From an optimization exercise on the open Yosys and OpenROAD flow, aimed at small area; shortcuts taken in it are not production practice. In this exercise RTL edits were held to simulation tests only and were not proved equivalent to the original. The series may have gaps, and a smaller design here may also do less where the tests do not look. No activity file was given, so power comes from the tool's default toggle rates.

$ cat flow/run.sh
#!/bin/bash
# synth_recipe.tcl (not shown) runs the flow's synth.tcl, then flattens the netlist and writes it again
# the make line also repeats each setting of config.mk as NAME=value (left out here)
make -C /OpenROAD-flow-scripts/flow DESIGN_CONFIG=/design/flow/config.mk WORK_HOME=/design/flow/orfs CLKGATE_MAP_FILE= SYNTH_SCRIPT=/design/flow/synth_recipe.tcl finish
$ cat flow/config.mk
export PLATFORM = sky130hd
export DESIGN_NAME = ras
export DESIGN_NICKNAME = ras
export VERILOG_FILES = /design/flow/design.v
export SDC_FILE = /design/flow/constraint.sdc
export NUM_CORES = 4
export LEC_CHECK = 0
export CAP_MARGIN = 20
export CORE_MARGIN = 2
export CORE_UTILIZATION = 40
export SLEW_MARGIN = 20
$ cat flow/constraint.sdc
create_clock -name core_clock -period 4.0 [get_ports {clk_i}]
set_input_delay 0.8000 -clock core_clock [delete_from_list [all_inputs] [get_ports {clk_i}]]
set_output_delay 0.8000 -clock core_clock [all_outputs]
set_load 0.01 [all_outputs]
$ cat flow/design.v
module ras #(
	parameter DATA_WIDTH = 64,
	parameter DATA_DEPTH = 4
)(
	input  logic                  rst_ni,
	input  logic                  clk_i,
	input  logic                  bp_flush_i,
	input  logic                  ras_push_i,
	input  logic                  ras_pop_i,
	input  logic [DATA_WIDTH-1:0] ras_data_i,
	output logic                  ras_data_vld_o,
	output logic [DATA_WIDTH-1:0] ras_data_o
);
	logic [DATA_DEPTH-1:0] [DATA_WIDTH-1:0] data_d, data_q;
	logic [DATA_DEPTH-1:0] data_vld_d, data_vld_q;
	assign ras_data_vld_o = data_vld_q[0];
	assign ras_data_o     = data_q[0];
  always_comb begin
    data_d     = data_q;
    data_vld_d = data_vld_q;
    if(ras_push_i) begin
      data_vld_d[0]              = 1'b1;
      data_d[0]                  = ras_data_i;
      data_vld_d[DATA_DEPTH-1:1] = data_vld_q[DATA_DEPTH-2:0];
      data_d[DATA_DEPTH-1:1]     = data_q[DATA_DEPTH-2:0];
    end
    if(ras_pop_i) begin
      data_vld_d[DATA_DEPTH-1]   = 1'b0;
      data_d[DATA_DEPTH-1]       = '0;
      data_vld_d[DATA_DEPTH-2:0] = data_vld_q[DATA_DEPTH-1:1];
      data_d[DATA_DEPTH-2:0]     = data_q[DATA_DEPTH-1:1];
    end
    if(ras_push_i && ras_pop_i) begin
      data_vld_d    = data_vld_q;
      data_d        = data_q;
      data_vld_d[0] = 1'b1;
      data_d[0]     = ras_data_i;
    end
    if(bp_flush_i) begin
      data_d     = '0;
      data_vld_d = '0;
    end
  end
  always_ff @(posedge clk_i or negedge rst_ni) begin
    if(~rst_ni) begin
        data_vld_q <= '0;
        data_q     <= '0;
    end
    else begin
        data_vld_q <= data_vld_d;
        data_q     <= data_d;
    end
  end
endmodule
==> run_1/congestion_map.png <==
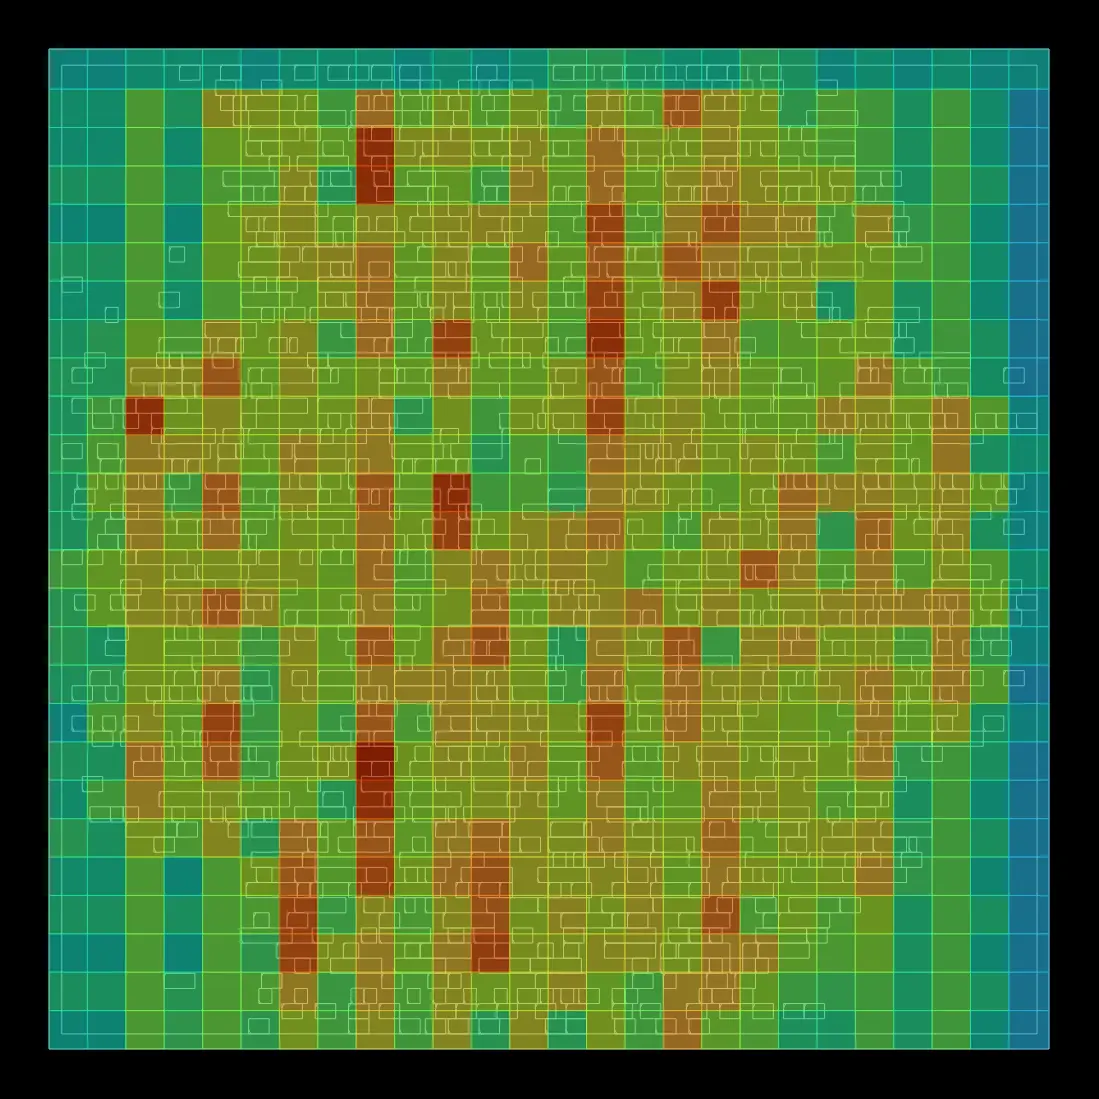
DR WL/cell: 18.0 µm
GR Util met2: 27.4%
GRT Util Overall: 16.0%
met1 usage: 21.5%
grt peak-use layer: met2

==> run_1/clock_wires.png <==
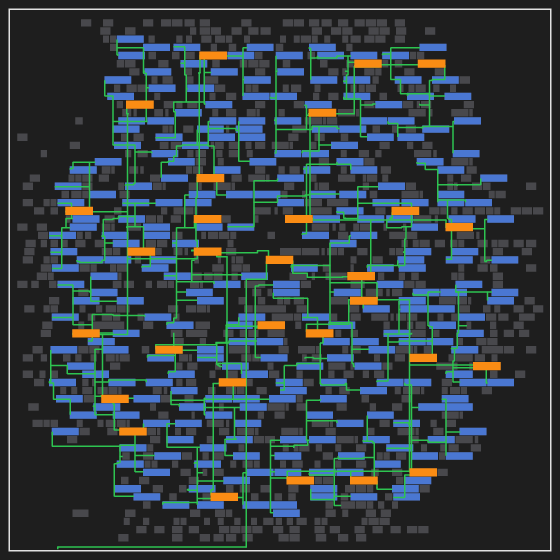
- green: clock wires (length 3360 µm)
- orange: clock-net drivers (count 29)
- blue: flip-flops (count 260)
- flops lie: all over the die
Fin Clk Skew: 8.37 ps
latest clock arrival within the worst-skew pair: 530 ps
Clk network pwr share: 44.1%
Clk. pwr: 2630 µW

==> run_1/class_map.png <==
Fill, decap, tap and diode cells in gray.
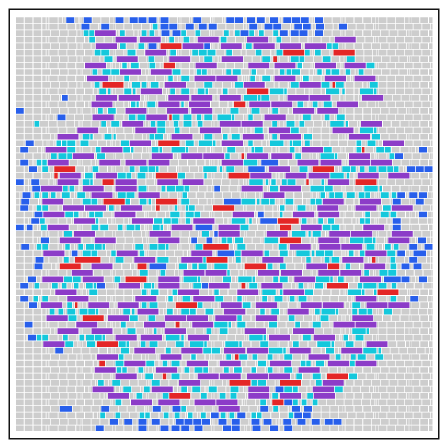
- cyan: remaining logic cells (cells 595; share of their area 35%)
- red: clock drivers and dummy loads (cells 53; share of their area 6.8%)
- blue: remaining buffers and delay cells (cells 149; share of their area 11%)
- purple: sequential cells (cells 260; share of their area 47%)
core area: 30500 µm²
Final Core Density: 47.1%
# rows: 64

[run 1: area by class of cell]
| cell class | instances | area share [%] |
|---|---|---|
| Sequential cell | 260 | 45.3 |
| Timing Repair Buffer | 149 | 10.8 |
| Clock buffer | 41 | 5.79 |
| Inverter | 66 | 1.73 |
| Multi-Input combinational cell | 529 | 32.1 |
| Clock inverter | 12 | 0.828 |
| Tap cell | 396 | 3.45 |
[run 1: metrics by stage]
stage | util [%] | power [µW]
floorplan | - | 3160
global placement | 44.0 | 3390
detailed placement | 44.0 | 3390
CTS | 47.1 | 6050
global route | 47.1 | 6200
finish | 47.1 | 5960
[run 1: layer usage]
metal / GRT usage, % / vias to the layer above / routed length [µm]
met5: 0 / - / 0
met2: 27.4 / 108 / 12600
li1: - / 3728 / -
met3: 2.43 / 31 / 865
met1: 21.5 / 3974 / 12200
met4: 3.51 / 0 / 443
[run 1: cell usage in the layout (no fill, tap or decap)]
cell type        count
a21boi_0             1
buf_4                9
o32ai_2             40
clkbuf_1             6
clkinv_2             8
o32ai_1             24
clkdlybuf4s50_1    129
a211oi_1            65
inv_8                1
bufinv_16            2
inv_2                1
o22ai_1            129
mux2i_1            196
dfrtp_1            260
o221ai_1             1
inv_1               65
buf_8                2
nand2_1              1
nand4bb_1            1
a21oi_1              1
clkbuf_8             6
clkbuf_16           29
clkinvlp_4           1
buf_2                1
nor2b_1             64
nand2b_4             1
buf_12               8
xor2_1               1
nand2b_1             2
or2_4                2
[run 1: kinds of logic (layout without fill, tap and decap cells)]
kind of cell | Yosys count | count (layout)
multiplexers | 196 | 196
AND/OR/NAND/NOR | 71 | 71
flip-flops | 260 | 260
AO/OA/AOI/OAI | 261 | 261
buffers and inverters | 224 | 268
XOR/XNOR | 1 | 1
[run 1: power breakdown]
group	switching, µW	internal, µW	total, µW
Clock	1060	1570	2630
Sequential	42.4	2700	2740
Combinational	333	264	596
Total	1430	4530	5960
[run 1: registers in the layout (all words and copies together), names as in the netlist]
register / count
data_q: 256
data_vld_q: 4
[run 1: worst min path at each step]
stage	start	to
floorplan	rst_ni	data_q[0]
global placement	data_q[234]	data_q[234]
detailed placement	data_q[249]	data_q[249]
CTS	rst_ni	data_q[41]
global route	rst_ni	data_q[40]
finish	rst_ni	data_q[41]
==> results.py, run 1 <==
metrics = {
    "cts": {
        "cts_inserted_buffers": 29,
        "cts_tree": "yes",
        "cts_root_buf": "clkbuf_16",
        "post_cts_buffers": 0,
        "post_cts.resized_instances": 0,
        "clock_sinks": 260,
    },
    "yosys": {
        "yosys-mux-area-fraction_pct": 15.9,
        "synth_compound_area_share_pct": 17.6,
        "synthTopCellsByArea": "dfrtp_1, mux2i_1, o22ai_1",
        "avgSynthCellArea_um2": 12.2,
        "ys.flop_type": "dfrtp_1",
        "ys_seq_area_share_pct": 52.7,
        "ys_types": 22,
        "synth_xor_area_share_pct": 0.0709,
        "yosys_warnings": 1,
    },
    "worst_setup_path": {
        "slowest_stage": "clkdlybuf4s50_1",
        "path_depth": 1,
        "path_cells": "clkdlybuf4s50_1",
        "worstPathMaxFanout": 3,
        "rrSetupSlack_ps": 3070,
        "path_buf_inv": 1,
        "required_ps": 3200,
        "r2r_cells": 2,
    },
    "placed_design": {
        "place_area_um2": 13400,
        "place_congestion": 0.692,
        "port_buffers": 133,
        "place_hpwl_um": 15200,
        "place_inst": 1400,
    },
    "global_routing": {
        "grt_pass1_vias": 8467,
        "grt-ovfl-total": 0,
    },
    "detailed_routing": {
        "drtAntennaViolNets": 0,
    },
    "pwr": {
        "p_per_area_nw_per_um2": 415,
    },
    "cells_and_area": {
        "layout-drive-gt1-share_pct": 10.5,
        "final_cell_area_um2": 14400,
        "diodes": 0,
        "multi_input_area_um2": 4610,
    },
    "status": {
        "status": "no timing/DRC/antenna violations",
    },
    "sta": {
        "worst_slew_pin_slew_ps": 840,
        "setup_tns_ps": 0,
        "min_period_ps": 2340,
    },
    "run": {
        "max_cap_viol_count": 0,
    },
    "worst_hold_path": {
        "hold_class": "primary input to asynchronous set/reset pin",
    },
}
==> inputs of run 2 (changes only) <==
==> flow/design.v (replaced) <==
module ras #(
	parameter DATA_WIDTH = 64,
	parameter DATA_DEPTH = 4
)(
	input  logic                  rst_ni,
	input  logic                  clk_i,
	input  logic                  bp_flush_i,
	input  logic                  ras_push_i,
	input  logic                  ras_pop_i,
	input  logic [DATA_WIDTH-1:0] ras_data_i,
	output logic                  ras_data_vld_o,
	output logic [DATA_WIDTH-1:0] ras_data_o
);
  logic [DATA_DEPTH-1:0] [DATA_WIDTH-1:0] data_d, data_q;
  logic [DATA_DEPTH-1:0] data_vld_d, data_vld_q;
  assign ras_data_vld_o = data_vld_q[0];
  assign ras_data_o     = data_q[0];
  logic sel_push, sel_pop, sel_hold, sel_in;
  assign sel_push = ras_push_i & ~ras_pop_i;    
  assign sel_pop  = ras_pop_i  & ~ras_push_i;   
  assign sel_hold = ~(sel_push | sel_pop);      
  assign sel_in   = ras_push_i;                 
  always_comb begin
    data_d[0] = ({DATA_WIDTH{sel_in}}                    & ras_data_i)
              | ({DATA_WIDTH{sel_pop}}                   & data_q[1])
              | ({DATA_WIDTH{~ras_push_i & ~ras_pop_i}}  & data_q[0]);
    for (int i = 1; i < DATA_DEPTH-1; i++) begin
      data_d[i] = ({DATA_WIDTH{sel_push}} & data_q[i-1])
                | ({DATA_WIDTH{sel_pop}}  & data_q[i+1])
                | ({DATA_WIDTH{sel_hold}} & data_q[i]);
    end
    data_d[DATA_DEPTH-1] = sel_push ? data_q[DATA_DEPTH-2] : data_q[DATA_DEPTH-1];
  end
  always_comb begin
    data_vld_d = data_vld_q;
    if (bp_flush_i) begin
      data_vld_d = '0;
    end else if (ras_push_i && ras_pop_i) begin
      data_vld_d[0] = 1'b1;
    end else if (ras_push_i) begin
      data_vld_d = {data_vld_q[DATA_DEPTH-2:0], 1'b1};
    end else if (ras_pop_i) begin
      data_vld_d = {1'b0, data_vld_q[DATA_DEPTH-1:1]};
    end
  end
  always_ff @(posedge clk_i) begin
    data_q <= data_d;
  end
  always_ff @(posedge clk_i or negedge rst_ni) begin
    if (~rst_ni) data_vld_q <= '0;
    else         data_vld_q <= data_vld_d;
  end
endmodule
--- a/flow/config.mk
+++ b/flow/config.mk
@@ -10,2 +10,4 @@
 export CORE_UTILIZATION = 40
+export CTS_BUF_LIST = sky130_fd_sc_hd__clkbuf_4
+export CTS_CLUSTER_SIZE = 20
 export SLEW_MARGIN = 20
==> run_2/class_map.png <==
Fill, decap, tap and diode cells in gray.
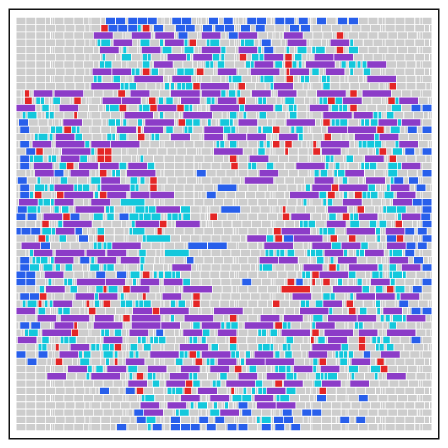
- red: clock drivers and dummy loads (cells 127; share of their area 8.0%)
- blue: remaining buffers and delay cells (cells 142; share of their area 13%)
- cyan: remaining logic cells (cells 531; share of their area 28%)
- purple: sequential cells (cells 260; share of their area 52%)

==> run_2/clock_wires.png <==
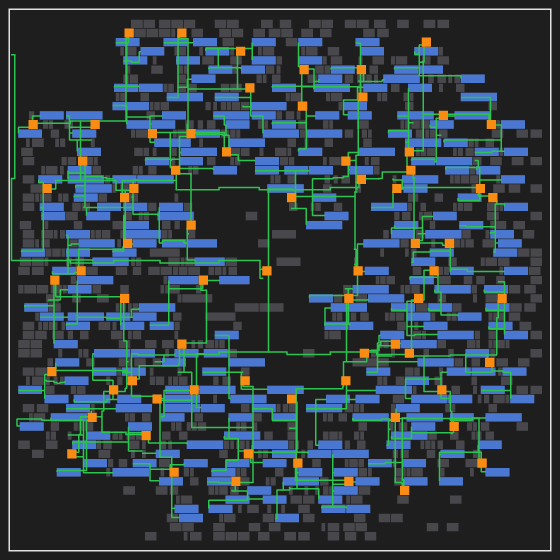
- green: clock wires (length 3570 µm)
- orange: clock-net drivers (count 69)
- blue: flip-flops (count 260)
- flops lie: all over the die

==> run 2 against run 1 <==
Against the previous run: still clean on timing, DRC and antenna; final cell count is 4.5% lower; sequential share of layout area is 4.5 points higher; critical path depth is the same; die area is 20% lower; sequential power rose by 23%; clock-buffer cell count is 67 higher; power grew 9.0%; area after synthesis fell by 21%; first-iteration DRC count grew 92%; final area is 18% lower; global-route usage down 0.20 points; largest cell class unchanged.
==> results.py, run 2 <==
metrics = {
    "yosys": {
        "ys.flop_type": "dfxtp_1",
        "avgSynthCellArea_um2": 10.7,
        "yosys_warnings": 1,
    },
    "worst_setup_path": {
        "path_buf_inv": 1,
        "slowest_stage": "clkdlybuf4s50_1",
        "required_ps": 3200,
        "rrSetupSlack_ps": 3130,
        "r2r_cells": 2,
    },
    "global_routing": {
        "grt_usage_pct": 15.8,
        "grt-ovfl-total": 0,
        "grt_pass1_vias": 6716,
    },
    "cells_and_area": {
        "layout.cells.most_common": "inv_1",
        "top_regs": "data_q: 256 flops, data_vld_q: 4 flops",
        "regMostFlops": "data_q",
        "layout-drive-gt1-share_pct": 12.2,
    },
    "run": {
        "max_cap_viol_count": 0,
    },
    "cts": {
        "cts_tree": "yes",
        "post_cts_buffers": 0,
        "post_cts.resized_instances": 0,
        "cts_root_buf": "clkbuf_4",
    },
    "placed_design": {
        "place_congestion": 0.708,
        "port_buffers": 133,
    },
    "status": {
        "status": "no timing/DRC/antenna violations",
    },
    "detailed_routing": {
        "drtAntennaViolNets": 0,
    },
    "pwr": {
        "p_per_area_nw_per_um2": 552,
    },
    "worst_hold_path": {
        "hold_class": "primary input to asynchronous set/reset pin",
    },
    "sta": {
        "final.setup_skew_ps": 31.2,
    },
}
==> run 2: kinds of logic after synthesis <==
group / count (synthesis) / synth area share (%)
multiplexers: 3 / 0.306
buffers and inverters: 322 / 15.8
adder cells (fa/ha/maj): 4 / 0.511
flip-flops: 260 / 59.9
AND/OR/NAND/NOR: 5 / 0.255
AO/OA/AOI/OAI: 325 / 23.2
==> run 2: worst register-to-register path: stages (launching register included) <==
cell and delay, ps:
dfxtp_1 350, a222oi_1 330, inv_1 80
==> run 2: how the worst max path moves through the flow <==
| stage | from | endpoint | slack (ps) | cells past startpoint |
|---|---|---|---|---|
| floorplan | ras_pop_i | data_q[100] | 650 | 6 |
| global placement | ras_pop_i | data_q[60] | 1160 | 5 |
| detailed placement | ras_pop_i | data_q[120] | 1070 | 5 |
| CTS | data_q[4] | ras_data_o[4] | 1530 | 1 |
| global route | data_vld_q[0] | ras_data_vld_o | 1450 | 1 |
| finish | data_q[4] | ras_data_o[4] | 1580 | 1 |
==> run 2: stage by stage <==
step | area (µm²) | power (µW) | instances | setup WS, ps | util (%)
6_report | 11800 | 6500 | 1387 | 1580 | 48.7
5_1_grt | 11800 | 6890 | 1387 | 1450 | 48.7
4_1_cts | 11800 | 6600 | 1384 | 1530 | 48.7
3_5_place_dp | 10900 | 4200 | 1257 | 1070 | 44.9
3_3_place_gp | 10900 | 4170 | 1257 | 1160 | 44.9
2_1_floorplan | 9800 | 3910 | 919 | 646 | -
==> run 2: layer usage <==
| layer | track usage (%) | wire [µm] |
|---|---|---|
| met4 | 5.98 | 383 |
| met3 | 5.24 | 1420 |
| met1 | 20.9 | 9400 |
| met5 | 0 | 0 |
| met2 | 24.1 | 9230 |
==> run 2: power by group <==
group	total, µW	switching (µW)	internal [µW]	leakage [µW]
Combinational	759	358	401	0.00203
Sequential	3380	277	3100	0.00228
Clock	2360	1060	1300	0.000555
Total	6500	1700	4800	0.00486
==> run 2: final cells by class <==
type                       instances  area [µm²]
tap                              324         405
sequential                       260        5870
clock inverter                    19         100
fill                            2216       12400
clock buffer                     108         811
inverter                         194         728
timing repair buffer             142        1440
antenna                            3        7.51
multi-input combinational        337        2420
==> inputs of run 3 (changes only) <==
--- a/flow/config.mk
+++ b/flow/config.mk
@@ -10,4 +10,2 @@
 export CORE_UTILIZATION = 40
-export CTS_BUF_LIST = sky130_fd_sc_hd__clkbuf_4
-export CTS_CLUSTER_SIZE = 20
 export SLEW_MARGIN = 20
==> run_3/class_map.png <==
Fill, decap, tap and diode cells in gray.
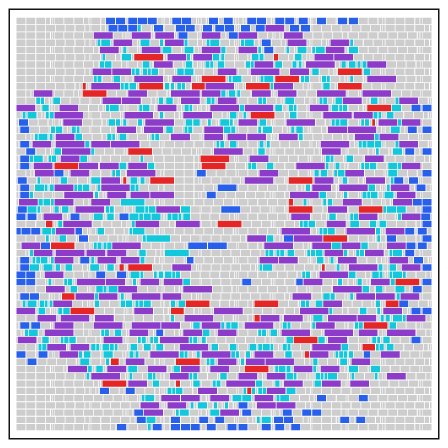
- blue: remaining buffers and delay cells (cells 142; share of their area 13%)
- purple: sequential cells (cells 260; share of their area 52%)
- red: clock drivers and dummy loads (cells 49; share of their area 8.1%)
- cyan: remaining logic cells (cells 531; share of their area 28%)
core area: 24200 µm²
Final Core Density: 48.7%
# rows: 57
fraction of area in registers: 49.8%
design area: 11800 µm²

==> run_3/m1.png <==
The bar under the picture is 50 µm long.
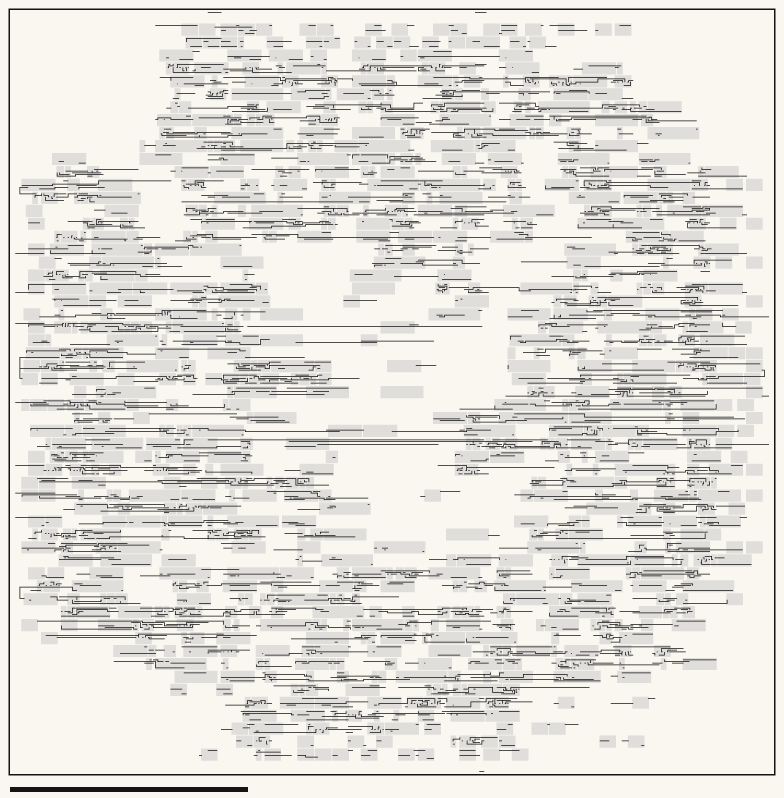
- longest straight run: 58.0 µm
- share of all routed wire: 47%
- wire length on this layer: 9260 µm
- main direction: horizontal

==> run 3 against run 2 <==
Against the previous run: power increased by 2.8%; core utilization about the same; routed wire length decreased by 2.8%; fmax increased by 1.8%; final area about the same; clock skew decreased by 18 ps; sequential power about the same; still clean on timing, DRC and antenna; area after synthesis unchanged; clock power increased by 8%; first-iteration DRC count decreased by 4.8%; largest cell class unchanged; final cell count decreased by 5.8%.
==> results.py, run 3 <==
metrics = {
    "status": {
        "status": "no timing/DRC/antenna violations",
    },
    "detailed_routing": {
        "wl_per_cell_um": 15.2,
        "drtAntennaViolNets": 0,
    },
    "cts": {
        "clock_sinks": 260,
        "worstSkewPairLatency_ps": 520,
        "cts_tree": "yes",
        "post_cts_buffers": 0,
    },
    "sta": {
        "worst_slew_pin_slew_ps": 922,
        "min_period_ps": 2380,
        "setup_tns_ps": 0,
    },
    "worst_setup_path": {
        "required_ps": 4430,
        "rrSetupSlack_ps": 3150,
        "worstPathMaxFanout": 67,
    },
    "cells_and_area": {
        "top_regs": "data_q: 256 flops, data_vld_q: 4 flops",
        "nFillCells": 2148,
        "diodes": 0,
        "layout.cells.most_common": "inv_1",
    },
    "run": {
        "max_cap_viol_count": 0,
    },
    "pwr": {
        "p_per_area_nw_per_um2": 567,
    },
    "worst_hold_path": {
        "hold_class": "flop to flop",
    },
    "yosys": {
        "ys_types": 21,
        "ys.flop_type": "dfxtp_1",
    },
    "global_routing": {
        "grt-ovfl-total": 0,
        "grt_usage_pct": 15.2,
    },
    "placed_design": {
        "place_hpwl_um": 11300,
        "pre_cts_ws_ps": 1070,
    },
}
run 3: cell counts after synthesis:
No cell type changed its count.
run 3: final timing paths:
kind / start / endpoint / cells after the start
max: ras_pop_i / data_q[179] / 5
min: data_q[128] / data_q[192] / 0
max reg2reg: data_q[76] / data_q[12] / 2
min reg2reg: data_q[128] / data_q[192] / 0
max in group asynchronous: rst_ni / data_vld_q[0] / 1
min in group asynchronous: rst_ni / data_vld_q[1] / 1
run 3: stage by stage:
step,cell area (µm²),std cells,total power [µW]
after floorplan,9800,919,3910
after global placement,10900,1257,4170
after detailed placement,10900,1257,4200
after CTS,11800,1306,6760
after global routing,11800,1306,7010
final,11800,1306,6680
run 3: layout make-up:
type | instances | area, µm² | share of cell area (%)
inverter | 194 | 728 | 6.18
tap | 324 | 405 | 3.44
clock inverter | 11 | 113 | 0.956
sequential | 260 | 5870 | 49.8
clock buffer | 38 | 810 | 6.87
timing repair buffer | 142 | 1440 | 12.3
multi-input combinational | 337 | 2420 | 20.5
run 3: where the power goes:
part | switching [µW] | internal [µW]
clock network | 1000 | 1540
registers | 276 | 3100
logic | 357 | 401
run 3: worst max-delay path, stage by stage:
cell and delay (ps):
clkdlybuf4s50_1 610, ha_4 690, buf_4 420, a22oi_1 140, o21ai_0 100
run 3: routing by layer:
layer / track usage [%] / up-vias / routed length [µm]
met5: 0 / - / 0
met4: 3.48 / 0 / 362
met3: 3.46 / 31 / 1170
met2: 24.2 / 159 / 9070
met1: 21.1 / 3211 / 9260
li1: - / 3294 / -
run 3: cells by family after synthesis:
| family | count (synthesis) | share of synthesized area (%) |
|---|---|---|
| mux | 3 | 0.306 |
| compound gates | 325 | 23.2 |
| fa+ha+maj | 4 | 0.511 |
| simple gates | 5 | 0.255 |
| buf+inv | 322 | 15.8 |
| flops | 260 | 59.9 |
==> inputs of run 4 (changes only) <==
==> flow/flow/run.sh (new file) <==
#!/bin/bash
# Standard ORFS layout, with the smallest buffer on the ports and no CTS dummy loads.
set -euo pipefail
bash standard.sh \
  BUFFER_PORTS_ARGS="-buffer_cell sky130_fd_sc_hd__buf_1" \
  CTS_ARGS="-sink_clustering_enable -repair_clock_nets -sink_clustering_size 20 -buf_list sky130_fd_sc_hd__clkbuf_4 -dont_use_dummy_load" \
  finish > standard.log 2>&1
==> flow/standard.sh (new file) <==
#!/bin/bash
# synth_recipe.tcl (not shown) runs the flow's synth.tcl, then flattens the netlist and writes it again
# the make line also repeats each setting of config.mk as NAME=value (left out here)
make -C /OpenROAD-flow-scripts/flow DESIGN_CONFIG=/design/flow/config.mk WORK_HOME=/design/flow/orfs CLKGATE_MAP_FILE= SYNTH_SCRIPT=/design/flow/synth_recipe.tcl "${@:-finish}"
--- a/flow/config.mk
+++ b/flow/config.mk
@@ -10,2 +10,4 @@
 export CORE_UTILIZATION = 40
+export CTS_BUF_LIST = sky130_fd_sc_hd__clkbuf_4
+export CTS_CLUSTER_SIZE = 20
 export SLEW_MARGIN = 20
removed: flow/run.sh
==> run_4/class_map.png <==
Fill, decap, tap and diode cells in gray.
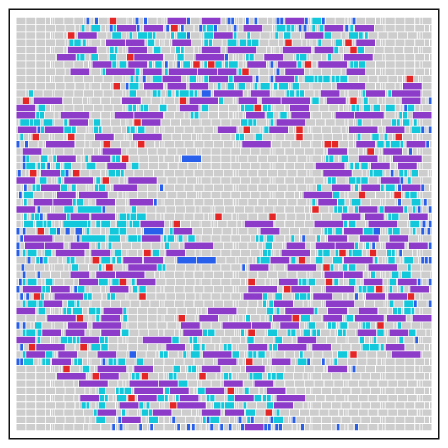
- red: clock-net drivers (cells 72; share of their area 5.3%)
- cyan: remaining logic cells (cells 531; share of their area 31%)
- purple: sequential cells (cells 260; share of their area 58%)
- blue: remaining buffers and delay cells (cells 141; share of their area 6.0%)

==> run_4/placed.png <==
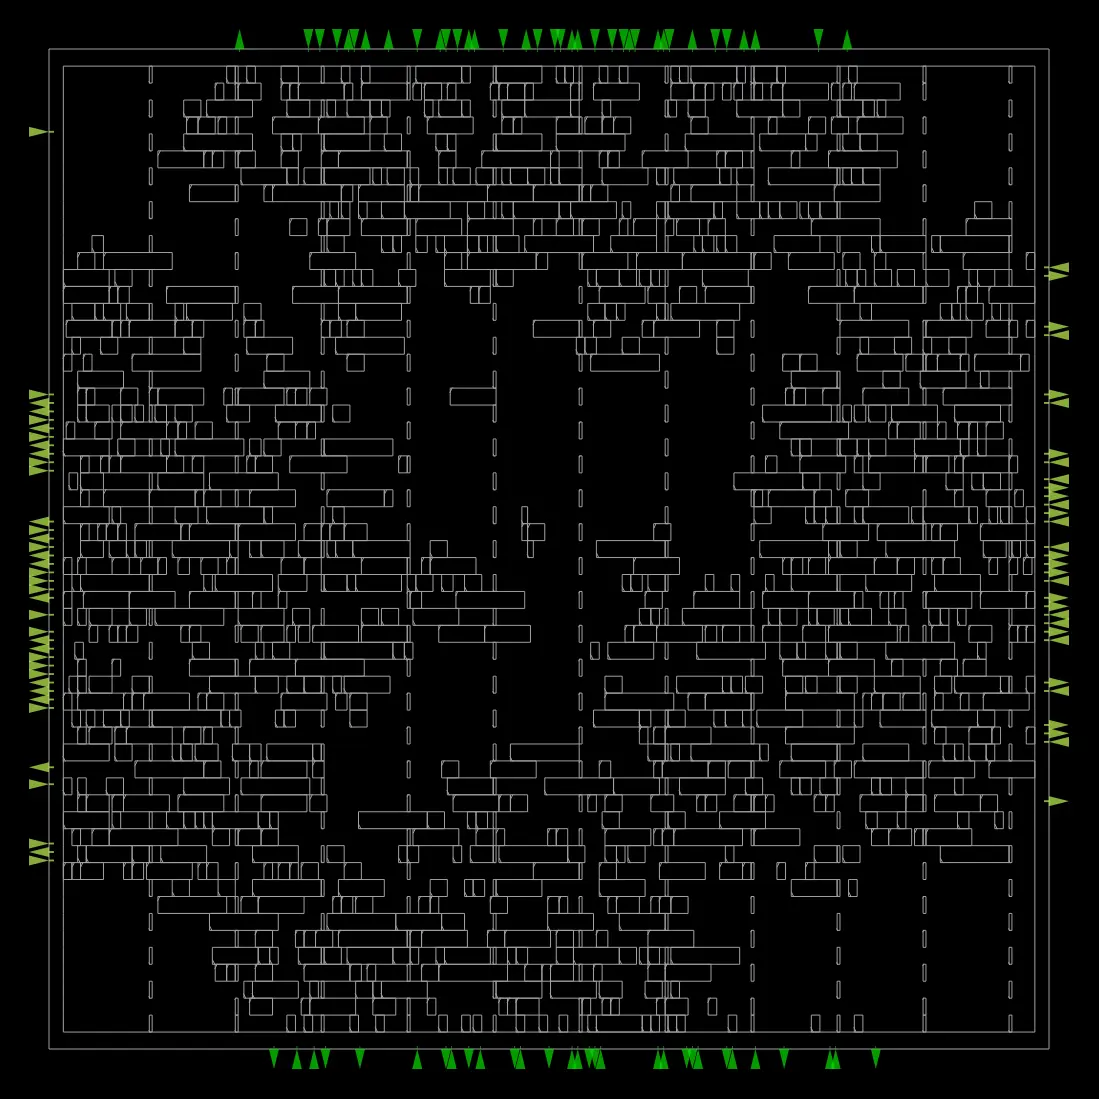
Tap Count: 324
sequential cells: 260
fraction of area in registers: 55.4%
Post-Layout Cell Count: 1331

==> run 4 against run 3 <==
Against the previous run: non-clock buffer count fell by 1; critical path depth fell by 4; combinational power fell by 18%; worst setup slack improved by 380 ps; first-iteration DRC count fell by 4.2%; routed wire length rose by 0.42%; final cell count rose by 1.9%; sequential power barely moved; critical path type is now flop to output port; critical endpoint is now ras_data_o[0]; largest cell class unchanged.
==> results.py, run 4 <==
metrics = {
    "placed_design": {
        "place_congestion": 0.686,
        "place_hpwl_um": 11100,
    },
    "yosys": {
        "synth-simple-area-share_pct": 0.255,
        "synthAdderAreaFrac_pct": 0.511,
        "synth_top_family_by_area": "compound AO/OA/AOI/OAI gates",
        "yosys-mux-area-fraction_pct": 0.306,
        "ys_seq_area_share_pct": 59.9,
        "synth_xor_area_share_pct": 0,
        "synth_compound_area_share_pct": 23.2,
    },
    "worst_setup_path": {
        "r2r-start": "data_q[90]",
        "path_depth": 1,
        "path_cells": "buf_1",
        "r2r_end": "data_q[26]",
        "required_ps": 3200,
        "slowest_stage": "dfxtp_1",
        "cpPeakStageDelay_ps": 370,
    },
    "worst_hold_path": {
        "hold_class": "primary input to flop",
    },
    "floorplan": {
        "row_count": 57,
        "core_area_um2": 24200,
    },
    "run": {
        "max_cap_viol_count": 0,
    },
    "global_routing": {
        "grt_usage_pct": 15.4,
    },
    "sta": {
        "worst_slew_pin_slew_ps": 911,
        "setup_tns_ps": 0,
        "final.setup_skew_ps": 43.3,
    },
    "cells_and_area": {
        "largest_reg_flops": 256,
        "layout-drive-gt1-share_pct": 8.37,
        "top_regs": "data_q: 256 flops, data_vld_q: 4 flops",
    },
    "cts": {
        "cts_root_buf": "clkbuf_4",
        "cts_inserted_buffers": 72,
        "worstSkewPairLatency_ps": 620,
        "post_cts.resized_instances": 0,
        "clock_sinks": 260,
    },
    "status": {
        "status": "no timing/DRC/antenna violations",
    },
    "detailed_routing": {
        "wl_per_cell_um": 15.0,
    },
}
-- run 4: area by class of cell --
class	count	area, µm²
antenna	3	7.51
clock buffer	72	541
fill	2352	13600
inverter	194	728
multi-input combinational	337	2420
sequential	260	5870
tap	324	405
timing repair buffer	141	613
-- run 4: metal layers --
layer	part of all wire, %	track usage [%]
met3	6.6	5.01
met2	46	24.2
met1	46	19.8
met5	0	0
met4	1.5	6.10
-- run 4: per-stage QoR --
step,setup slack [ps],cells,utilization [%],power (µW)
after floorplan,646,919,-,3910
after global placement,1430,1255,41.5,4020
final,2000,1331,43.8,5720
after global routing,1860,1331,43.8,6090
after detailed placement,1410,1255,41.5,4060
after CTS,1920,1328,43.7,5820
-- run 4: where the power goes --
group	internal [µW]	leakage [µW]	switching [µW]	total, µW
sequential	3110	0.00228	268	3380
clock	816	0.000331	903	1720
combinational	262	0.00167	361	622
-- run 4: worst min-delay path by stage --
stage,start,to,cells past startpoint
final,ras_data_i[21],data_q[21],3
after global routing,ras_data_i[18],data_q[18],3
after CTS,ras_data_i[21],data_q[21],3
after detailed placement,data_q[168],data_q[232],0
after global placement,data_q[168],data_q[232],0
after floorplan,data_q[128],data_q[192],0
-- run 4: cell families (layout without fill, tap and decap cells) --
kind of cell | Yosys count | after routing
compound gates | 325 | 325
buf+inv | 322 | 407
flops | 260 | 260
simple gates | 5 | 5
fa+ha+maj | 4 | 4
mux | 3 | 3
other cells | 0 | 3
==> inputs of run 5 (changes only) <==
--- a/flow/design.v
+++ b/flow/design.v
@@ -22,13 +22,17 @@
   assign sel_in   = ras_push_i;                 
-  always_comb begin
-    data_d[0] = ({DATA_WIDTH{sel_in}}                    & ras_data_i)
-              | ({DATA_WIDTH{sel_pop}}                   & data_q[1])
-              | ({DATA_WIDTH{~ras_push_i & ~ras_pop_i}}  & data_q[0]);
-    for (int i = 1; i < DATA_DEPTH-1; i++) begin
-      data_d[i] = ({DATA_WIDTH{sel_push}} & data_q[i-1])
-                | ({DATA_WIDTH{sel_pop}}  & data_q[i+1])
-                | ({DATA_WIDTH{sel_hold}} & data_q[i]);
-    end
-    data_d[DATA_DEPTH-1] = sel_push ? data_q[DATA_DEPTH-2] : data_q[DATA_DEPTH-1];
+  ras_sel3 #(.W(DATA_WIDTH)) u_sel_top (
+    .sa(sel_in),  .a(ras_data_i),
+    .sb(sel_pop), .b(data_q[1]),
+    .sc(~ras_push_i & ~ras_pop_i), .c(data_q[0]),
+    .y(data_d[0])
+  );
+  for (genvar i = 1; i < DATA_DEPTH-1; i++) begin : g_mid
+    ras_sel3 #(.W(DATA_WIDTH)) u_sel (
+      .sa(sel_push), .a(data_q[i-1]),
+      .sb(sel_pop),  .b(data_q[i+1]),
+      .sc(sel_hold), .c(data_q[i]),
+      .y(data_d[i])
+    );
   end
+  assign data_d[DATA_DEPTH-1] = sel_push ? data_q[DATA_DEPTH-2] : data_q[DATA_DEPTH-1];
   always_comb begin
@@ -53 +57,14 @@
 endmodule
+module ras_sel3 #(
+	parameter W = 64
+)(
+	input  logic         sa,
+	input  logic [W-1:0] a,
+	input  logic         sb,
+	input  logic [W-1:0] b,
+	input  logic         sc,
+	input  logic [W-1:0] c,
+	output logic [W-1:0] y
+);
+  assign y = ({W{sa}} & a) | ({W{sb}} & b) | ({W{sc}} & c);
+endmodule
==> flow/flow/run.sh (replaced) <==
#!/bin/bash
# Standard ORFS layout, with the smallest buffer on the ports and a clock tree
# of larger clusters and no dummy loads.
set -euo pipefail
bash standard.sh \
  BUFFER_PORTS_ARGS="-buffer_cell sky130_fd_sc_hd__buf_1" \
  CTS_ARGS="-sink_clustering_enable -repair_clock_nets -sink_clustering_size 20 -sink_clustering_max_diameter 200 -buf_list sky130_fd_sc_hd__clkbuf_8 -dont_use_dummy_load" \
  finish > standard.log 2>&1
--- a/flow/config.mk
+++ b/flow/config.mk
@@ -9,5 +9,5 @@
 export CORE_MARGIN = 2
-export CORE_UTILIZATION = 40
-export CTS_BUF_LIST = sky130_fd_sc_hd__clkbuf_4
-export CTS_CLUSTER_SIZE = 20
+export CORE_UTILIZATION = 70
 export SLEW_MARGIN = 20
+export SYNTH_HIERARCHICAL = 1
+export SYNTH_MINIMUM_KEEP_SIZE = 0
==> run_5/congestion_map.png <==
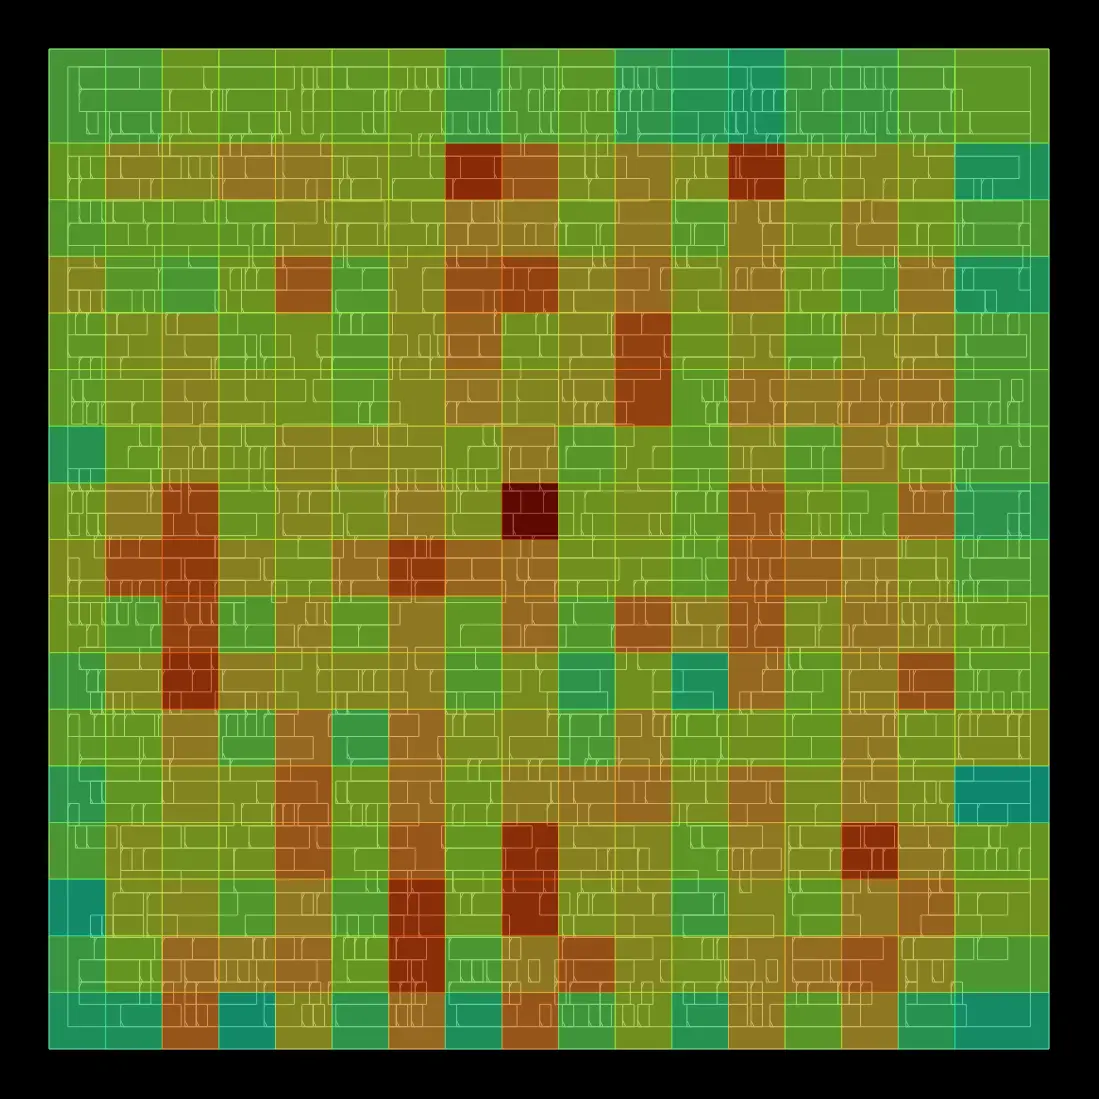
DR WL/cell: 18.2 µm
Final Core Density: 71.5%
GR Util met2: 39.5%

==> run_5/clock_wires.png <==
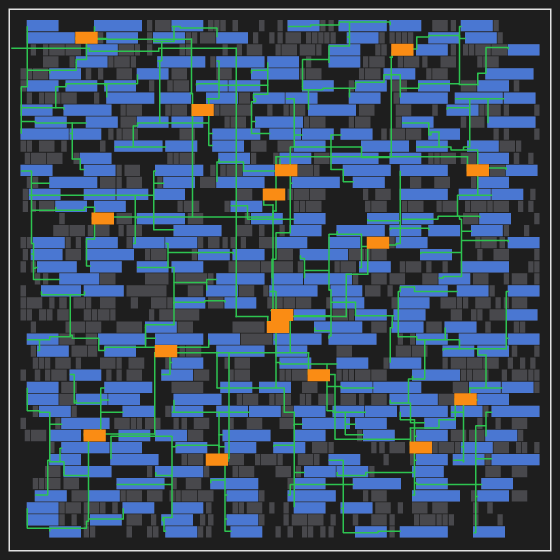
- orange: clock-net drivers (count 16)
- green: clock wires (length 2400 µm)
- blue: flip-flops (count 260)
- flops lie: all over the die

==> run 5 against run 4 <==
Against the previous run: still clean; worst setup slack worse by 480 ps; die area is 42% lower; clock power is 37% lower; critical path type is now primary input to flop; largest power group unchanged.
==> results.py, run 5 <==
metrics = {
    "yosys": {
        "ys.flop_type": "dfxtp_1",
        "yosys.area.top_type": "dfxtp_1",
        "synth_top_area_share_pct": 39.5,
        "synthTopCellsByArea": "dfxtp_1, a222oi_1, edfxtp_1",
        "yosys_warnings": 7,
        "ys_seq_area_share_pct": 60.3,
        "ys_types": 16,
        "avgSynthCellArea_um2": 12.3,
    },
    "global_routing": {
        "grt_pass1_vias": 5914,
        "busiest_layer": "met2",
        "met1_usage_pct": 33.1,
        "met3_usage_pct": 3.75,
        "grt-ovfl-total": 0,
    },
    "status": {
        "status": "no timing/DRC/antenna violations",
    },
    "cells_and_area": {
        "diodes": 0,
        "area_delta_synth_final_pct": 0.914,
        "top_regs": "data_q: 256 flops, data_vld_q: 4 flops",
        "largest_reg_flops": 256,
        "multi_input_area_um2": 2100,
        "layout.cells.most_common": "inv_1",
        "nFillCells": 1036,
        "final_cell_mix": "inv_1, a222oi_1, dfxtp_1",
        "regMostFlops": "data_q",
    },
    "sta": {
        "final.setup_skew_ps": 16.0,
        "min_period_ps": 2470,
        "setup_tns_ps": 0,
        "fin_ws_ps": 1530,
        "min_period_over_period_pct": 61.8,
        "worst_slew_pin_slew_ps": 910,
    },
    "worst_setup_path": {
        "path_buf_inv": 3,
        "slowest_stage": "buf_4",
        "r2r_cells": 2,
        "worstPathMaxFanout": 70,
        "cpPeakStageDelay_ps": 690,
        "cpMostUsedCell": "buf_4",
        "path_cells": "clkbuf_2 -> buf_4 -> ha_4 -> buf_4",
        "crit_path_start": "ras_push_i",
        "cp-endpoint": "data_q[215]",
        "r2r-start": "data_q[34]",
        "required_ps": 4180,
        "r2r_end": "data_q[98]",
    },
    "cts": {
        "post_cts.resized_instances": 0,
        "worstSkewPairLatency_ps": 500,
        "post_cts_buffers": 0,
        "clock_sinks": 260,
        "cts_inserted_buffers": 16,
        "cts_root_buf": "clkbuf_8",
        "cts_tree": "yes",
    },
    "pwr": {
        "finalPower_uw": 5100,
        "p_per_area_nw_per_um2": 520,
    },
    "placed_design": {
        "pre_cts_ws_ps": 1010,
        "place_hpwl_um": 11200,
        "port_buffers": 133,
    },
    "floorplan": {
        "core_area_um2": 13700,
        "row_count": 43,
    },
    "detailed_routing": {
        "drtAntennaViolNets": 0,
    },
    "worst_hold_path": {
        "hold_class": "primary input to asynchronous set/reset pin",
    },
}
## run 5: logic make-up after synthesis
family / after synthesis / share of synthesized area (%)
AO/OA/AOI/OAI: 197 / 20.2
AND/OR/NAND/NOR: 5 / 0.257
multiplexers: 3 / 0.309
buffers and inverters: 322 / 18.4
adder cells (fa/ha/maj): 4 / 0.515
flip-flops: 260 / 60.3
## run 5: power breakdown
| part | switching (µW) | leakage (µW) | total (µW) | internal [µW] |
|---|---|---|---|---|
| sequential | 268 | 0.00227 | 3360 | 3090 |
| clock | 716 | 0.000115 | 1080 | 365 |
| combinational | 362 | 0.00211 | 658 | 296 |
| total | 1350 | 0.00450 | 5100 | 3760 |
## run 5: worst min path at each step
stage	to	slack, ps	cells past startpoint
floorplan	data_q[190]	430	2
global placement	data_q[198]	430	0
detailed placement	data_q[252]	440	0
CTS	data_vld_q[0]	90	1
global route	data_vld_q[0]	90	1
finish	data_vld_q[0]	100	1
## run 5: final cells by class
type / count / area share [%]
Timing Repair Buffer: 146 / 6.86
Inverter: 195 / 7.47
Sequential cell: 260 / 59.8
Clock buffer: 16 / 2.24
Tap cell: 180 / 2.30
Multi-Input combinational cell: 209 / 21.4
## run 5: metal layers
layer / wire length [µm] / up-vias / share of wire (%)
met5: 0 / - / 0
met3: 1430 / 16 / 7.8
met4: 194 / 0 / 1.1
li1: - / 2990 / -
met1: 7650 / 3136 / 42
met2: 9050 / 294 / 49
## run 5: stage by stage
stage               cell area, µm²  std cells
floorplan                     9720        791
global placement              9590        990
detailed placement            9590        990
CTS                           9810       1006
global route                  9810       1006
finish                        9810       1006
==> inputs of run 6 (changes only) <==
--- a/flow/config.mk
+++ b/flow/config.mk
@@ -9,3 +9,3 @@
 export CORE_MARGIN = 2
-export CORE_UTILIZATION = 70
+export CORE_UTILIZATION = 40
 export SLEW_MARGIN = 20
==> run_6/class_map.png <==
Fill, decap, tap and diode cells in gray.
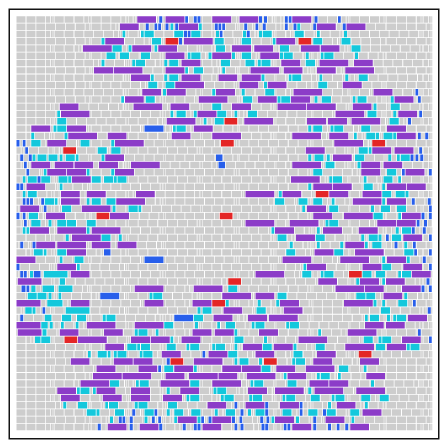
- purple: sequential cells (cells 260; share of their area 62%)
- red: clock-net drivers (cells 16; share of their area 2.3%)
- cyan: remaining logic cells (cells 404; share of their area 30%)
- blue: remaining buffers and delay cells (cells 141; share of their area 6.4%)
design area: 9930 µm²
core area: 24100 µm²
fraction of area in registers: 59.1%
Final Core Density: 41.2%

==> run_6/placed.png <==
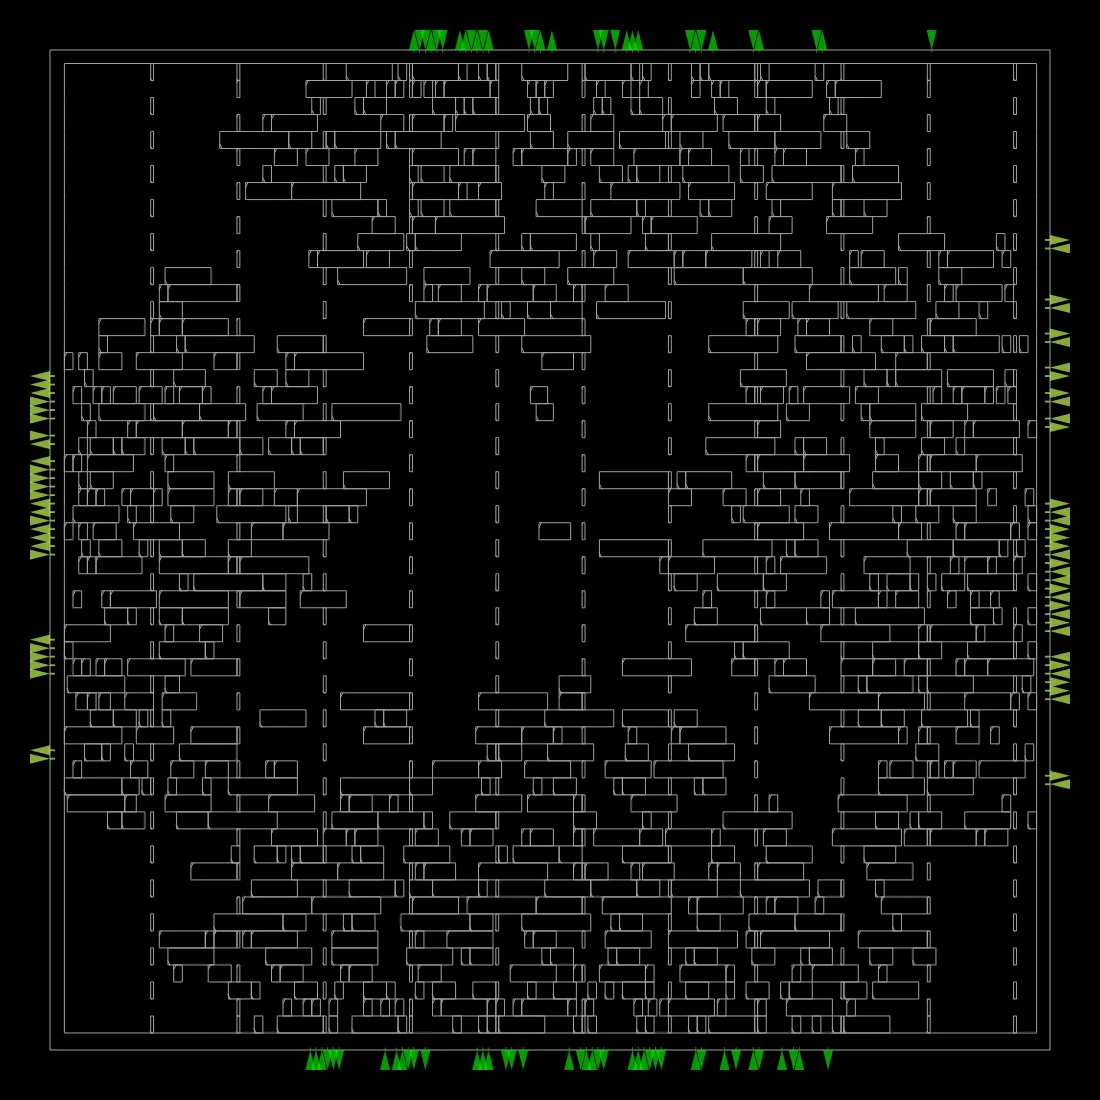
Filler cells: 2366
Post-Layout Cell Count: 1145

==> run 6 against run 5 <==
Against the previous run: combinational power fell by 4.0%; register-to-register slack improved by 30 ps; power rose by 0.49%; fmax rose by 7.4%; hold slack improved by 3.4 ps; critical path depth rose by 2; critical path type unchanged.
==> results.py, run 6 <==
metrics = {
    "sta": {
        "fin_ws_ps": 1700,
        "final.setup_skew_ps": 25.5,
        "setup_tns_ps": 0,
        "min_period_over_period_pct": 57.6,
        "hold_viol": 0,
        "finalSetupViolations": 0,
        "worst_slew_pin_slew_ps": 1020,
        "min_period_ps": 2300,
    },
    "cts": {
        "cts_root_buf": "clkbuf_8",
        "cts_tree": "yes",
        "post_cts.resized_instances": 0,
        "post_cts_buffers": 0,
        "cts_inserted_buffers": 16,
        "worstSkewPairLatency_ps": 520,
        "clock_sinks": 260,
    },
    "cells_and_area": {
        "multi_input_area_um2": 2100,
        "diodes": 0,
        "top_regs": "data_q: 256 flops, data_vld_q: 4 flops",
        "final_cell_mix": "inv_1, a222oi_1, dfxtp_1",
        "layout-drive-gt1-share_pct": 3.65,
        "area_delta_synth_final_pct": 2.14,
        "regArea_um2": 5870,
        "nNetsFinal": 896,
        "largest_reg_flops": 256,
        "layout.cells.most_common": "inv_1",
        "regMostFlops": "data_q",
    },
    "placed_design": {
        "place_inst": 1129,
        "port_buffers": 133,
        "place_hpwl_um": 10700,
        "place_congestion": 0.675,
        "place_area_um2": 9710,
        "pre_cts_ws_ps": 1200,
    },
    "yosys": {
        "ys_seq_area_share_pct": 60.3,
        "yosys.area.top_type": "dfxtp_1",
        "ys_types": 16,
        "synth_top_area_share_pct": 39.5,
        "synthTopCellsByArea": "dfxtp_1, a222oi_1, edfxtp_1",
        "yosys_warnings": 7,
        "ys.flop_type": "dfxtp_1",
        "avgSynthCellArea_um2": 12.3,
    },
    "pwr": {
        "p_per_area_nw_per_um2": 516,
        "ir_drop_v": 0.000253,
    },
    "detailed_routing": {
        "wl_per_cell_um": 16.2,
        "vias": 6373,
        "drtAntennaViolNets": 0,
    },
    "floorplan": {
        "row_count": 57,
    },
    "worst_setup_path": {
        "arrival_ps": 2740,
        "required_ps": 4440,
        "worstPathMaxFanout": 84,
    },
    "global_routing": {
        "grt_pass1_vias": 5764,
        "grt-ovfl-total": 0,
        "grt_usage_pct": 13.6,
    },
    "worst_hold_path": {
        "hold_class": "primary input to asynchronous set/reset pin",
    },
    "status": {
        "status": "no timing/DRC/antenna violations",
    },
    "run": {
        "max_cap_viol_count": 0,
    },
}
-- run 6: worst paths after layout --
check / cells past startpoint / from / endpoint / slack [ps]
min reg2reg: 0 / data_q[135] / data_q[199] / 470
max reg2reg: 2 / data_q[89] / data_q[153] / 3110
min in group core_clock: 0 / data_q[135] / data_q[199] / 470
max in group asynchronous: 1 / rst_ni / data_vld_q[3] / 3720
min: 1 / rst_ni / data_vld_q[0] / 100
max: 6 / ras_push_i / data_q[153] / 1700
-- run 6: cell families (layout without fill, tap and decap cells) --
kind of cell               after synthesis  in the layout  synth area share, %
and+or+nand+nor                          5              5                0.257
buffers and inverters                  322            352                 18.4
adders and majority gates                4              4                0.515
muxes                                    3              3                0.309
AOI/OAI and AO/OA                      197            197                 20.2
DFF                                    260            260                 60.3
-- run 6: final cells by class --
type | instances | share of cell area (%)
Multi-Input combinational cell | 209 | 21.1
Clock buffer | 16 | 2.22
Sequential cell | 260 | 59.1
Timing Repair Buffer | 141 | 6.15
Tap cell | 324 | 4.08
Inverter | 195 | 7.39
-- run 6: metrics by stage --
step	total power, µW	hold slack, ps
2_1_floorplan	3950	430
3_3_place_gp	4030	435
5_1_grt	5420	105
3_5_place_dp	4070	444
4_1_cts	5210	65.8
6_report	5130	104
-- run 6: layer usage --
metal / vias to the layer above / global-route usage, % / share of wire (%)
li1: 2985 / - / -
met1: 3138 / 20.0 / 47
met2: 229 / 21.3 / 45
met3: 21 / 1.95 / 6.4
met4: 0 / 3.19 / 1.5
met5: - / 0 / 0
-- run 6: critical path, stage by stage --
cell and delay, ps:
clkbuf_2 90, buf_4 650, ha_4 470, buf_12 360, a222oi_1 190, inv_1 100
-- run 6: report_power, final --
part           total (µW)  switching [µW]  internal [µW]
combinational         632             344            288
sequential           3370             277           3090
clock                1120             757            366
==> inputs of run 7 (changes only) <==
--- a/flow/config.mk
+++ b/flow/config.mk
@@ -7,6 +7,7 @@
 export LEC_CHECK = 0
-export CAP_MARGIN = 20
+export CAP_MARGIN = 0
 export CORE_MARGIN = 2
 export CORE_UTILIZATION = 40
-export SLEW_MARGIN = 20
+export GPL_TIMING_DRIVEN = 0
+export SLEW_MARGIN = 0
 export SYNTH_HIERARCHICAL = 1
==> run_7/congestion_map.png <==
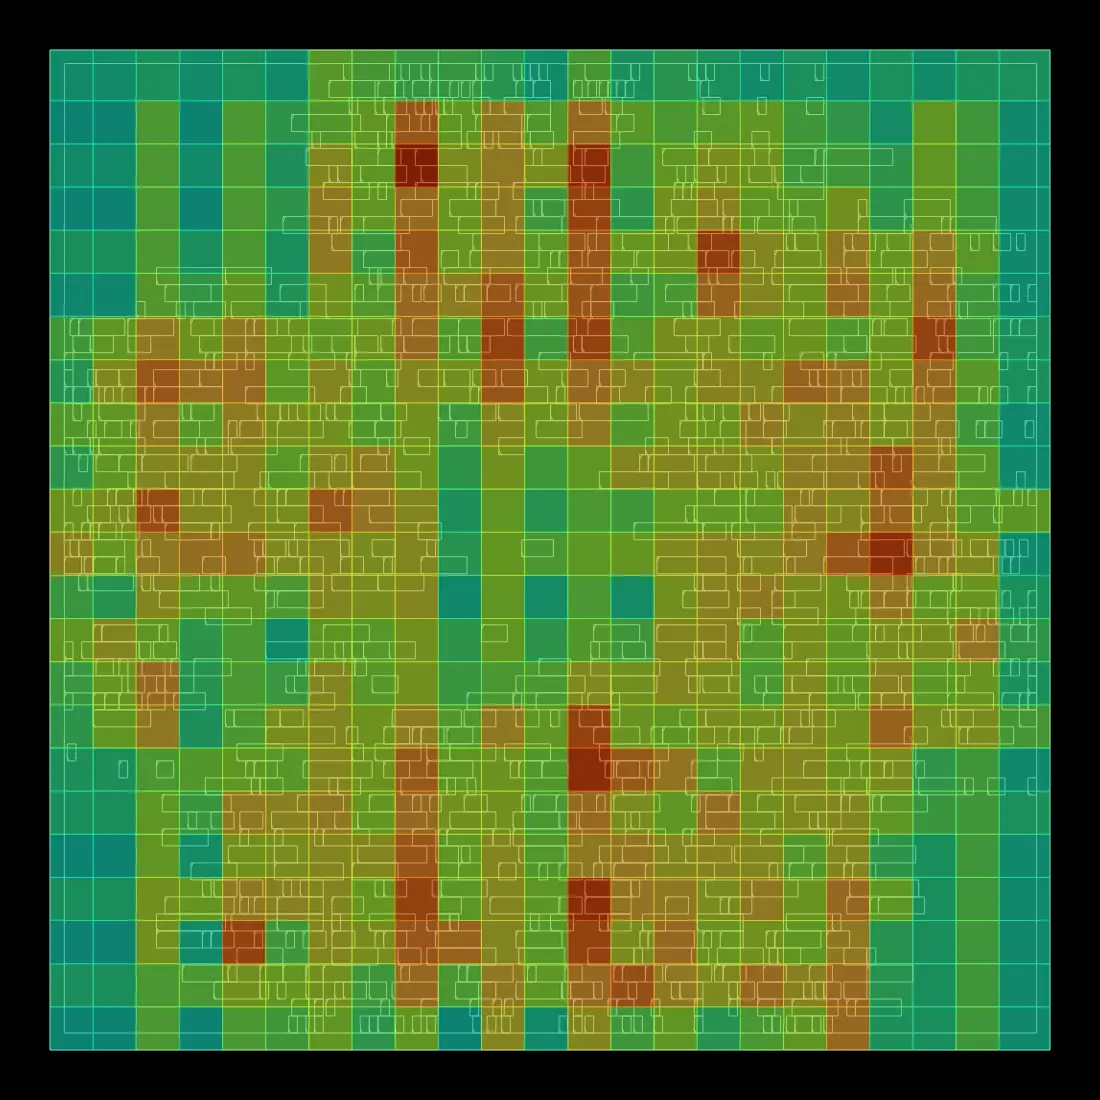
GRT Util Overall: 16.9%
Final Core Density: 45.1%
met1 usage: 24.6%
DR WL/cell: 17.8 µm
GR Util met2: 27.2%

==> run_7/m1.png <==
The bar under the picture is 50 µm long.
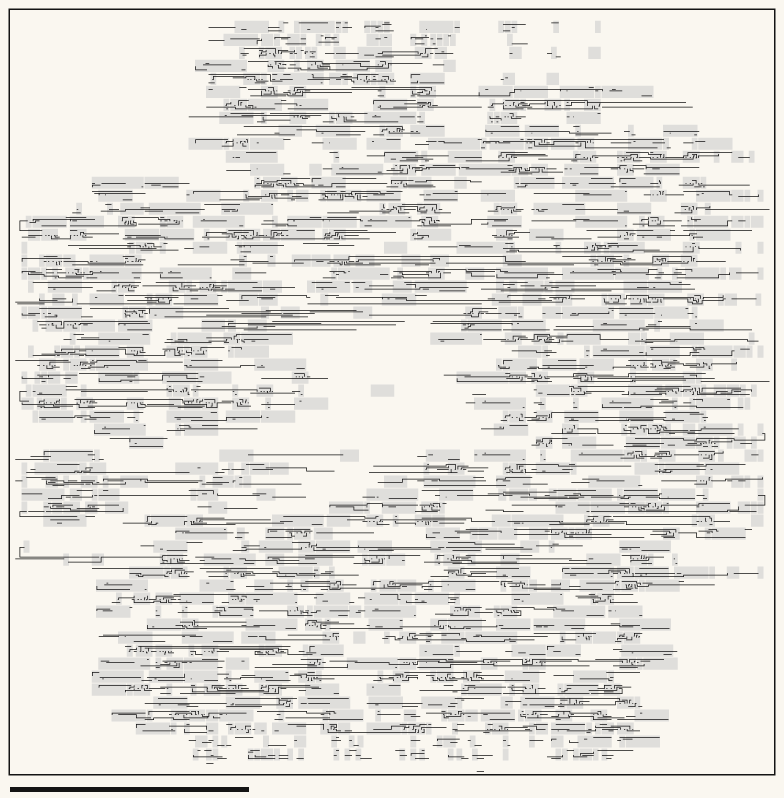
- main direction: horizontal
- wire length on this layer: 10100 µm
- share of all routed wire: 45%
- nets with wire on the layer: 935
- longest straight run: 36.5 µm
vias: 6864
DRT Wirelength: 22500 µm

==> run 7 against run 6 <==
Against the previous run: still clean on timing, DRC and antenna; first-iteration DRC count grew 9.3%; sequential share of layout area shrank 5.2 points; area after synthesis is the same; routed wire length grew 21%; hold slack lost 6.5 ps; global-route usage grew 3.3 points; register-to-register slack is essentially flat; critical path depth grew 1; non-clock buffer count grew 120; clock power is essentially flat; highest routed layer unchanged.
==> results.py, run 7 <==
metrics = {
    "sta": {
        "hold_viol": 0,
        "min_period_ps": 2210,
        "finalSetupViolations": 0,
        "setup_tns_ps": 0,
        "worst_slew_pin_slew_ps": 550,
        "final.setup_skew_ps": 19.5,
        "min_period_over_period_pct": 55.4,
    },
    "cells_and_area": {
        "final_cell_mix": "inv_1, a222oi_1, dfxtp_1",
        "layout.cells.most_common": "inv_1",
        "diodes": 0,
        "regMostFlops": "data_q",
        "layout-drive-gt1-share_pct": 15.5,
        "top_regs": "data_q: 256 flops, data_vld_q: 4 flops",
        "area_delta_synth_final_pct": 11.9,
        "final_cell_area_um2": 10900,
        "largest_reg_flops": 256,
        "nNetsFinal": 1016,
    },
    "yosys": {
        "ys_seq_area_share_pct": 60.3,
        "yosys_warnings": 7,
        "synthMostInstantiatedCell": "inv_1",
        "synth_top_area_share_pct": 39.5,
        "synthArstFlopShare_pct": 1.54,
        "ys_types": 16,
        "avgSynthCellArea_um2": 12.3,
        "ys.flop_type": "dfxtp_1",
        "synthTopCellsByArea": "dfxtp_1, a222oi_1, edfxtp_1",
        "syn_nets": 864,
        "yosys.area.top_type": "dfxtp_1",
    },
    "global_routing": {
        "grt_pass1_wl_um": 35300,
        "grt_pass1_vias": 6457,
    },
    "worst_setup_path": {
        "path_cells": "buf_1 -> ha_4 -> buf_12 -> buf_6 -> buf_6 -> a222oi_1 -> inv_1",
        "cpMostUsedCell": "buf_6",
        "required_ps": 4460,
        "arrival_ps": 2670,
        "worstPathMaxFanout": 34,
        "cpPeakStageDelay_ps": 580,
        "slowest_stage": "ha_4",
    },
    "detailed_routing": {
        "drcViolationCount": 0,
        "drtAntennaViolNets": 0,
        "firstDrtPassIters": 8,
    },
    "pwr": {
        "p_per_area_nw_per_um2": 489,
        "ir_drop_v": 0.000197,
        "finalPower_uw": 5320,
    },
    "cts": {
        "cts_tree": "yes",
        "post_cts_buffers": 0,
        "cts_inserted_buffers": 16,
        "worstSkewPairLatency_ps": 520,
        "cts_root_buf": "clkbuf_8",
        "post_cts.resized_instances": 0,
    },
    "placed_design": {
        "place_area_um2": 10700,
        "place_congestion": 0.750,
        "place_hpwl_um": 14300,
        "port_buffers": 133,
    },
    "floorplan": {
        "row_count": 57,
        "core_area_um2": 24100,
    },
    "status": {
        "status": "no timing/DRC/antenna violations",
    },
    "run": {
        "max_cap_viol_count": 0,
    },
    "worst_hold_path": {
        "hold_class": "primary input to asynchronous set/reset pin",
    },
}
run 7: cell counts after synthesis:
No cell type changed its count.
run 7: kinds of logic after synthesis:
kind of cell	share of synthesized area, %
compound gates	20.2
simple gates	0.257
fa+ha+maj	0.515
buf+inv	18.4
flops	60.3
mux	0.309
run 7: power by group:
group / total [µW] / switching [µW] / leakage (µW) / internal [µW]
Sequential: 3370 / 271 / 0.00227 / 3090
Combinational: 816 / 402 / 0.00269 / 414
Clock: 1130 / 768 / 0.000115 / 366
run 7: worst max-delay path, delay by kind of cell:
family	cells	cell delay, ps
AOI/OAI and AO/OA	1	110
buffers and inverters	5	1170
adders and majority gates	1	580
run 7: cell type report:
cell class              count  area, µm²
inverters                 195        732
flip-flops and latches    260       5870
plain buffers             127       1060
multi-input cells         209       2080
well taps                 324        405
repair buffers            134        519
fillers                  2300      13200
clock buffers              16        220
run 7: per-layer routing:
metal | vias up | part of all wire, % | GRT usage (%)
li1 | 3230 | - | -
met1 | 3350 | 45 | 24.6
met2 | 264 | 46 | 27.2
met3 | 20 | 7.8 | 2.23
met4 | 0 | 1.3 | 3.36
met5 | - | 0 | 0
run 7: worst paths after layout:
path | start | end | slack (ps) | cells after the start
setup / recovery | ras_push_i | data_q[76] | 1790 | 7
hold / removal | rst_ni | data_vld_q[0] | 100 | 1
setup reg to reg | data_q[119] | data_q[183] | 3110 | 2
hold reg to reg | data_q[139] | data_q[203] | 450 | 0
max in group asynchronous | rst_ni | data_vld_q[2] | 3730 | 1
min in group core_clock | data_q[139] | data_q[203] | 450 | 0
run 7: per-stage QoR:
step                utilization (%)  instances  setup WS (ps)  hold slack, ps
floorplan                         -        791            912             430
global placement               44.1       1248           -680             440
detailed placement             44.2       1249           1230             446
CTS                            45.1       1265           1760            72.7
global route                   45.1       1265           1640            76.0
finish                         45.1       1265           1790            97.5
==> inputs of run 8 (changes only) <==
--- a/flow/config.mk
+++ b/flow/config.mk
@@ -10,3 +10,2 @@
 export CORE_UTILIZATION = 40
-export GPL_TIMING_DRIVEN = 0
 export SLEW_MARGIN = 0
==> run_8/m1.png <==
The bar under the picture is 50 µm long.
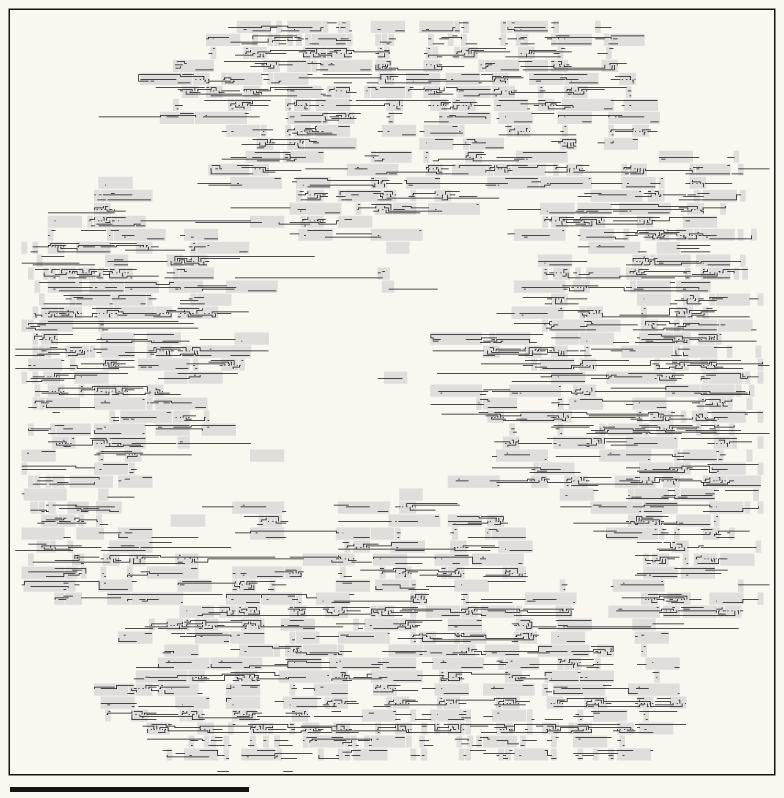
- nets with wire on the layer: 830
- wire length on this layer: 8680 µm

==> run_8/ff_map.png <==
Other cells in gray.
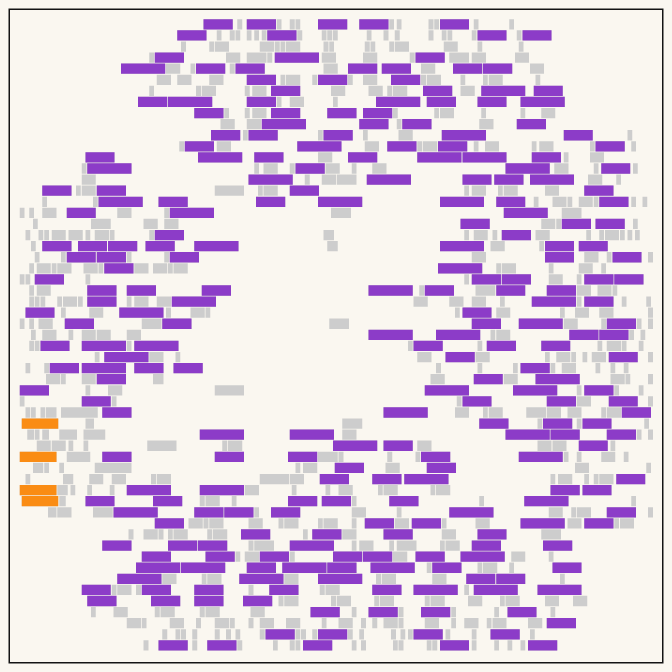
- orange: data_vld_q (placed flops 4)
- purple: data_q (placed flops 256; where all over the die)

==> run 8 against run 7 <==
Against the previous run: still clean on timing, DRC and antenna; sequential share of layout area is 5.2 points higher; combinational power is 23% lower; final area is 8.7% lower; synthesized cell count stayed put; area after synthesis stayed put; largest power group unchanged.
==> results.py, run 8 <==
metrics = {
    "cells_and_area": {
        "area_delta_synth_final_pct": 2.14,
        "final_cell_mix": "inv_1, a222oi_1, dfxtp_1",
        "largest_reg_flops": 256,
        "regMostFlops": "data_q",
        "nNetsFinal": 896,
        "layout-drive-gt1-share_pct": 3.65,
    },
    "global_routing": {
        "busiest_layer": "met2",
        "grt_pass1_wl_um": 29600,
        "met1_usage_pct": 20.0,
    },
    "yosys": {
        "synthArstFlopShare_pct": 1.54,
        "yosys_warnings": 7,
        "ys_seq_area_share_pct": 60.3,
        "avgSynthCellArea_um2": 12.3,
        "ys.flop_type": "dfxtp_1",
        "synthTopCellsByArea": "dfxtp_1, a222oi_1, edfxtp_1",
        "yosys.area.top_type": "dfxtp_1",
    },
    "floorplan": {
        "core_area_um2": 24100,
    },
    "worst_setup_path": {
        "worstPathMaxFanout": 84,
        "path_cells": "clkbuf_2 -> buf_4 -> ha_4 -> buf_12 -> a222oi_1 -> inv_1",
        "cpPeakStageDelay_ps": 650,
        "rrSetupSlack_ps": 3110,
        "path_depth": 6,
    },
    "run": {
        "max_cap_viol_count": 0,
    },
    "worst_hold_path": {
        "hold_class": "primary input to asynchronous set/reset pin",
    },
    "cts": {
        "cts_tree": "yes",
        "worstSkewPairLatency_ps": 520,
    },
    "detailed_routing": {
        "wirelength_um": 18500,
        "drtAntennaViolNets": 0,
        "firstDrtPassIters": 9,
    },
    "sta": {
        "finalSetupViolations": 0,
        "worst_slew_pin_slew_ps": 1020,
        "hold_viol": 0,
    },
    "status": {
        "status": "no timing/DRC/antenna violations",
    },
    "placed_design": {
        "place_hpwl_um": 10700,
        "port_buffers": 133,
    },
    "pwr": {
        "p_per_area_nw_per_um2": 516,
    },
}
run 8: changes by cell type in the layout (fill, tap and decap cells not counted):
cell and change:
buf_4 -60, buf_6 -42, buf_2 -21, buf_12 +3, ha_1 -2, buf_1 -1, clkbuf_2 +1, ha_2 +1
ha_4 +1, inv_1 -1, inv_4 +1
run 8: worst min-delay path by stage:
stage,startpoint,to,slack [ps],depth (start not counted)
6_report,rst_ni,data_vld_q[0],100,1
4_1_cts,rst_ni,data_vld_q[0],70,1
3_3_place_gp,data_q[254],data_q[190],440,2
2_1_floorplan,data_q[254],data_q[190],430,2
5_1_grt,rst_ni,data_vld_q[1],100,1
3_5_place_dp,data_q[172],data_q[236],440,0
run 8: through the flow:
step / hold slack, ps / utilization, % / cells
floorplan: 430 / - / 791
global placement: 435 / 40.3 / 1129
detailed placement: 444 / 40.3 / 1129
CTS: 65.8 / 41.2 / 1145
global route: 105 / 41.2 / 1145
finish: 104 / 41.2 / 1145
run 8: layout make-up:
class,count,area [µm²]
Clock buffer,16,220
Sequential cell,260,5870
Tap cell,324,405
Fill cell,2366,14200
Inverter,195,734
Multi-Input combinational cell,209,2100
Timing Repair Buffer,141,611
run 8: layer usage:
layer | routed length (µm) | vias to the layer above
met4 | 272 | 0
met2 | 8380 | 229
li1 | - | 2985
met1 | 8680 | 3138
met3 | 1190 | 21
met5 | 0 | -
run 8: kinds of logic after synthesis:
| group | share of synthesized area [%] |
|---|---|
| muxes | 0.309 |
| AOI/OAI and AO/OA | 20.2 |
| and+or+nand+nor | 0.257 |
| buffers and inverters | 18.4 |
| adders and majority gates | 0.515 |
| DFF | 60.3 |
run 8: worst reg2reg max path, delay by kind of cell (launching register included):
kind / cells / cell delay (ps)
buf+inv: 1 / 80
flops: 1 / 350
compound gates: 1 / 350
run 8: where the power goes:
group	leakage [µW]	total, µW	internal [µW]	switching [µW]
clock	0.000115	1120	366	757
sequential	0.00227	3370	3090	277
combinational	0.00208	632	288	344
==> inputs of run 9 (changes only) <==
--- a/flow/flow/run.sh
+++ b/flow/flow/run.sh
@@ -1,6 +1,10 @@
 #!/bin/bash
-# Standard ORFS layout, with the smallest buffer on the ports and a clock tree
-# of larger clusters and no dummy loads.
+# Standard ORFS layout, with the smallest buffer on the ports, a clock tree
+# of larger clusters and no dummy loads, and no large buffers after synthesis.
 set -euo pipefail
+PLATFORM_DONT_USE="$(make -s -C "$FLOW_HOME" DESIGN_CONFIG="$PWD/config.mk" WORK_HOME="$PWD/orfs" print-DONT_USE_CELLS | sed -n 's/^DONT_USE_CELLS: //p')"
+EXTRA_DONT_USE="sky130_fd_sc_hd__buf_8 sky130_fd_sc_hd__buf_12 sky130_fd_sc_hd__buf_16 sky130_fd_sc_hd__bufbuf_8 sky130_fd_sc_hd__bufbuf_16 sky130_fd_sc_hd__inv_8 sky130_fd_sc_hd__inv_12 sky130_fd_sc_hd__inv_16 sky130_fd_sc_hd__ha_2 sky130_fd_sc_hd__ha_4 sky130_fd_sc_hd__bufinv_8 sky130_fd_sc_hd__bufinv_16"
+bash standard.sh synth > synth.log 2>&1
 bash standard.sh \
+  DONT_USE_CELLS="$PLATFORM_DONT_USE $EXTRA_DONT_USE" \
   BUFFER_PORTS_ARGS="-buffer_cell sky130_fd_sc_hd__buf_1" \
--- a/flow/config.mk
+++ b/flow/config.mk
@@ -7,6 +7,6 @@
 export LEC_CHECK = 0
-export CAP_MARGIN = 0
+export CAP_MARGIN = 20
 export CORE_MARGIN = 2
 export CORE_UTILIZATION = 40
-export SLEW_MARGIN = 0
+export SLEW_MARGIN = 20
 export SYNTH_HIERARCHICAL = 1
==> run_9/ff_map.png <==
Other cells in gray.
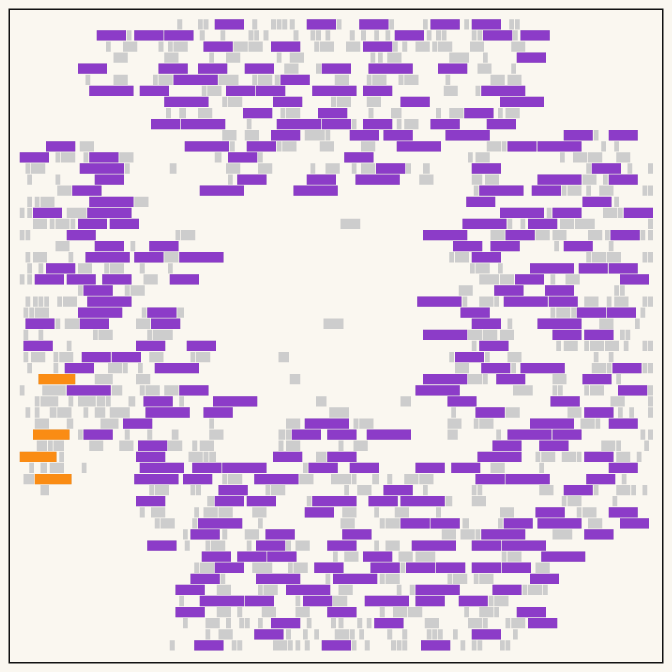
- orange: data_vld_q (placed flops 4)
- purple: data_q (placed flops 256; where all over the die)
Final Core Density: 41.2%
register area: 5870 µm²
fraction of area in registers: 59.0%
Flop+latch power: 3370 µW

==> run_9/placed.png <==
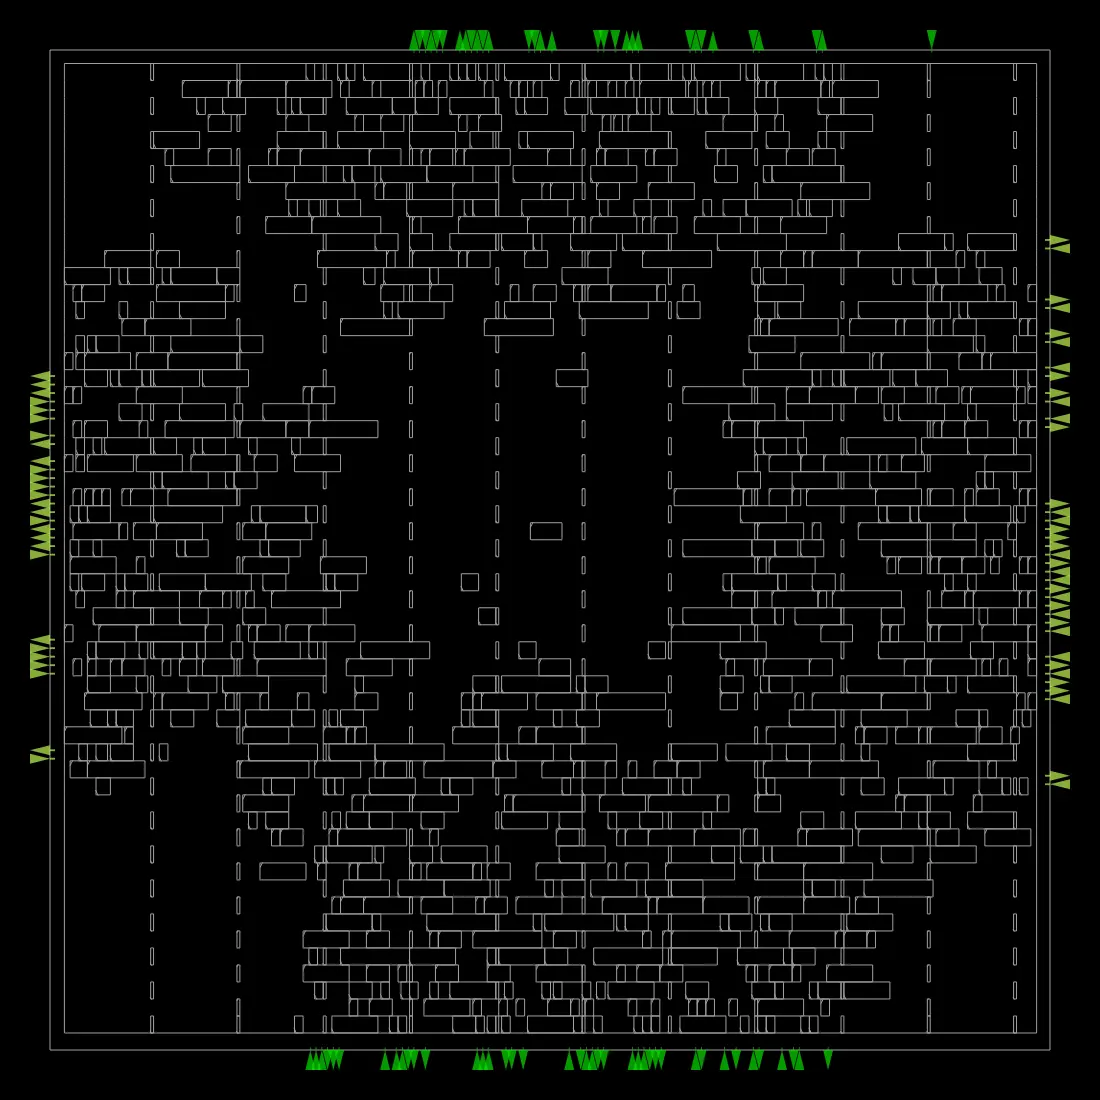
Filler cells: 2357
Post-Layout Cell Count: 1160

==> run 9 against run 8 <==
Against the previous run: still clean on timing, DRC and antenna; critical path depth unchanged; final area about the same; sequential share of layout area about the same; final cell count increased by 1.3%.
==> results.py, run 9 <==
metrics = {
    "cells_and_area": {
        "diodes": 0,
        "final_cell_mix": "inv_1, a222oi_1, dfxtp_1",
        "layout-drive-gt1-share_pct": 5.02,
        "top_regs": "data_q: 256 flops, data_vld_q: 4 flops",
        "layout.cells.most_common": "inv_1",
        "nNetsFinal": 911,
        "area_delta_synth_final_pct": 2.16,
        "regMostFlops": "data_q",
    },
    "cts": {
        "post_cts.resized_instances": 0,
        "post_cts_buffers": 0,
        "worstSkewPairLatency_ps": 510,
        "cts_tree": "yes",
        "cts_inserted_buffers": 16,
        "clock_sinks": 260,
    },
    "global_routing": {
        "grt_usage_pct": 13.9,
        "grt_pass1_wl_um": 30100,
        "grt-ovfl-total": 0,
        "grt_pass1_vias": 5877,
    },
    "run": {
        "max_cap_viol_count": 0,
    },
    "worst_setup_path": {
        "slowest_stage": "ha_1",
        "path_buf_inv": 4,
        "cpPeakStageDelay_ps": 640,
        "path_cells": "buf_1 -> ha_1 -> buf_4 -> buf_2 -> a222oi_1 -> inv_1",
        "required_ps": 4440,
        "arrival_ps": 2550,
        "r2r-start": "data_q[12]",
        "r2r_end": "data_q[76]",
        "r2r_cells": 2,
    },
    "floorplan": {
        "core_area_um2": 24100,
        "row_count": 57,
    },
    "detailed_routing": {
        "wirelength_um": 19000,
        "wl_per_cell_um": 16.4,
        "drcViolationCount": 0,
        "drtAntennaViolNets": 0,
        "firstDrtPassIters": 9,
    },
    "pwr": {
        "p_per_area_nw_per_um2": 514,
        "finalPower_uw": 5110,
        "ir_drop_v": 0.000315,
    },
    "yosys": {
        "yosys_warnings": 7,
        "ys.flop_type": "dfxtp_1",
        "yosys.area.top_type": "dfxtp_1",
        "avgSynthCellArea_um2": 12.3,
        "ys_seq_area_share_pct": 60.3,
        "ys_types": 16,
        "synthTopCellsByArea": "dfxtp_1, a222oi_1, edfxtp_1",
        "syn_nets": 864,
        "synthMostInstantiatedCell": "inv_1",
        "synthArstFlopShare_pct": 1.54,
    },
    "sta": {
        "finalSetupViolations": 0,
        "min_period_ps": 2100,
        "min_period_over_period_pct": 52.6,
        "hold_viol": 0,
        "final.setup_skew_ps": 14.2,
        "worst_slew_pin_slew_ps": 847,
    },
    "worst_hold_path": {
        "hold_class": "primary input to asynchronous set/reset pin",
    },
    "status": {
        "status": "no timing/DRC/antenna violations",
    },
    "placed_design": {
        "port_buffers": 133,
        "place_congestion": 0.701,
    },
}
-- run 9: cell counts after synthesis --
No cell type changed its count.
-- run 9: routing by layer --
metal / wire (µm) / up-vias / share of wire, % / GRT usage (%)
met5: 0 / - / 0 / 0
met4: 263 / 0 / 1.4 / 3.28
met3: 1140 / 19 / 6.0 / 2.16
met2: 8760 / 217 / 46 / 22.8
met1: 8820 / 3170 / 46 / 19.5
li1: - / 3013 / - / -
-- run 9: layout make-up --
cell class | instances | area, µm² | share of cell area, %
sequential | 260 | 5870 | 59.0
multi-input combinational | 209 | 2070 | 20.8
tap | 324 | 405 | 4.08
timing repair buffer | 156 | 641 | 6.45
clock buffer | 16 | 220 | 2.22
inverter | 195 | 734 | 7.39
-- run 9: where the power goes --
| group | switching, µW | internal [µW] |
|---|---|---|
| combinational | 348 | 285 |
| clock | 742 | 366 |
| sequential | 272 | 3090 |
| total | 1360 | 3740 |
-- run 9: how the worst max path moves through the flow --
| stage | from | to | slack, ps |
|---|---|---|---|
| 3_3_place_gp | ras_pop_i | data_q[47] | 1370 |
| 3_5_place_dp | ras_pop_i | data_q[45] | 1340 |
| 5_1_grt | ras_pop_i | data_q[45] | 1730 |
| 4_1_cts | ras_pop_i | data_q[45] | 1900 |
| 2_1_floorplan | ras_pop_i | data_q[100] | 910 |
| 6_report | ras_pop_i | data_q[45] | 1900 |
-- run 9: kinds of logic after synthesis --
kind of cell,Yosys count,share of synthesized area [%]
buffers and inverters,322,18.4
DFF,260,60.3
adders and majority gates,4,0.515
and+or+nand+nor,5,0.257
AOI/OAI and AO/OA,197,20.2
muxes,3,0.309
-- run 9: per-stage QoR --
stage          worst slack, ps  instances  hold slack, ps  instance area, µm²  util, %
5_1_grt                   1730       1160            63.7                9930     41.2
6_report                  1900       1160            95.0                9930     41.2
4_1_cts                   1900       1160            55.2                9930     41.2
3_5_place_dp              1340       1144             444                9710     40.3
3_3_place_gp              1370       1144             432                9710     40.3
2_1_floorplan              912        791             430                9720        -
==> inputs of run 10 (changes only) <==
--- a/flow/design.v
+++ b/flow/design.v
@@ -39,11 +39,19 @@
     data_vld_d = data_vld_q;
-    if (bp_flush_i) begin
-      data_vld_d = '0;
-    end else if (ras_push_i && ras_pop_i) begin
-      data_vld_d[0] = 1'b1;
-    end else if (ras_push_i) begin
+    if (sel_push) begin
       data_vld_d = {data_vld_q[DATA_DEPTH-2:0], 1'b1};
-    end else if (ras_pop_i) begin
+    end else if (sel_pop) begin
       data_vld_d = {1'b0, data_vld_q[DATA_DEPTH-1:1]};
+      data_vld_d[0] = data_vld_q[1] & data_vld_q[0];
+    end else begin
+      if (ras_push_i) data_vld_d[0] = 1'b1;
+      data_vld_d[1] = data_vld_q[1] & data_vld_q[0];
     end
+    if (bp_flush_i) data_vld_d[0] = 1'b0;
+  end
+  always_ff @(posedge clk_i or negedge rst_ni) begin
+    if (~rst_ni) data_vld_q[0] <= 1'b0;
+    else         data_vld_q[0] <= data_vld_d[0];
+  end
+  always_ff @(posedge clk_i) begin
+    data_vld_q[DATA_DEPTH-1:1] <= data_vld_d[DATA_DEPTH-1:1];
   end
@@ -51,6 +59,2 @@
     data_q <= data_d;
-  end
-  always_ff @(posedge clk_i or negedge rst_ni) begin
-    if (~rst_ni) data_vld_q <= '0;
-    else         data_vld_q <= data_vld_d;
   end
==> flow/flow/run.sh (replaced) <==
#!/bin/bash
# Standard ORFS layout, with the smallest buffer on the ports and a clock tree
# of larger clusters and no dummy loads.
set -euo pipefail
bash standard.sh \
  BUFFER_PORTS_ARGS="-buffer_cell sky130_fd_sc_hd__buf_1" \
  CTS_ARGS="-sink_clustering_enable -repair_clock_nets -sink_clustering_size 20 -sink_clustering_max_diameter 200 -buf_list sky130_fd_sc_hd__clkbuf_8 -dont_use_dummy_load" \
  finish > standard.log 2>&1
--- a/flow/config.mk
+++ b/flow/config.mk
@@ -9,3 +9,3 @@
 export CORE_MARGIN = 2
-export CORE_UTILIZATION = 40
+export CORE_UTILIZATION = 75
 export SLEW_MARGIN = 20
==> run_10/clock_wires.png <==
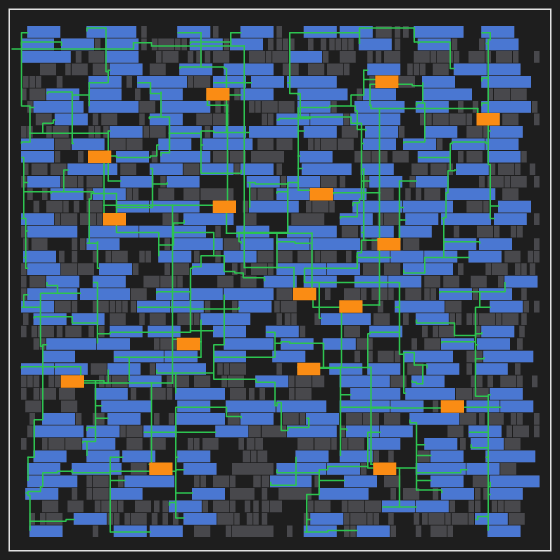
- orange: clock-net drivers (count 16)
- green: clock wires (length 2320 µm)
- blue: flip-flops (count 260)
- flops lie: all over the die
- routed clock nets: 17

==> run_10/congestion_map.png <==
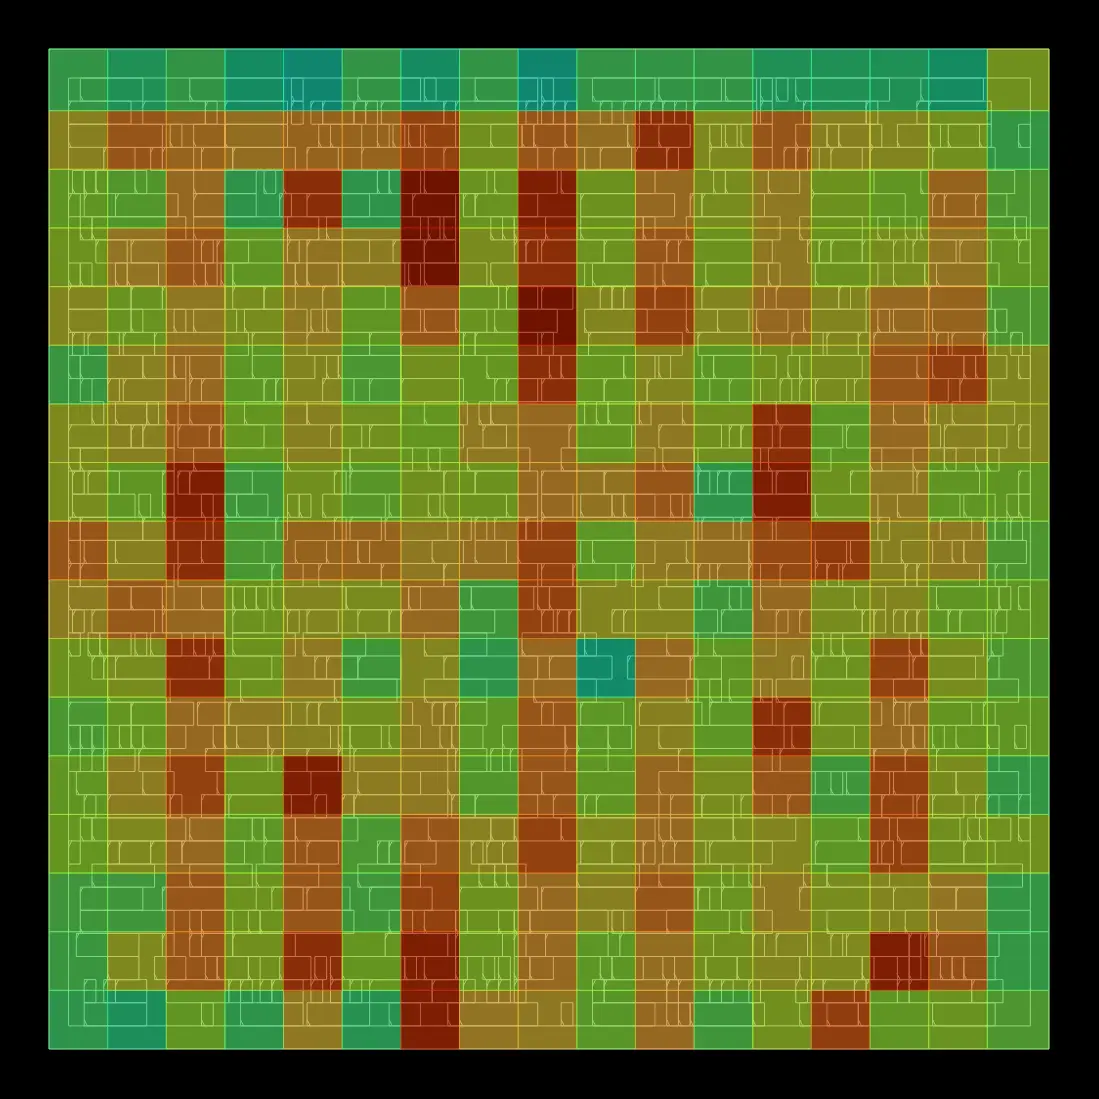
DR WL/cell: 18.3 µm
met1 usage: 33.3%
GRT Util Overall: 25.0%
GR Util met3: 5.18%
Final Core Density: 77.0%

==> run 10 against run 9 <==
Against the previous run: register-to-register slack got worse by 40 ps; die area decreased by 46%; power is 0.12% lower; routed wire length shrank 4.5%; highest routed layer unchanged; via count is 1.4% higher; critical path type unchanged; worst setup slack worse by 270 ps; sequential power hardly changed; hold slack got worse by 43 ps; sequential cell count is the same; largest power group unchanged; final cell count is 15% lower.
==> results.py, run 10 <==
metrics = {
    "sta": {
        "setup_tns_ps": 0,
        "final.setup_skew_ps": 9.43,
        "finalSetupViolations": 0,
    },
    "detailed_routing": {
        "firstDrtPassIters": 12,
        "vias": 6508,
    },
    "global_routing": {
        "grt_pass1_wl_um": 29300,
        "grt_pass1_vias": 6035,
    },
    "pwr": {
        "power_switching_share_pct": 26.4,
        "seq_power_share_pct": 66.1,
        "pwr-share-clk_pct": 21.1,
    },
    "yosys": {
        "avgSynthCellArea_um2": 12.3,
        "syn_nets": 860,
        "ys_seq_area_share_pct": 60.6,
        "synth_top_area_share_pct": 39.9,
        "yosys.area.top_type": "dfxtp_1",
        "synthMostInstantiatedCell": "inv_1",
        "synthArstFlopShare_pct": 0.385,
    },
    "cts": {
        "cts_inserted_buffers": 16,
        "clock_sinks": 260,
        "worstSkewPairLatency_ps": 490,
    },
    "cells_and_area": {
        "nFillCells": 878,
        "nNetsFinal": 893,
        "final_cell_mix": "inv_1, dfxtp_1, a222oi_1",
        "largest_reg_flops": 256,
    },
    "worst_setup_path": {
        "slowest_stage": "clkinv_2",
        "cpPeakStageDelay_ps": 450,
        "cpMostUsedCell": "inv_1",
        "rrSetupSlack_ps": 3070,
        "path_cells": "buf_1 -> inv_1 -> ha_2 -> clkinv_2 -> buf_12 -> a222oi_1 -> inv_1",
        "required_ps": 4380,
    },
    "floorplan": {
        "core_area_um2": 12600,
    },
    "status": {
        "status": "no timing/DRC/antenna violations",
    },
}
run 10: cells by family (layout without fill, tap and decap cells):
kind of cell               after synthesis  count (layout)  synth area share, %
AOI/OAI and AO/OA                      197             197                 20.1
buffers and inverters                  324             355                 18.6
DFF                                    260             260                 60.6
muxes                                    1               1                0.155
and+or+nand+nor                          3               3                0.194
adders and majority gates                3               3                0.387
run 10: routing by layer:
metal  global-route usage [%]  vias up  wire [µm]
li1                         -     2972          -
met1                     33.3     3180       7300
met2                     42.3      326       8940
met3                     5.18       30       1590
met4                     6.25        0        297
met5                        0        -          0
run 10: layout make-up:
class	count	area, µm²	share of cell area (%)
well taps	172	215	2.22
repair buffers	142	618	6.36
multi-input cells	204	2050	21.1
clock buffers	16	220	2.27
inverters	197	741	7.63
flip-flops and latches	260	5870	60.4
run 10: worst max path at each step:
stage,from,end,slack (ps),cells after the start
floorplan,ras_pop_i,data_vld_q[2],820,3
global placement,ras_push_i,data_q[211],1170,4
detailed placement,ras_pop_i,data_q[174],1120,7
CTS,ras_pop_i,data_q[170],1650,7
global route,ras_pop_i,data_q[179],1500,7
finish,ras_pop_i,data_q[169],1620,7
run 10: metrics by stage:
step / cells / hold WS, ps / util (%) / worst slack [ps] / cell area (µm²)
2_1_floorplan: 788 / 430 / - / 816 / 9690
3_3_place_gp: 975 / 436 / 75.2 / 1170 / 9490
3_5_place_dp: 975 / 445 / 75.2 / 1120 / 9490
4_1_cts: 991 / 30.4 / 77.0 / 1650 / 9710
5_1_grt: 991 / 33.4 / 77.0 / 1500 / 9710
6_report: 991 / 52.3 / 77.0 / 1620 / 9710
run 10: power groups by stage:
| stage | clock network [µW] | logic, µW | registers (µW) |
|---|---|---|---|
| floorplan | 0 | 618 | 3340 |
| global placement | 0 | 609 | 3390 |
| detailed placement | 0 | 652 | 3420 |
| CTS | 1100 | 655 | 3360 |
| global route | 1200 | 729 | 3420 |
| finish | 1080 | 652 | 3370 |
==> inputs of run 11 (changes only) <==
--- a/flow/config.mk
+++ b/flow/config.mk
@@ -9,3 +9,3 @@
 export CORE_MARGIN = 2
-export CORE_UTILIZATION = 75
+export CORE_UTILIZATION = 40
 export SLEW_MARGIN = 20
==> run_11/m1.png <==
The bar under the picture is 50 µm long.
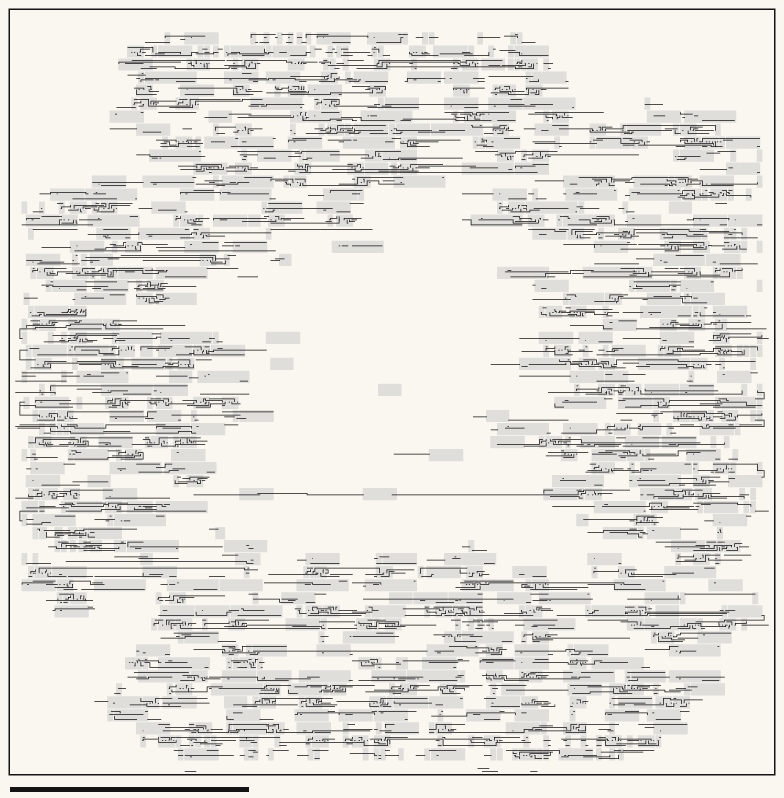
- longest straight run: 49.7 µm
- wire length on this layer: 8580 µm
- share of all routed wire: 46%
- main direction: horizontal

==> run_11/ff_map.png <==
Other cells in gray.
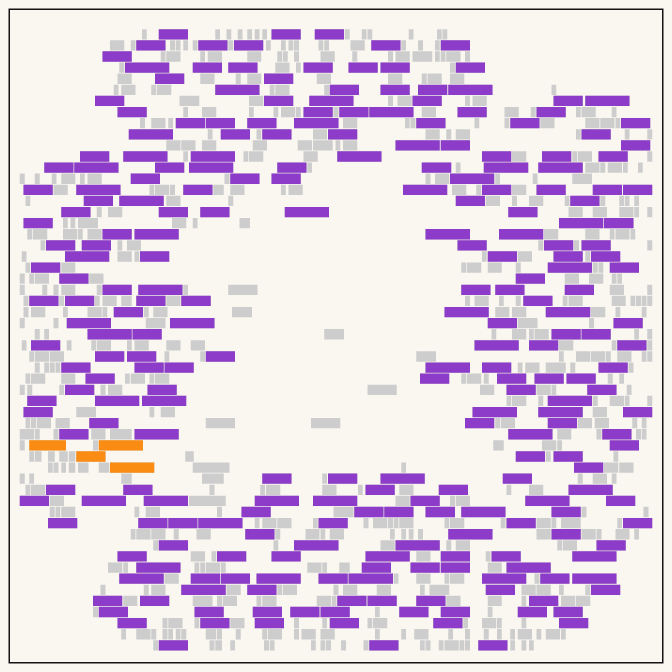
- purple: data_q (placed flops 256; where all over the die)
- orange: data_vld_q (placed flops 4)

==> run 11 against run 10 <==
Against the previous run: routed wire length is 1.9% higher; die area is 84% higher; sequential share of layout area shrank 1.3 points; still clean on timing, DRC and antenna; highest routed layer unchanged; first-iteration DRC count is 21% lower; critical path depth decreased by 3; via count down 4.5%; critical endpoint is now data_q[254]; fmax increased by 2.8%; core utilization down 35 points; synthesized cell count unchanged; largest power group unchanged.
==> results.py, run 11 <==
metrics = {
    "cts": {
        "worstSkewPairLatency_ps": 520,
        "post_cts.resized_instances": 0,
    },
    "yosys": {
        "ys_seq_area_share_pct": 60.6,
        "syn_nets": 860,
        "synth-simple-area-share_pct": 0.194,
        "synth_xor_area_share_pct": 0,
        "ys.flop_type": "dfxtp_1",
        "yosys.area.top_type": "dfxtp_1",
        "synth_top_area_share_pct": 39.9,
        "synth_compound_area_share_pct": 20.1,
        "synthArstFlopShare_pct": 0.385,
        "yosys-mux-area-fraction_pct": 0.155,
        "avgSynthCellArea_um2": 12.3,
    },
    "cells_and_area": {
        "final_core_util_pct": 42.0,
        "area_delta_synth_final_pct": 2.42,
        "layout-drive-gt1-share_pct": 4.14,
        "final_cell_mix": "inv_1, dfxtp_1, a222oi_1",
        "nFillCells": 2244,
        "layout.cells.most_common": "inv_1",
        "nNetsFinal": 896,
        "top_regs": "data_q: 256 flops, data_vld_q: 4 flops",
        "diodes": 0,
        "instances_no_fill": 1141,
    },
    "worst_hold_path": {
        "hold_depth": 2,
    },
    "global_routing": {
        "busiest_layer": "met2",
        "grt_usage_pct": 13.8,
        "grt_pass1_vias": 5779,
    },
    "sta": {
        "hold_viol": 0,
        "worst_slew_pin_slew_ps": 910,
        "min_period_over_period_pct": 57.8,
        "hold_slack_ps": 415,
        "min_period_ps": 2310,
        "final.setup_skew_ps": 19.6,
    },
    "status": {
        "status": "no timing/DRC/antenna violations",
    },
    "worst_setup_path": {
        "arrival_ps": 2510,
        "worstPathMaxFanout": 67,
    },
    "detailed_routing": {
        "firstDrtPassIters": 9,
        "wirelength_um": 18500,
        "wl_per_cell_um": 16.2,
        "drcViolationCount": 0,
        "drtAntennaViolNets": 0,
    },
    "floorplan": {
        "core_area_um2": 23600,
    },
    "placed_design": {
        "pre_cts_ws_ps": 1090,
        "place_congestion": 0.670,
        "place_hpwl_um": 10500,
        "place_inst": 1124,
    },
    "pwr": {
        "p_per_area_nw_per_um2": 515,
    },
}
run 11: final timing paths:
| check | to | slack [ps] | start |
|---|---|---|---|
| worst min register to register | data_q[202] | 460 | data_q[138] |
| worst min-delay path | data_vld_q[0] | 420 | bp_flush_i |
| worst max-delay path | data_q[254] | 1690 | ras_push_i |
| min in group asynchronous | data_vld_q[0] | 570 | rst_ni |
| worst max register to register | data_vld_q[2] | 3110 | data_vld_q[3] |
| max in group asynchronous | data_vld_q[0] | 3330 | rst_ni |
run 11: routing by layer:
metal  vias up  wire (µm)
met5         -          0
met4         0        435
met3        23       1070
met2       227       8390
met1      2980       8580
li1       2985          -
run 11: metrics by stage:
stage	power [µW]	area, µm²
after global placement	4030	9690
after detailed placement	4070	9690
after floorplan	3960	9690
after CTS	5200	9920
final	5110	9920
after global routing	5420	9920
run 11: worst max-delay path, cell delays in order:
cell      delay [ps]
clkbuf_2          90
buf_4            640
ha_4             590
buf_12           320
run 11: timing repair:
item,4_1_cts,5_1_grt
buffers inserted,0,0
hold buffers,1,0
endpoints found under the hold margin,1,0
run 11: cell type report:
class                   count  area (µm²)  share of cell area (%)
clock buffers              16         220                    2.22
inverters                 197         742                    7.48
multi-input cells         204        2050                    20.6
flip-flops and latches    260        5870                    59.2
well taps                 319         399                    4.02
repair buffers            145         643                    6.48
run 11: cells by family (layout without fill, tap and decap cells):
kind of cell / count (synthesis) / in the layout
compound gates: 197 / 197
fa+ha+maj: 3 / 3
buf+inv: 324 / 358
flops: 260 / 260
mux: 1 / 1
simple gates: 3 / 3
run 11: report_power, final:
part	internal, µW	leakage, µW	switching, µW	total, µW
Combinational	289	0.00208	348	637
Sequential	3100	0.00226	264	3360
Clock	365	0.000115	749	1110
==> inputs of run 12 (changes only) <==
--- a/flow/config.mk
+++ b/flow/config.mk
@@ -9,3 +9,3 @@
 export CORE_MARGIN = 2
-export CORE_UTILIZATION = 40
+export CORE_UTILIZATION = 55
 export SLEW_MARGIN = 20
==> run_12/ff_map.png <==
Other cells in gray.
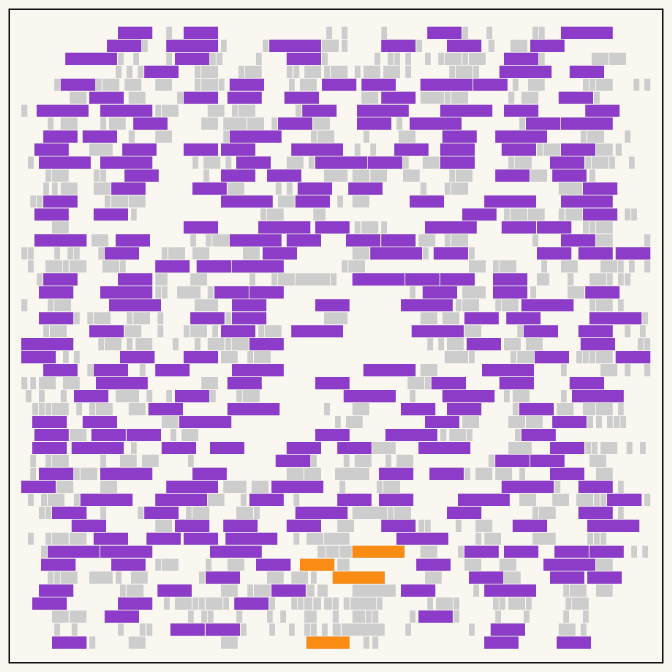
- orange: data_vld_q (placed flops 4; where bottom center)
- purple: data_q (placed flops 256; where all over the die)

==> run_12/clock_wires.png <==
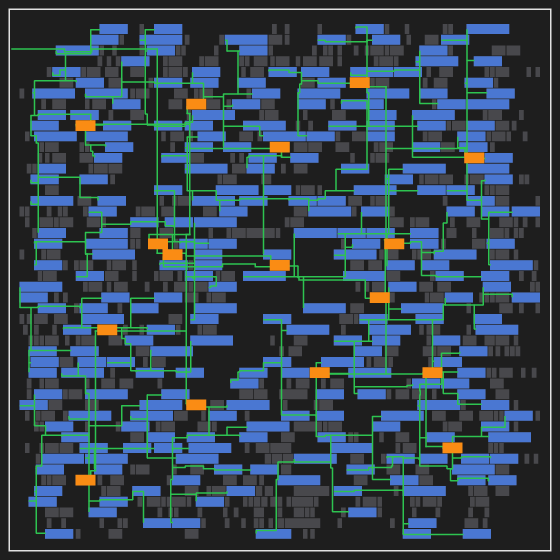
- green: clock wires (length 2590 µm)
- orange: clock-net drivers (count 16)
- blue: flip-flops (count 260)
- flops lie: all over the die
- routed clock nets: 17
Clk network pwr share: 21.4%
Clk. pwr: 1090 µW
Fin Clk Skew: 28.4 ps

==> run 12 against run 11 <==
Against the previous run: hold slack worse by 370 ps; routed wire length is 0.36% higher; synthesized cell count unchanged; final area down 1.5%; largest power group unchanged.
==> results.py, run 12 <==
metrics = {
    "placed_design": {
        "port_buffers": 133,
        "place_congestion": 0.693,
        "place_hpwl_um": 10900,
    },
    "cells_and_area": {
        "largest_reg_flops": 256,
        "final_cell_mix": "inv_1, dfxtp_1, a222oi_1",
        "layout.cells.most_common": "inv_1",
        "regArea_um2": 5870,
        "nNetsFinal": 894,
        "final_cell_area_um2": 9770,
        "area_delta_synth_final_pct": 0.878,
        "multi_input_area_um2": 2050,
        "diodes": 0,
        "top_regs": "data_q: 256 flops, data_vld_q: 4 flops",
    },
    "yosys": {
        "synthMostInstantiatedCell": "inv_1",
        "avgSynthCellArea_um2": 12.3,
        "ys.flop_type": "dfxtp_1",
        "synth_xor_area_share_pct": 0,
        "ys_seq_area_share_pct": 60.6,
        "yosys-mux-area-fraction_pct": 0.155,
        "yosys_warnings": 7,
        "synth-simple-area-share_pct": 0.194,
        "synth_top_family_by_area": "compound AO/OA/AOI/OAI gates",
        "synth_compound_area_share_pct": 20.1,
        "synthTopCellsByArea": "dfxtp_1, edfxtp_1, a222oi_1",
        "ys_types": 17,
        "synthAdderAreaFrac_pct": 0.387,
        "synth_top_area_share_pct": 39.9,
    },
    "detailed_routing": {
        "drcViolationCount": 0,
        "wl_per_cell_um": 17.7,
        "vias": 6361,
        "drtAntennaViolNets": 0,
    },
    "sta": {
        "min_period_over_period_pct": 48.6,
        "worst_slew_pin_slew_ps": 808,
        "hold_viol": 0,
    },
    "global_routing": {
        "grt_usage_pct": 19.2,
        "grt_pass1_wl_um": 29300,
        "grt-ovfl-total": 0,
    },
    "cts": {
        "clock_sinks": 260,
        "cts_root_buf": "clkbuf_8",
        "cts_tree": "yes",
        "ctsHoldBuffers": 0,
        "post_cts.resized_instances": 0,
        "worstSkewPairLatency_ps": 510,
    },
    "worst_setup_path": {
        "worstPathMaxFanout": 80,
        "arrival_ps": 2330,
    },
    "floorplan": {
        "core_area_um2": 17200,
    },
    "status": {
        "status": "no timing/DRC/antenna violations",
    },
}
[run 12: changes by cell type in the layout (fill, tap and decap cells not counted), sizes merged]
cell / delta
inv: -1
buf: -1
dlygate4sd3: -1
clkinv: +1
[run 12: metal layers]
| layer | vias up | part of all wire (%) | GRT usage, % |
|---|---|---|---|
| met3 | 21 | 8.1 | 4.11 |
| met2 | 249 | 48 | 31.3 |
| met4 | 0 | 1.5 | 4.22 |
| li1 | 2977 | - | - |
| met5 | - | 0 | 0 |
| met1 | 3114 | 43 | 26.4 |
[run 12: cells by family (layout without fill, tap and decap cells)]
| family | after synthesis | after routing |
|---|---|---|
| AO/OA/AOI/OAI | 197 | 197 |
| adder cells (fa/ha/maj) | 3 | 3 |
| AND/OR/NAND/NOR | 3 | 3 |
| buffers and inverters | 324 | 356 |
| flip-flops | 260 | 260 |
| multiplexers | 1 | 1 |
[run 12: final cells by class]
type | instances | share of cell area (%)
repair buffers | 143 | 6.27
flip-flops and latches | 260 | 60.1
multi-input cells | 204 | 20.9
well taps | 225 | 2.88
clock buffers | 16 | 2.25
inverters | 197 | 7.58
[run 12: stage by stage]
stage	cells	power, µW	utilization [%]	hold WS, ps
4_1_cts	1045	5170	56.7	10.5
6_report	1045	5100	56.7	43.0
3_3_place_gp	1029	4010	55.4	436
5_1_grt	1045	5390	56.7	11.7
3_5_place_dp	1029	4070	55.4	444
2_1_floorplan	788	3960	-	430
[run 12: path summary, 6_finish.rpt]
| path | start | cells after the start | slack, ps | endpoint |
|---|---|---|---|---|
| worst max-delay path | ras_push_i | 7 | 2060 | data_vld_q[0] |
| worst min-delay path | rst_ni | 1 | 40 | data_vld_q[0] |
| worst max register to register | data_q[41] | 2 | 3090 | data_q[105] |
| worst min register to register | data_q[158] | 0 | 460 | data_q[222] |
| max in group asynchronous | rst_ni | 1 | 3860 | data_vld_q[0] |
| min in group core_clock | bp_flush_i | 2 | 440 | data_vld_q[0] |
[run 12: report_power, final]
part,leakage (µW),switching [µW],internal [µW],total [µW]
Combinational,0.00207,354,286,640
Sequential,0.00226,270,3100,3370
Clock,0.000115,724,366,1090
Total,0.00445,1350,3750,5100
[run 12: critical path, stage by stage]
cell,delay [ps]
clkbuf_2,120
inv_1,130
ha_4,530
buf_12,390
inv_1,100
o22ai_1,140
a21oi_1,80
==> inputs of run 13 (changes only) <==
--- a/flow/design.v
+++ b/flow/design.v
@@ -36,3 +36,7 @@
   end
-  assign data_d[DATA_DEPTH-1] = sel_push ? data_q[DATA_DEPTH-2] : data_q[DATA_DEPTH-1];
+  ras_sel2 #(.W(DATA_WIDTH)) u_sel_bottom (
+    .sa(sel_push), .sa_n(~sel_push), .a(data_q[DATA_DEPTH-2]),
+    .b(data_q[DATA_DEPTH-1]),
+    .y(data_d[DATA_DEPTH-1])
+  );
   always_comb begin
@@ -74 +78,12 @@
 endmodule
+module ras_sel2 #(
+	parameter W = 64
+)(
+	input  logic         sa,
+	input  logic         sa_n,
+	input  logic [W-1:0] a,
+	input  logic [W-1:0] b,
+	output logic [W-1:0] y
+);
+  assign y = ({W{sa_n}} | a) & ({W{sa}} | b);
+endmodule
==> run_13/congestion_map.png <==
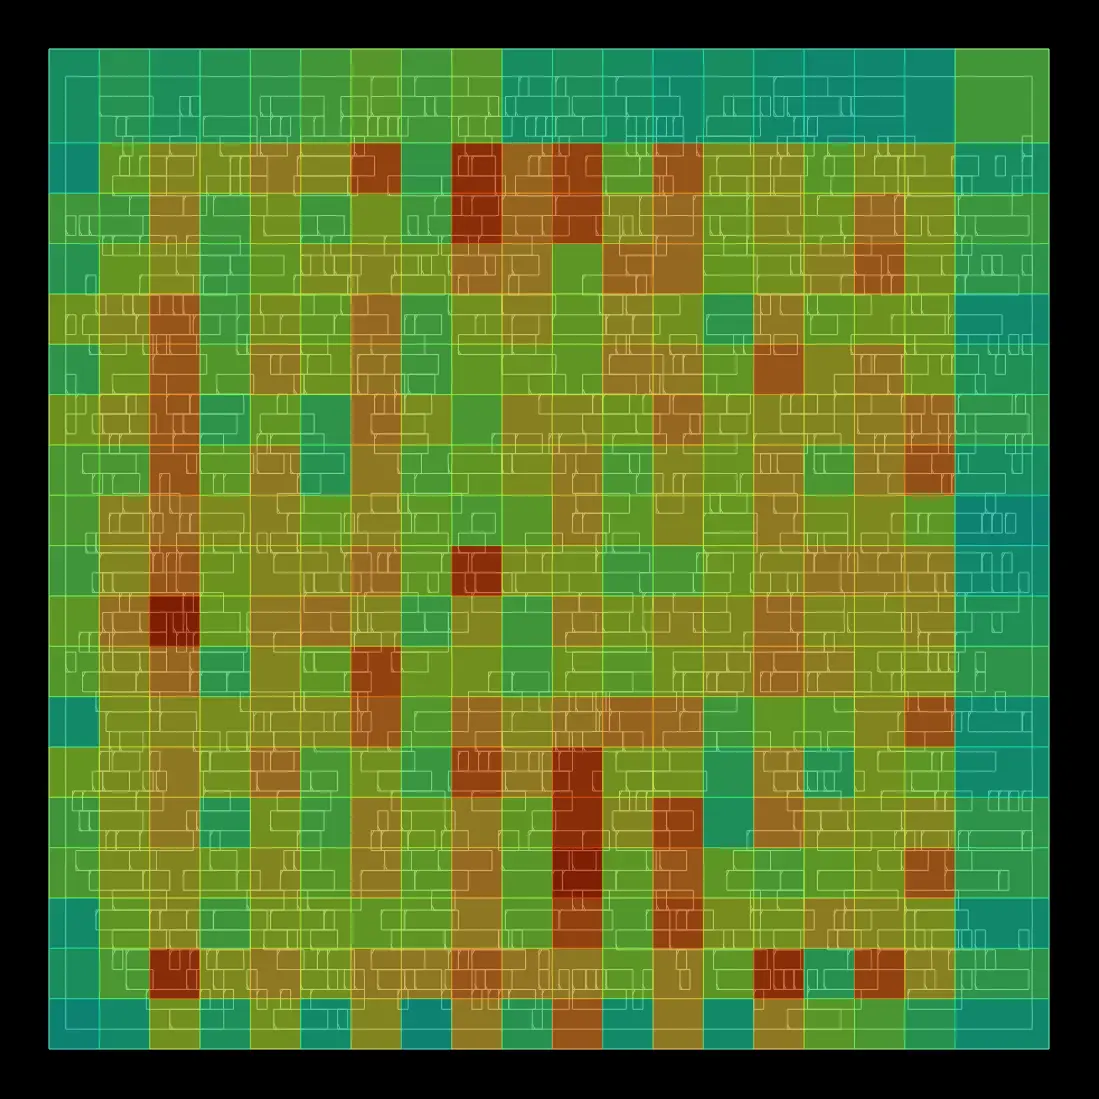
GR Util met3: 3.56%
Final Core Density: 56.3%
met1 usage: 28.8%
DR WL/cell: 18.1 µm
GRT Util Overall: 20.8%

==> run_13/class_map.png <==
Fill, decap, tap and diode cells in gray.
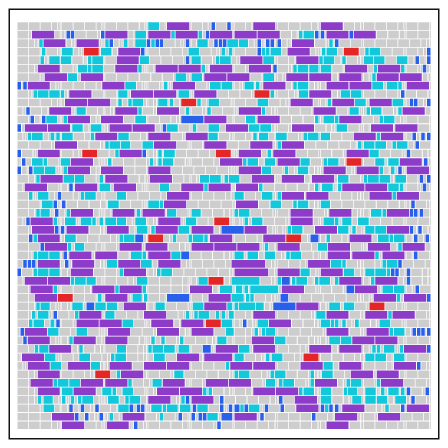
- blue: remaining buffers and delay cells (cells 146; share of their area 6.9%)
- cyan: remaining logic cells (cells 464; share of their area 35%)
- purple: sequential cells (cells 260; share of their area 55%)
- red: clock-net drivers (cells 16; share of their area 2.3%)
fraction of area in registers: 53.7%
core area: 17300 µm²

==> run 13 against run 12 <==
Against the previous run: still clean; clock-buffer cell count did not move; synthesized cell count grew 9.8%; final cell count increased by 6.3%; core utilization fell by 0.44 points; sequential power is 3% higher; critical path depth is the same; first-iteration DRC count decreased by 3.3%; combinational power rose by 31%; die area up 0.51%; area after synthesis grew 0.53%; worst setup slack worse by 430 ps; non-clock buffer count rose by 3; highest routed layer unchanged.
==> results.py, run 13 <==
metrics = {
    "global_routing": {
        "grt_pass1_wl_um": 32300,
        "grt_pass1_vias": 6415,
        "grt-ovfl-total": 0,
    },
    "placed_design": {
        "place_congestion": 0.709,
        "place_inst": 1094,
        "port_buffers": 133,
        "place_hpwl_um": 11900,
        "place_area_um2": 9500,
    },
    "cts": {
        "worstSkewPairLatency_ps": 500,
        "cts_root_buf": "clkbuf_8",
        "post_cts.resized_instances": 0,
        "clock_sinks": 260,
        "cts_inserted_buffers": 16,
    },
    "pwr": {
        "p_per_area_nw_per_um2": 556,
        "finalPower_uw": 5410,
    },
    "sta": {
        "final.setup_skew_ps": 17.5,
        "min_period_over_period_pct": 59.5,
        "hold_viol": 0,
        "worst_slew_pin_slew_ps": 800,
    },
    "cells_and_area": {
        "regMostFlops": "data_q",
        "final_cell_area_um2": 9730,
        "area_delta_synth_final_pct": -0.0771,
        "largest_reg_flops": 256,
        "layout.cells.most_common": "dfxtp_1",
    },
    "yosys": {
        "ys_seq_area_share_pct": 53.7,
        "synth_top_area_share_pct": 52.8,
        "synthTopCellsByArea": "dfxtp_1, a222oi_1, inv_1",
        "avgSynthCellArea_um2": 11.3,
        "yosys_warnings": 7,
        "ys.flop_type": "dfxtp_1",
        "synthArstFlopShare_pct": 0.385,
    },
    "run": {
        "max_cap_viol_count": 0,
    },
    "detailed_routing": {
        "vias": 6904,
        "firstDrtPassIters": 13,
        "wirelength_um": 20100,
        "drtAntennaViolNets": 0,
    },
    "floorplan": {
        "row_count": 48,
    },
    "status": {
        "status": "no timing/DRC/antenna violations",
    },
    "worst_setup_path": {
        "worstPathMaxFanout": 51,
        "required_ps": 4390,
        "arrival_ps": 2770,
    },
}
==> run 13: cell count changes in the layout (fill, tap and decap cells not counted), moves of 2 or more <==
cell / change
o22a_1: +64
dfxtp_1: +64
edfxtp_1: -64
a21oi_1: -2
==> run 13: power breakdown <==
part	internal [µW]	switching, µW
logic	421	416
clock network	365	728
registers	3110	375
total	3890	1520
==> run 13: kinds of logic after synthesis <==
family	share of synthesized area, %
and+or+nand+nor	0.116
muxes	0.116
AOI/OAI and AO/OA	25.9
adders and majority gates	0.385
buffers and inverters	19.8
DFF	53.7
==> run 13: path summary, 6_finish.rpt <==
kind                                  start             to  slack (ps)  cells after the start
worst max register to register    data_q[8]     data_q[72]        3090                      2
worst min register to register  data_q[211]    data_q[211]         490                      1
max in group asynchronous            rst_ni  data_vld_q[0]        3310                      2
worst min-delay path             bp_flush_i  data_vld_q[0]         470                      2
min in group asynchronous            rst_ni  data_vld_q[0]         580                      2
worst max-delay path             ras_push_i     data_q[72]        1620                      7
==> run 13: what timing repair did <==
action,in CTS,in global routing
hold buffers,0,1
endpoints found under the hold margin,0,1
buffers inserted,0,0
==> run 13: per-stage QoR <==
stage	worst slack (ps)	hold WS, ps
floorplan	2080	437
finish	1620	474
CTS	1600	7.38
detailed placement	1050	464
global placement	1170	445
global route	1470	447
==> run 13: area by class of cell <==
type                       count  area (µm²)  area share, %
timing repair buffer         146         651           6.69
tap                          225         282           2.89
multi-input combinational    267        2610           26.8
clock buffer                  16         220           2.26
inverter                     197         742           7.62
sequential                   260        5230           53.7
==> run 13: critical path, cell delays in order <==
cell and delay, ps:
clkbuf_2 460, inv_1 200, ha_2 430, inv_4 210, buf_4 280, a222oi_1 290, inv_1 80
==> run 13: metal layers <==
metal / GRT usage [%] / vias to the layer above / share of wire, %
met4: 4.75 / 0 / 1.2
met1: 28.8 / 3391 / 45
met3: 3.56 / 20 / 7.1
met5: 0 / - / 0
li1: - / 3240 / -
met2: 33.9 / 253 / 47

## Gallery

Sequential cells colored by netlist name.
Other cells in gray.
panel A
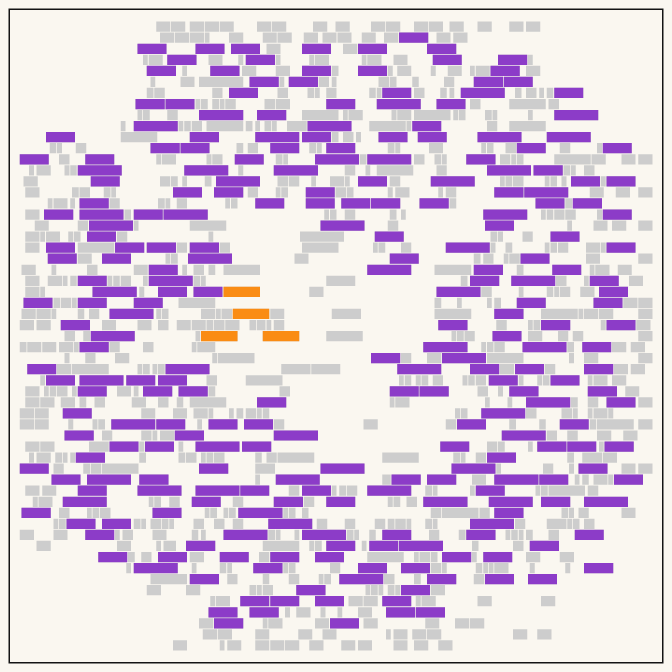
panel B
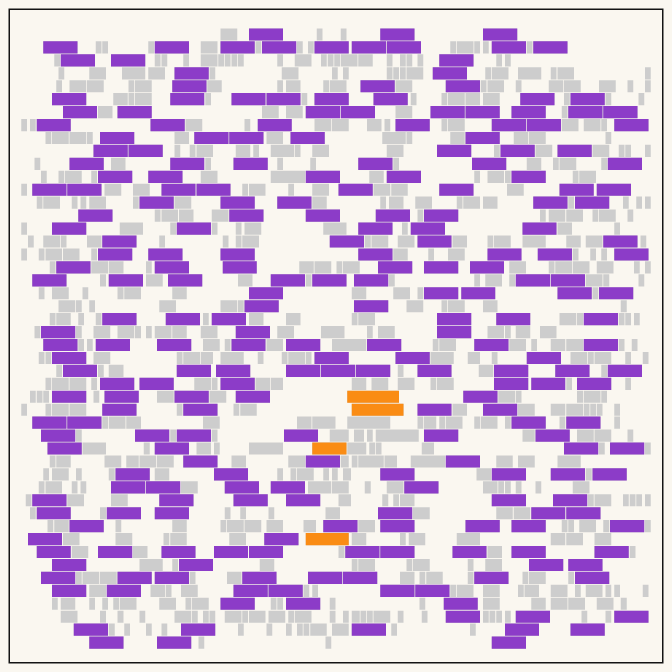
panel C
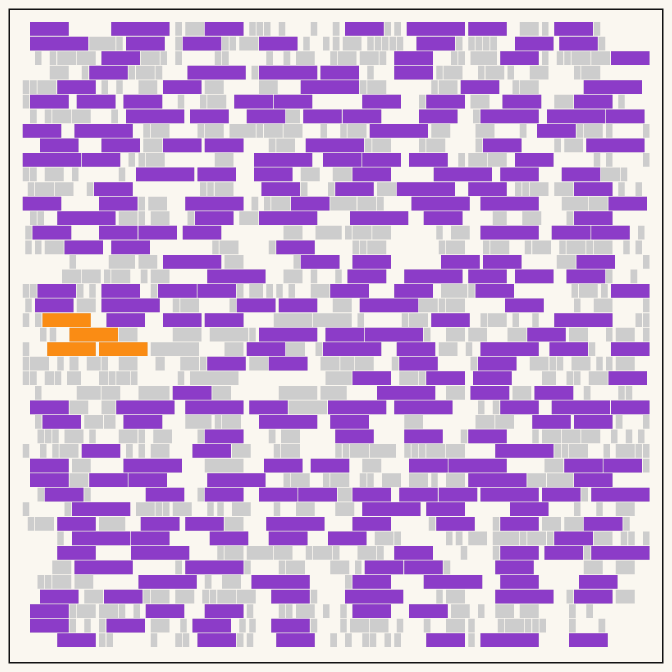
panel D
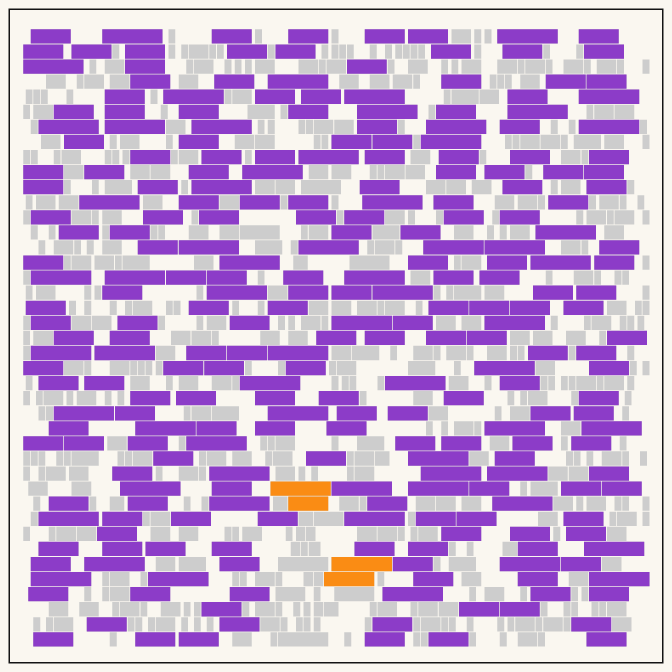
panel E
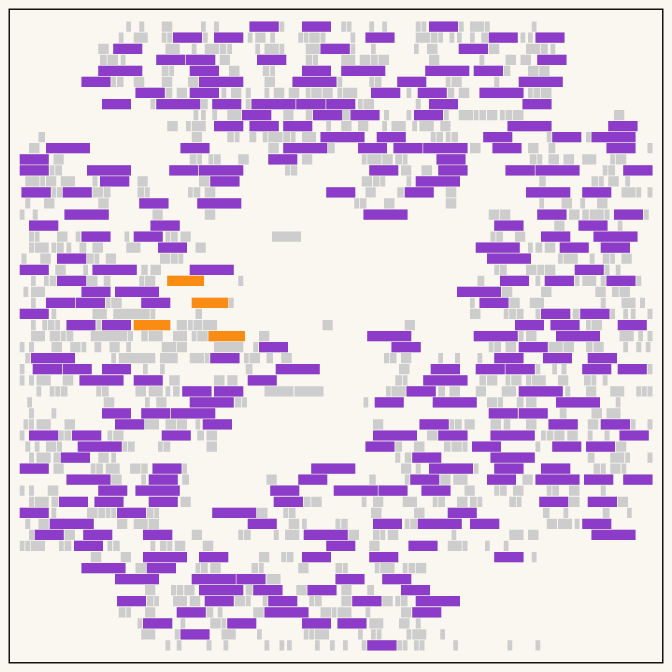
panel F
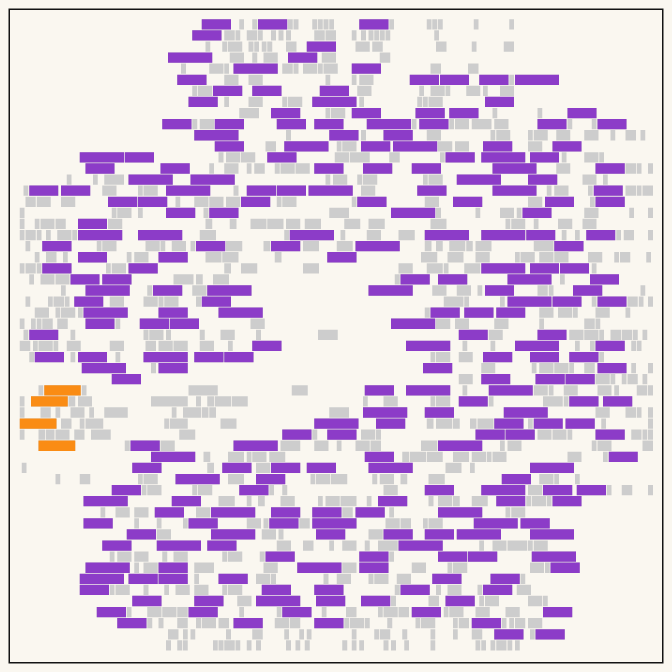
Panel C comes from run 5.
Panel D comes from run 10.
Panel B comes from run 13.
Panel F comes from run 7.
Panel E comes from run 4.
Panel A comes from run 3.

Key to panel E:
- purple: data_q (placed flops 256; where all over the die)
- orange: data_vld_q (placed flops 4)


==> screenshots <==
Cell classes on the final placement.
Fill, decap, tap and diode cells in gray.
picture 1
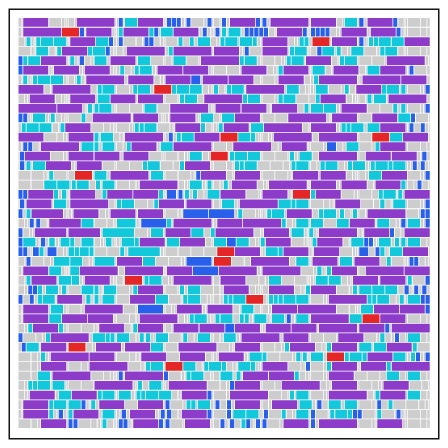
picture 2
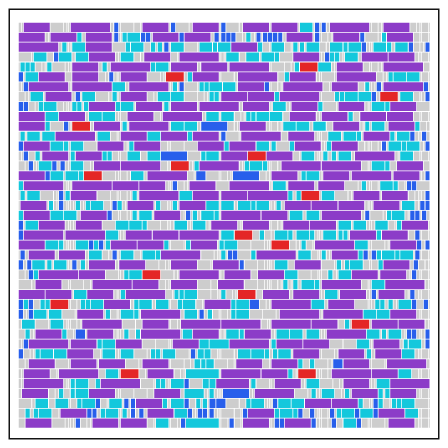
picture 3
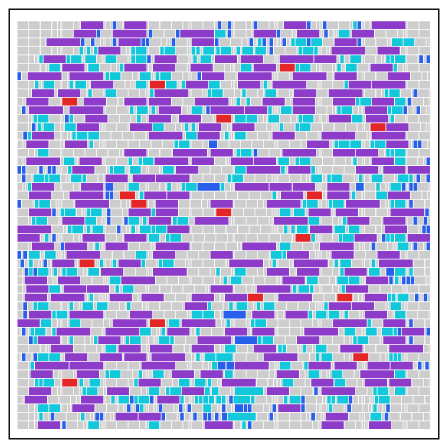
picture 4
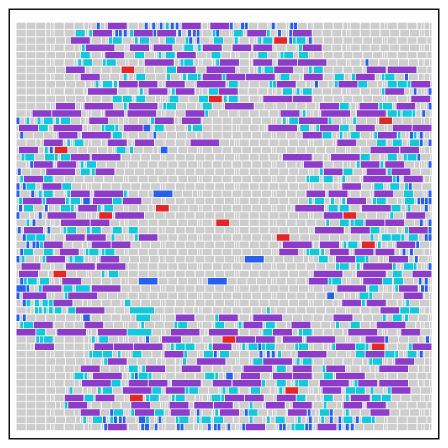
picture 5
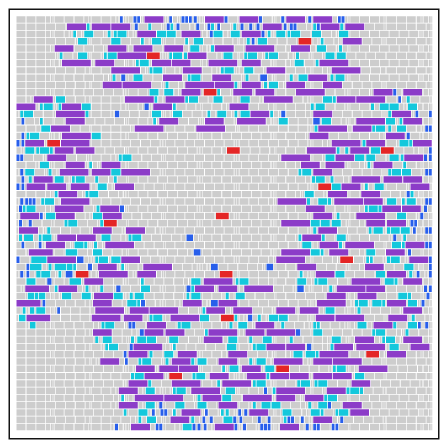
picture 6
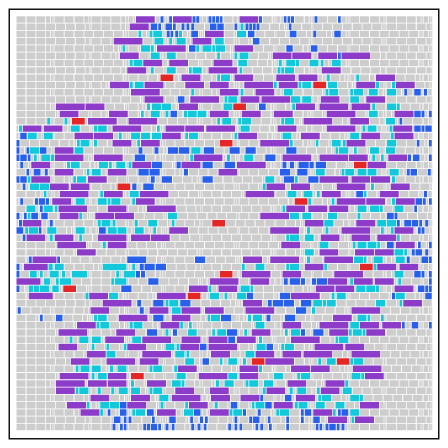
Picture 5 comes from run 9.
Picture 2 comes from run 10.
Picture 6 comes from run 7.
Picture 4 comes from run 11.
Picture 3 comes from run 12.
Picture 1 comes from run 5.

## afterwards: timing with drivers on the ports
No port has a modelled driver above. Below, the same layouts with a new extraction and two added sets of constraints. Step 1, drivers: a clkbuf_16 drives clk_i and a buf_2 each remaining input, both assumed. Step 2, shift: input delay + t, output delay - t, t = (earliest + latest rising clock arrival at the registers) / 2. This alone moves slack from input paths to output paths. a / b / c = ideal ports / drivers / drivers and shift; a / b = the first two.
run	shift t [ns]	setup WS [ns]	hold slack, ns	slew at the worst register clock pin (ns)	cell pins on the clock port's net
run 1	0.577	1.658 / 1.609 / 1.106	0.307 / 0.311 / 0.547	0.06 / 0.06	1
run 2	0.660	1.578 / 1.537 / 1.048	0.371 / 0.404 / 0.450	0.08 / 0.08	1
run 3	0.558	1.621 / 1.627 / 1.069	0.457 / 0.457 / 0.457	0.06 / 0.06	1
run 4	0.643	2.004 / 1.964 / 1.408	0.380 / 0.362 / 0.452	0.07 / 0.07	1
run 5	0.533	1.527 / 1.542 / 1.009	0.101 / 0.082 / 0.470	0.12 / 0.12	1
run 6	0.544	1.697 / 1.712 / 1.168	0.104 / 0.089 / 0.473	0.12 / 0.12	1
run 7	0.553	1.785 / 1.804 / 1.251	0.097 / 0.074 / 0.452	0.12 / 0.12	1
run 8	0.544	1.697 / 1.712 / 1.168	0.104 / 0.089 / 0.473	0.12 / 0.12	1
run 9	0.540	1.898 / 1.915 / 1.375	0.095 / 0.078 / 0.472	0.12 / 0.12	1
run 10	0.525	1.624 / 1.637 / 1.112	0.052 / 0.038 / 0.471	0.12 / 0.12	1
run 11	0.548	1.688 / 1.704 / 1.156	0.415 / 0.404 / 0.456	0.12 / 0.12	1
run 12	0.531	2.056 / 2.052 / 1.539	0.043 / 0.030 / 0.459	0.12 / 0.12	1
run 13	0.536	1.621 / 1.637 / 1.101	0.474 / 0.456 / 0.490	0.12 / 0.12	1
After both steps setup and hold are still met in every run listed. For run 4, which loses most, drivers alone change the setup slack by -0.040 ns; drivers and shift together by -0.596 ns.
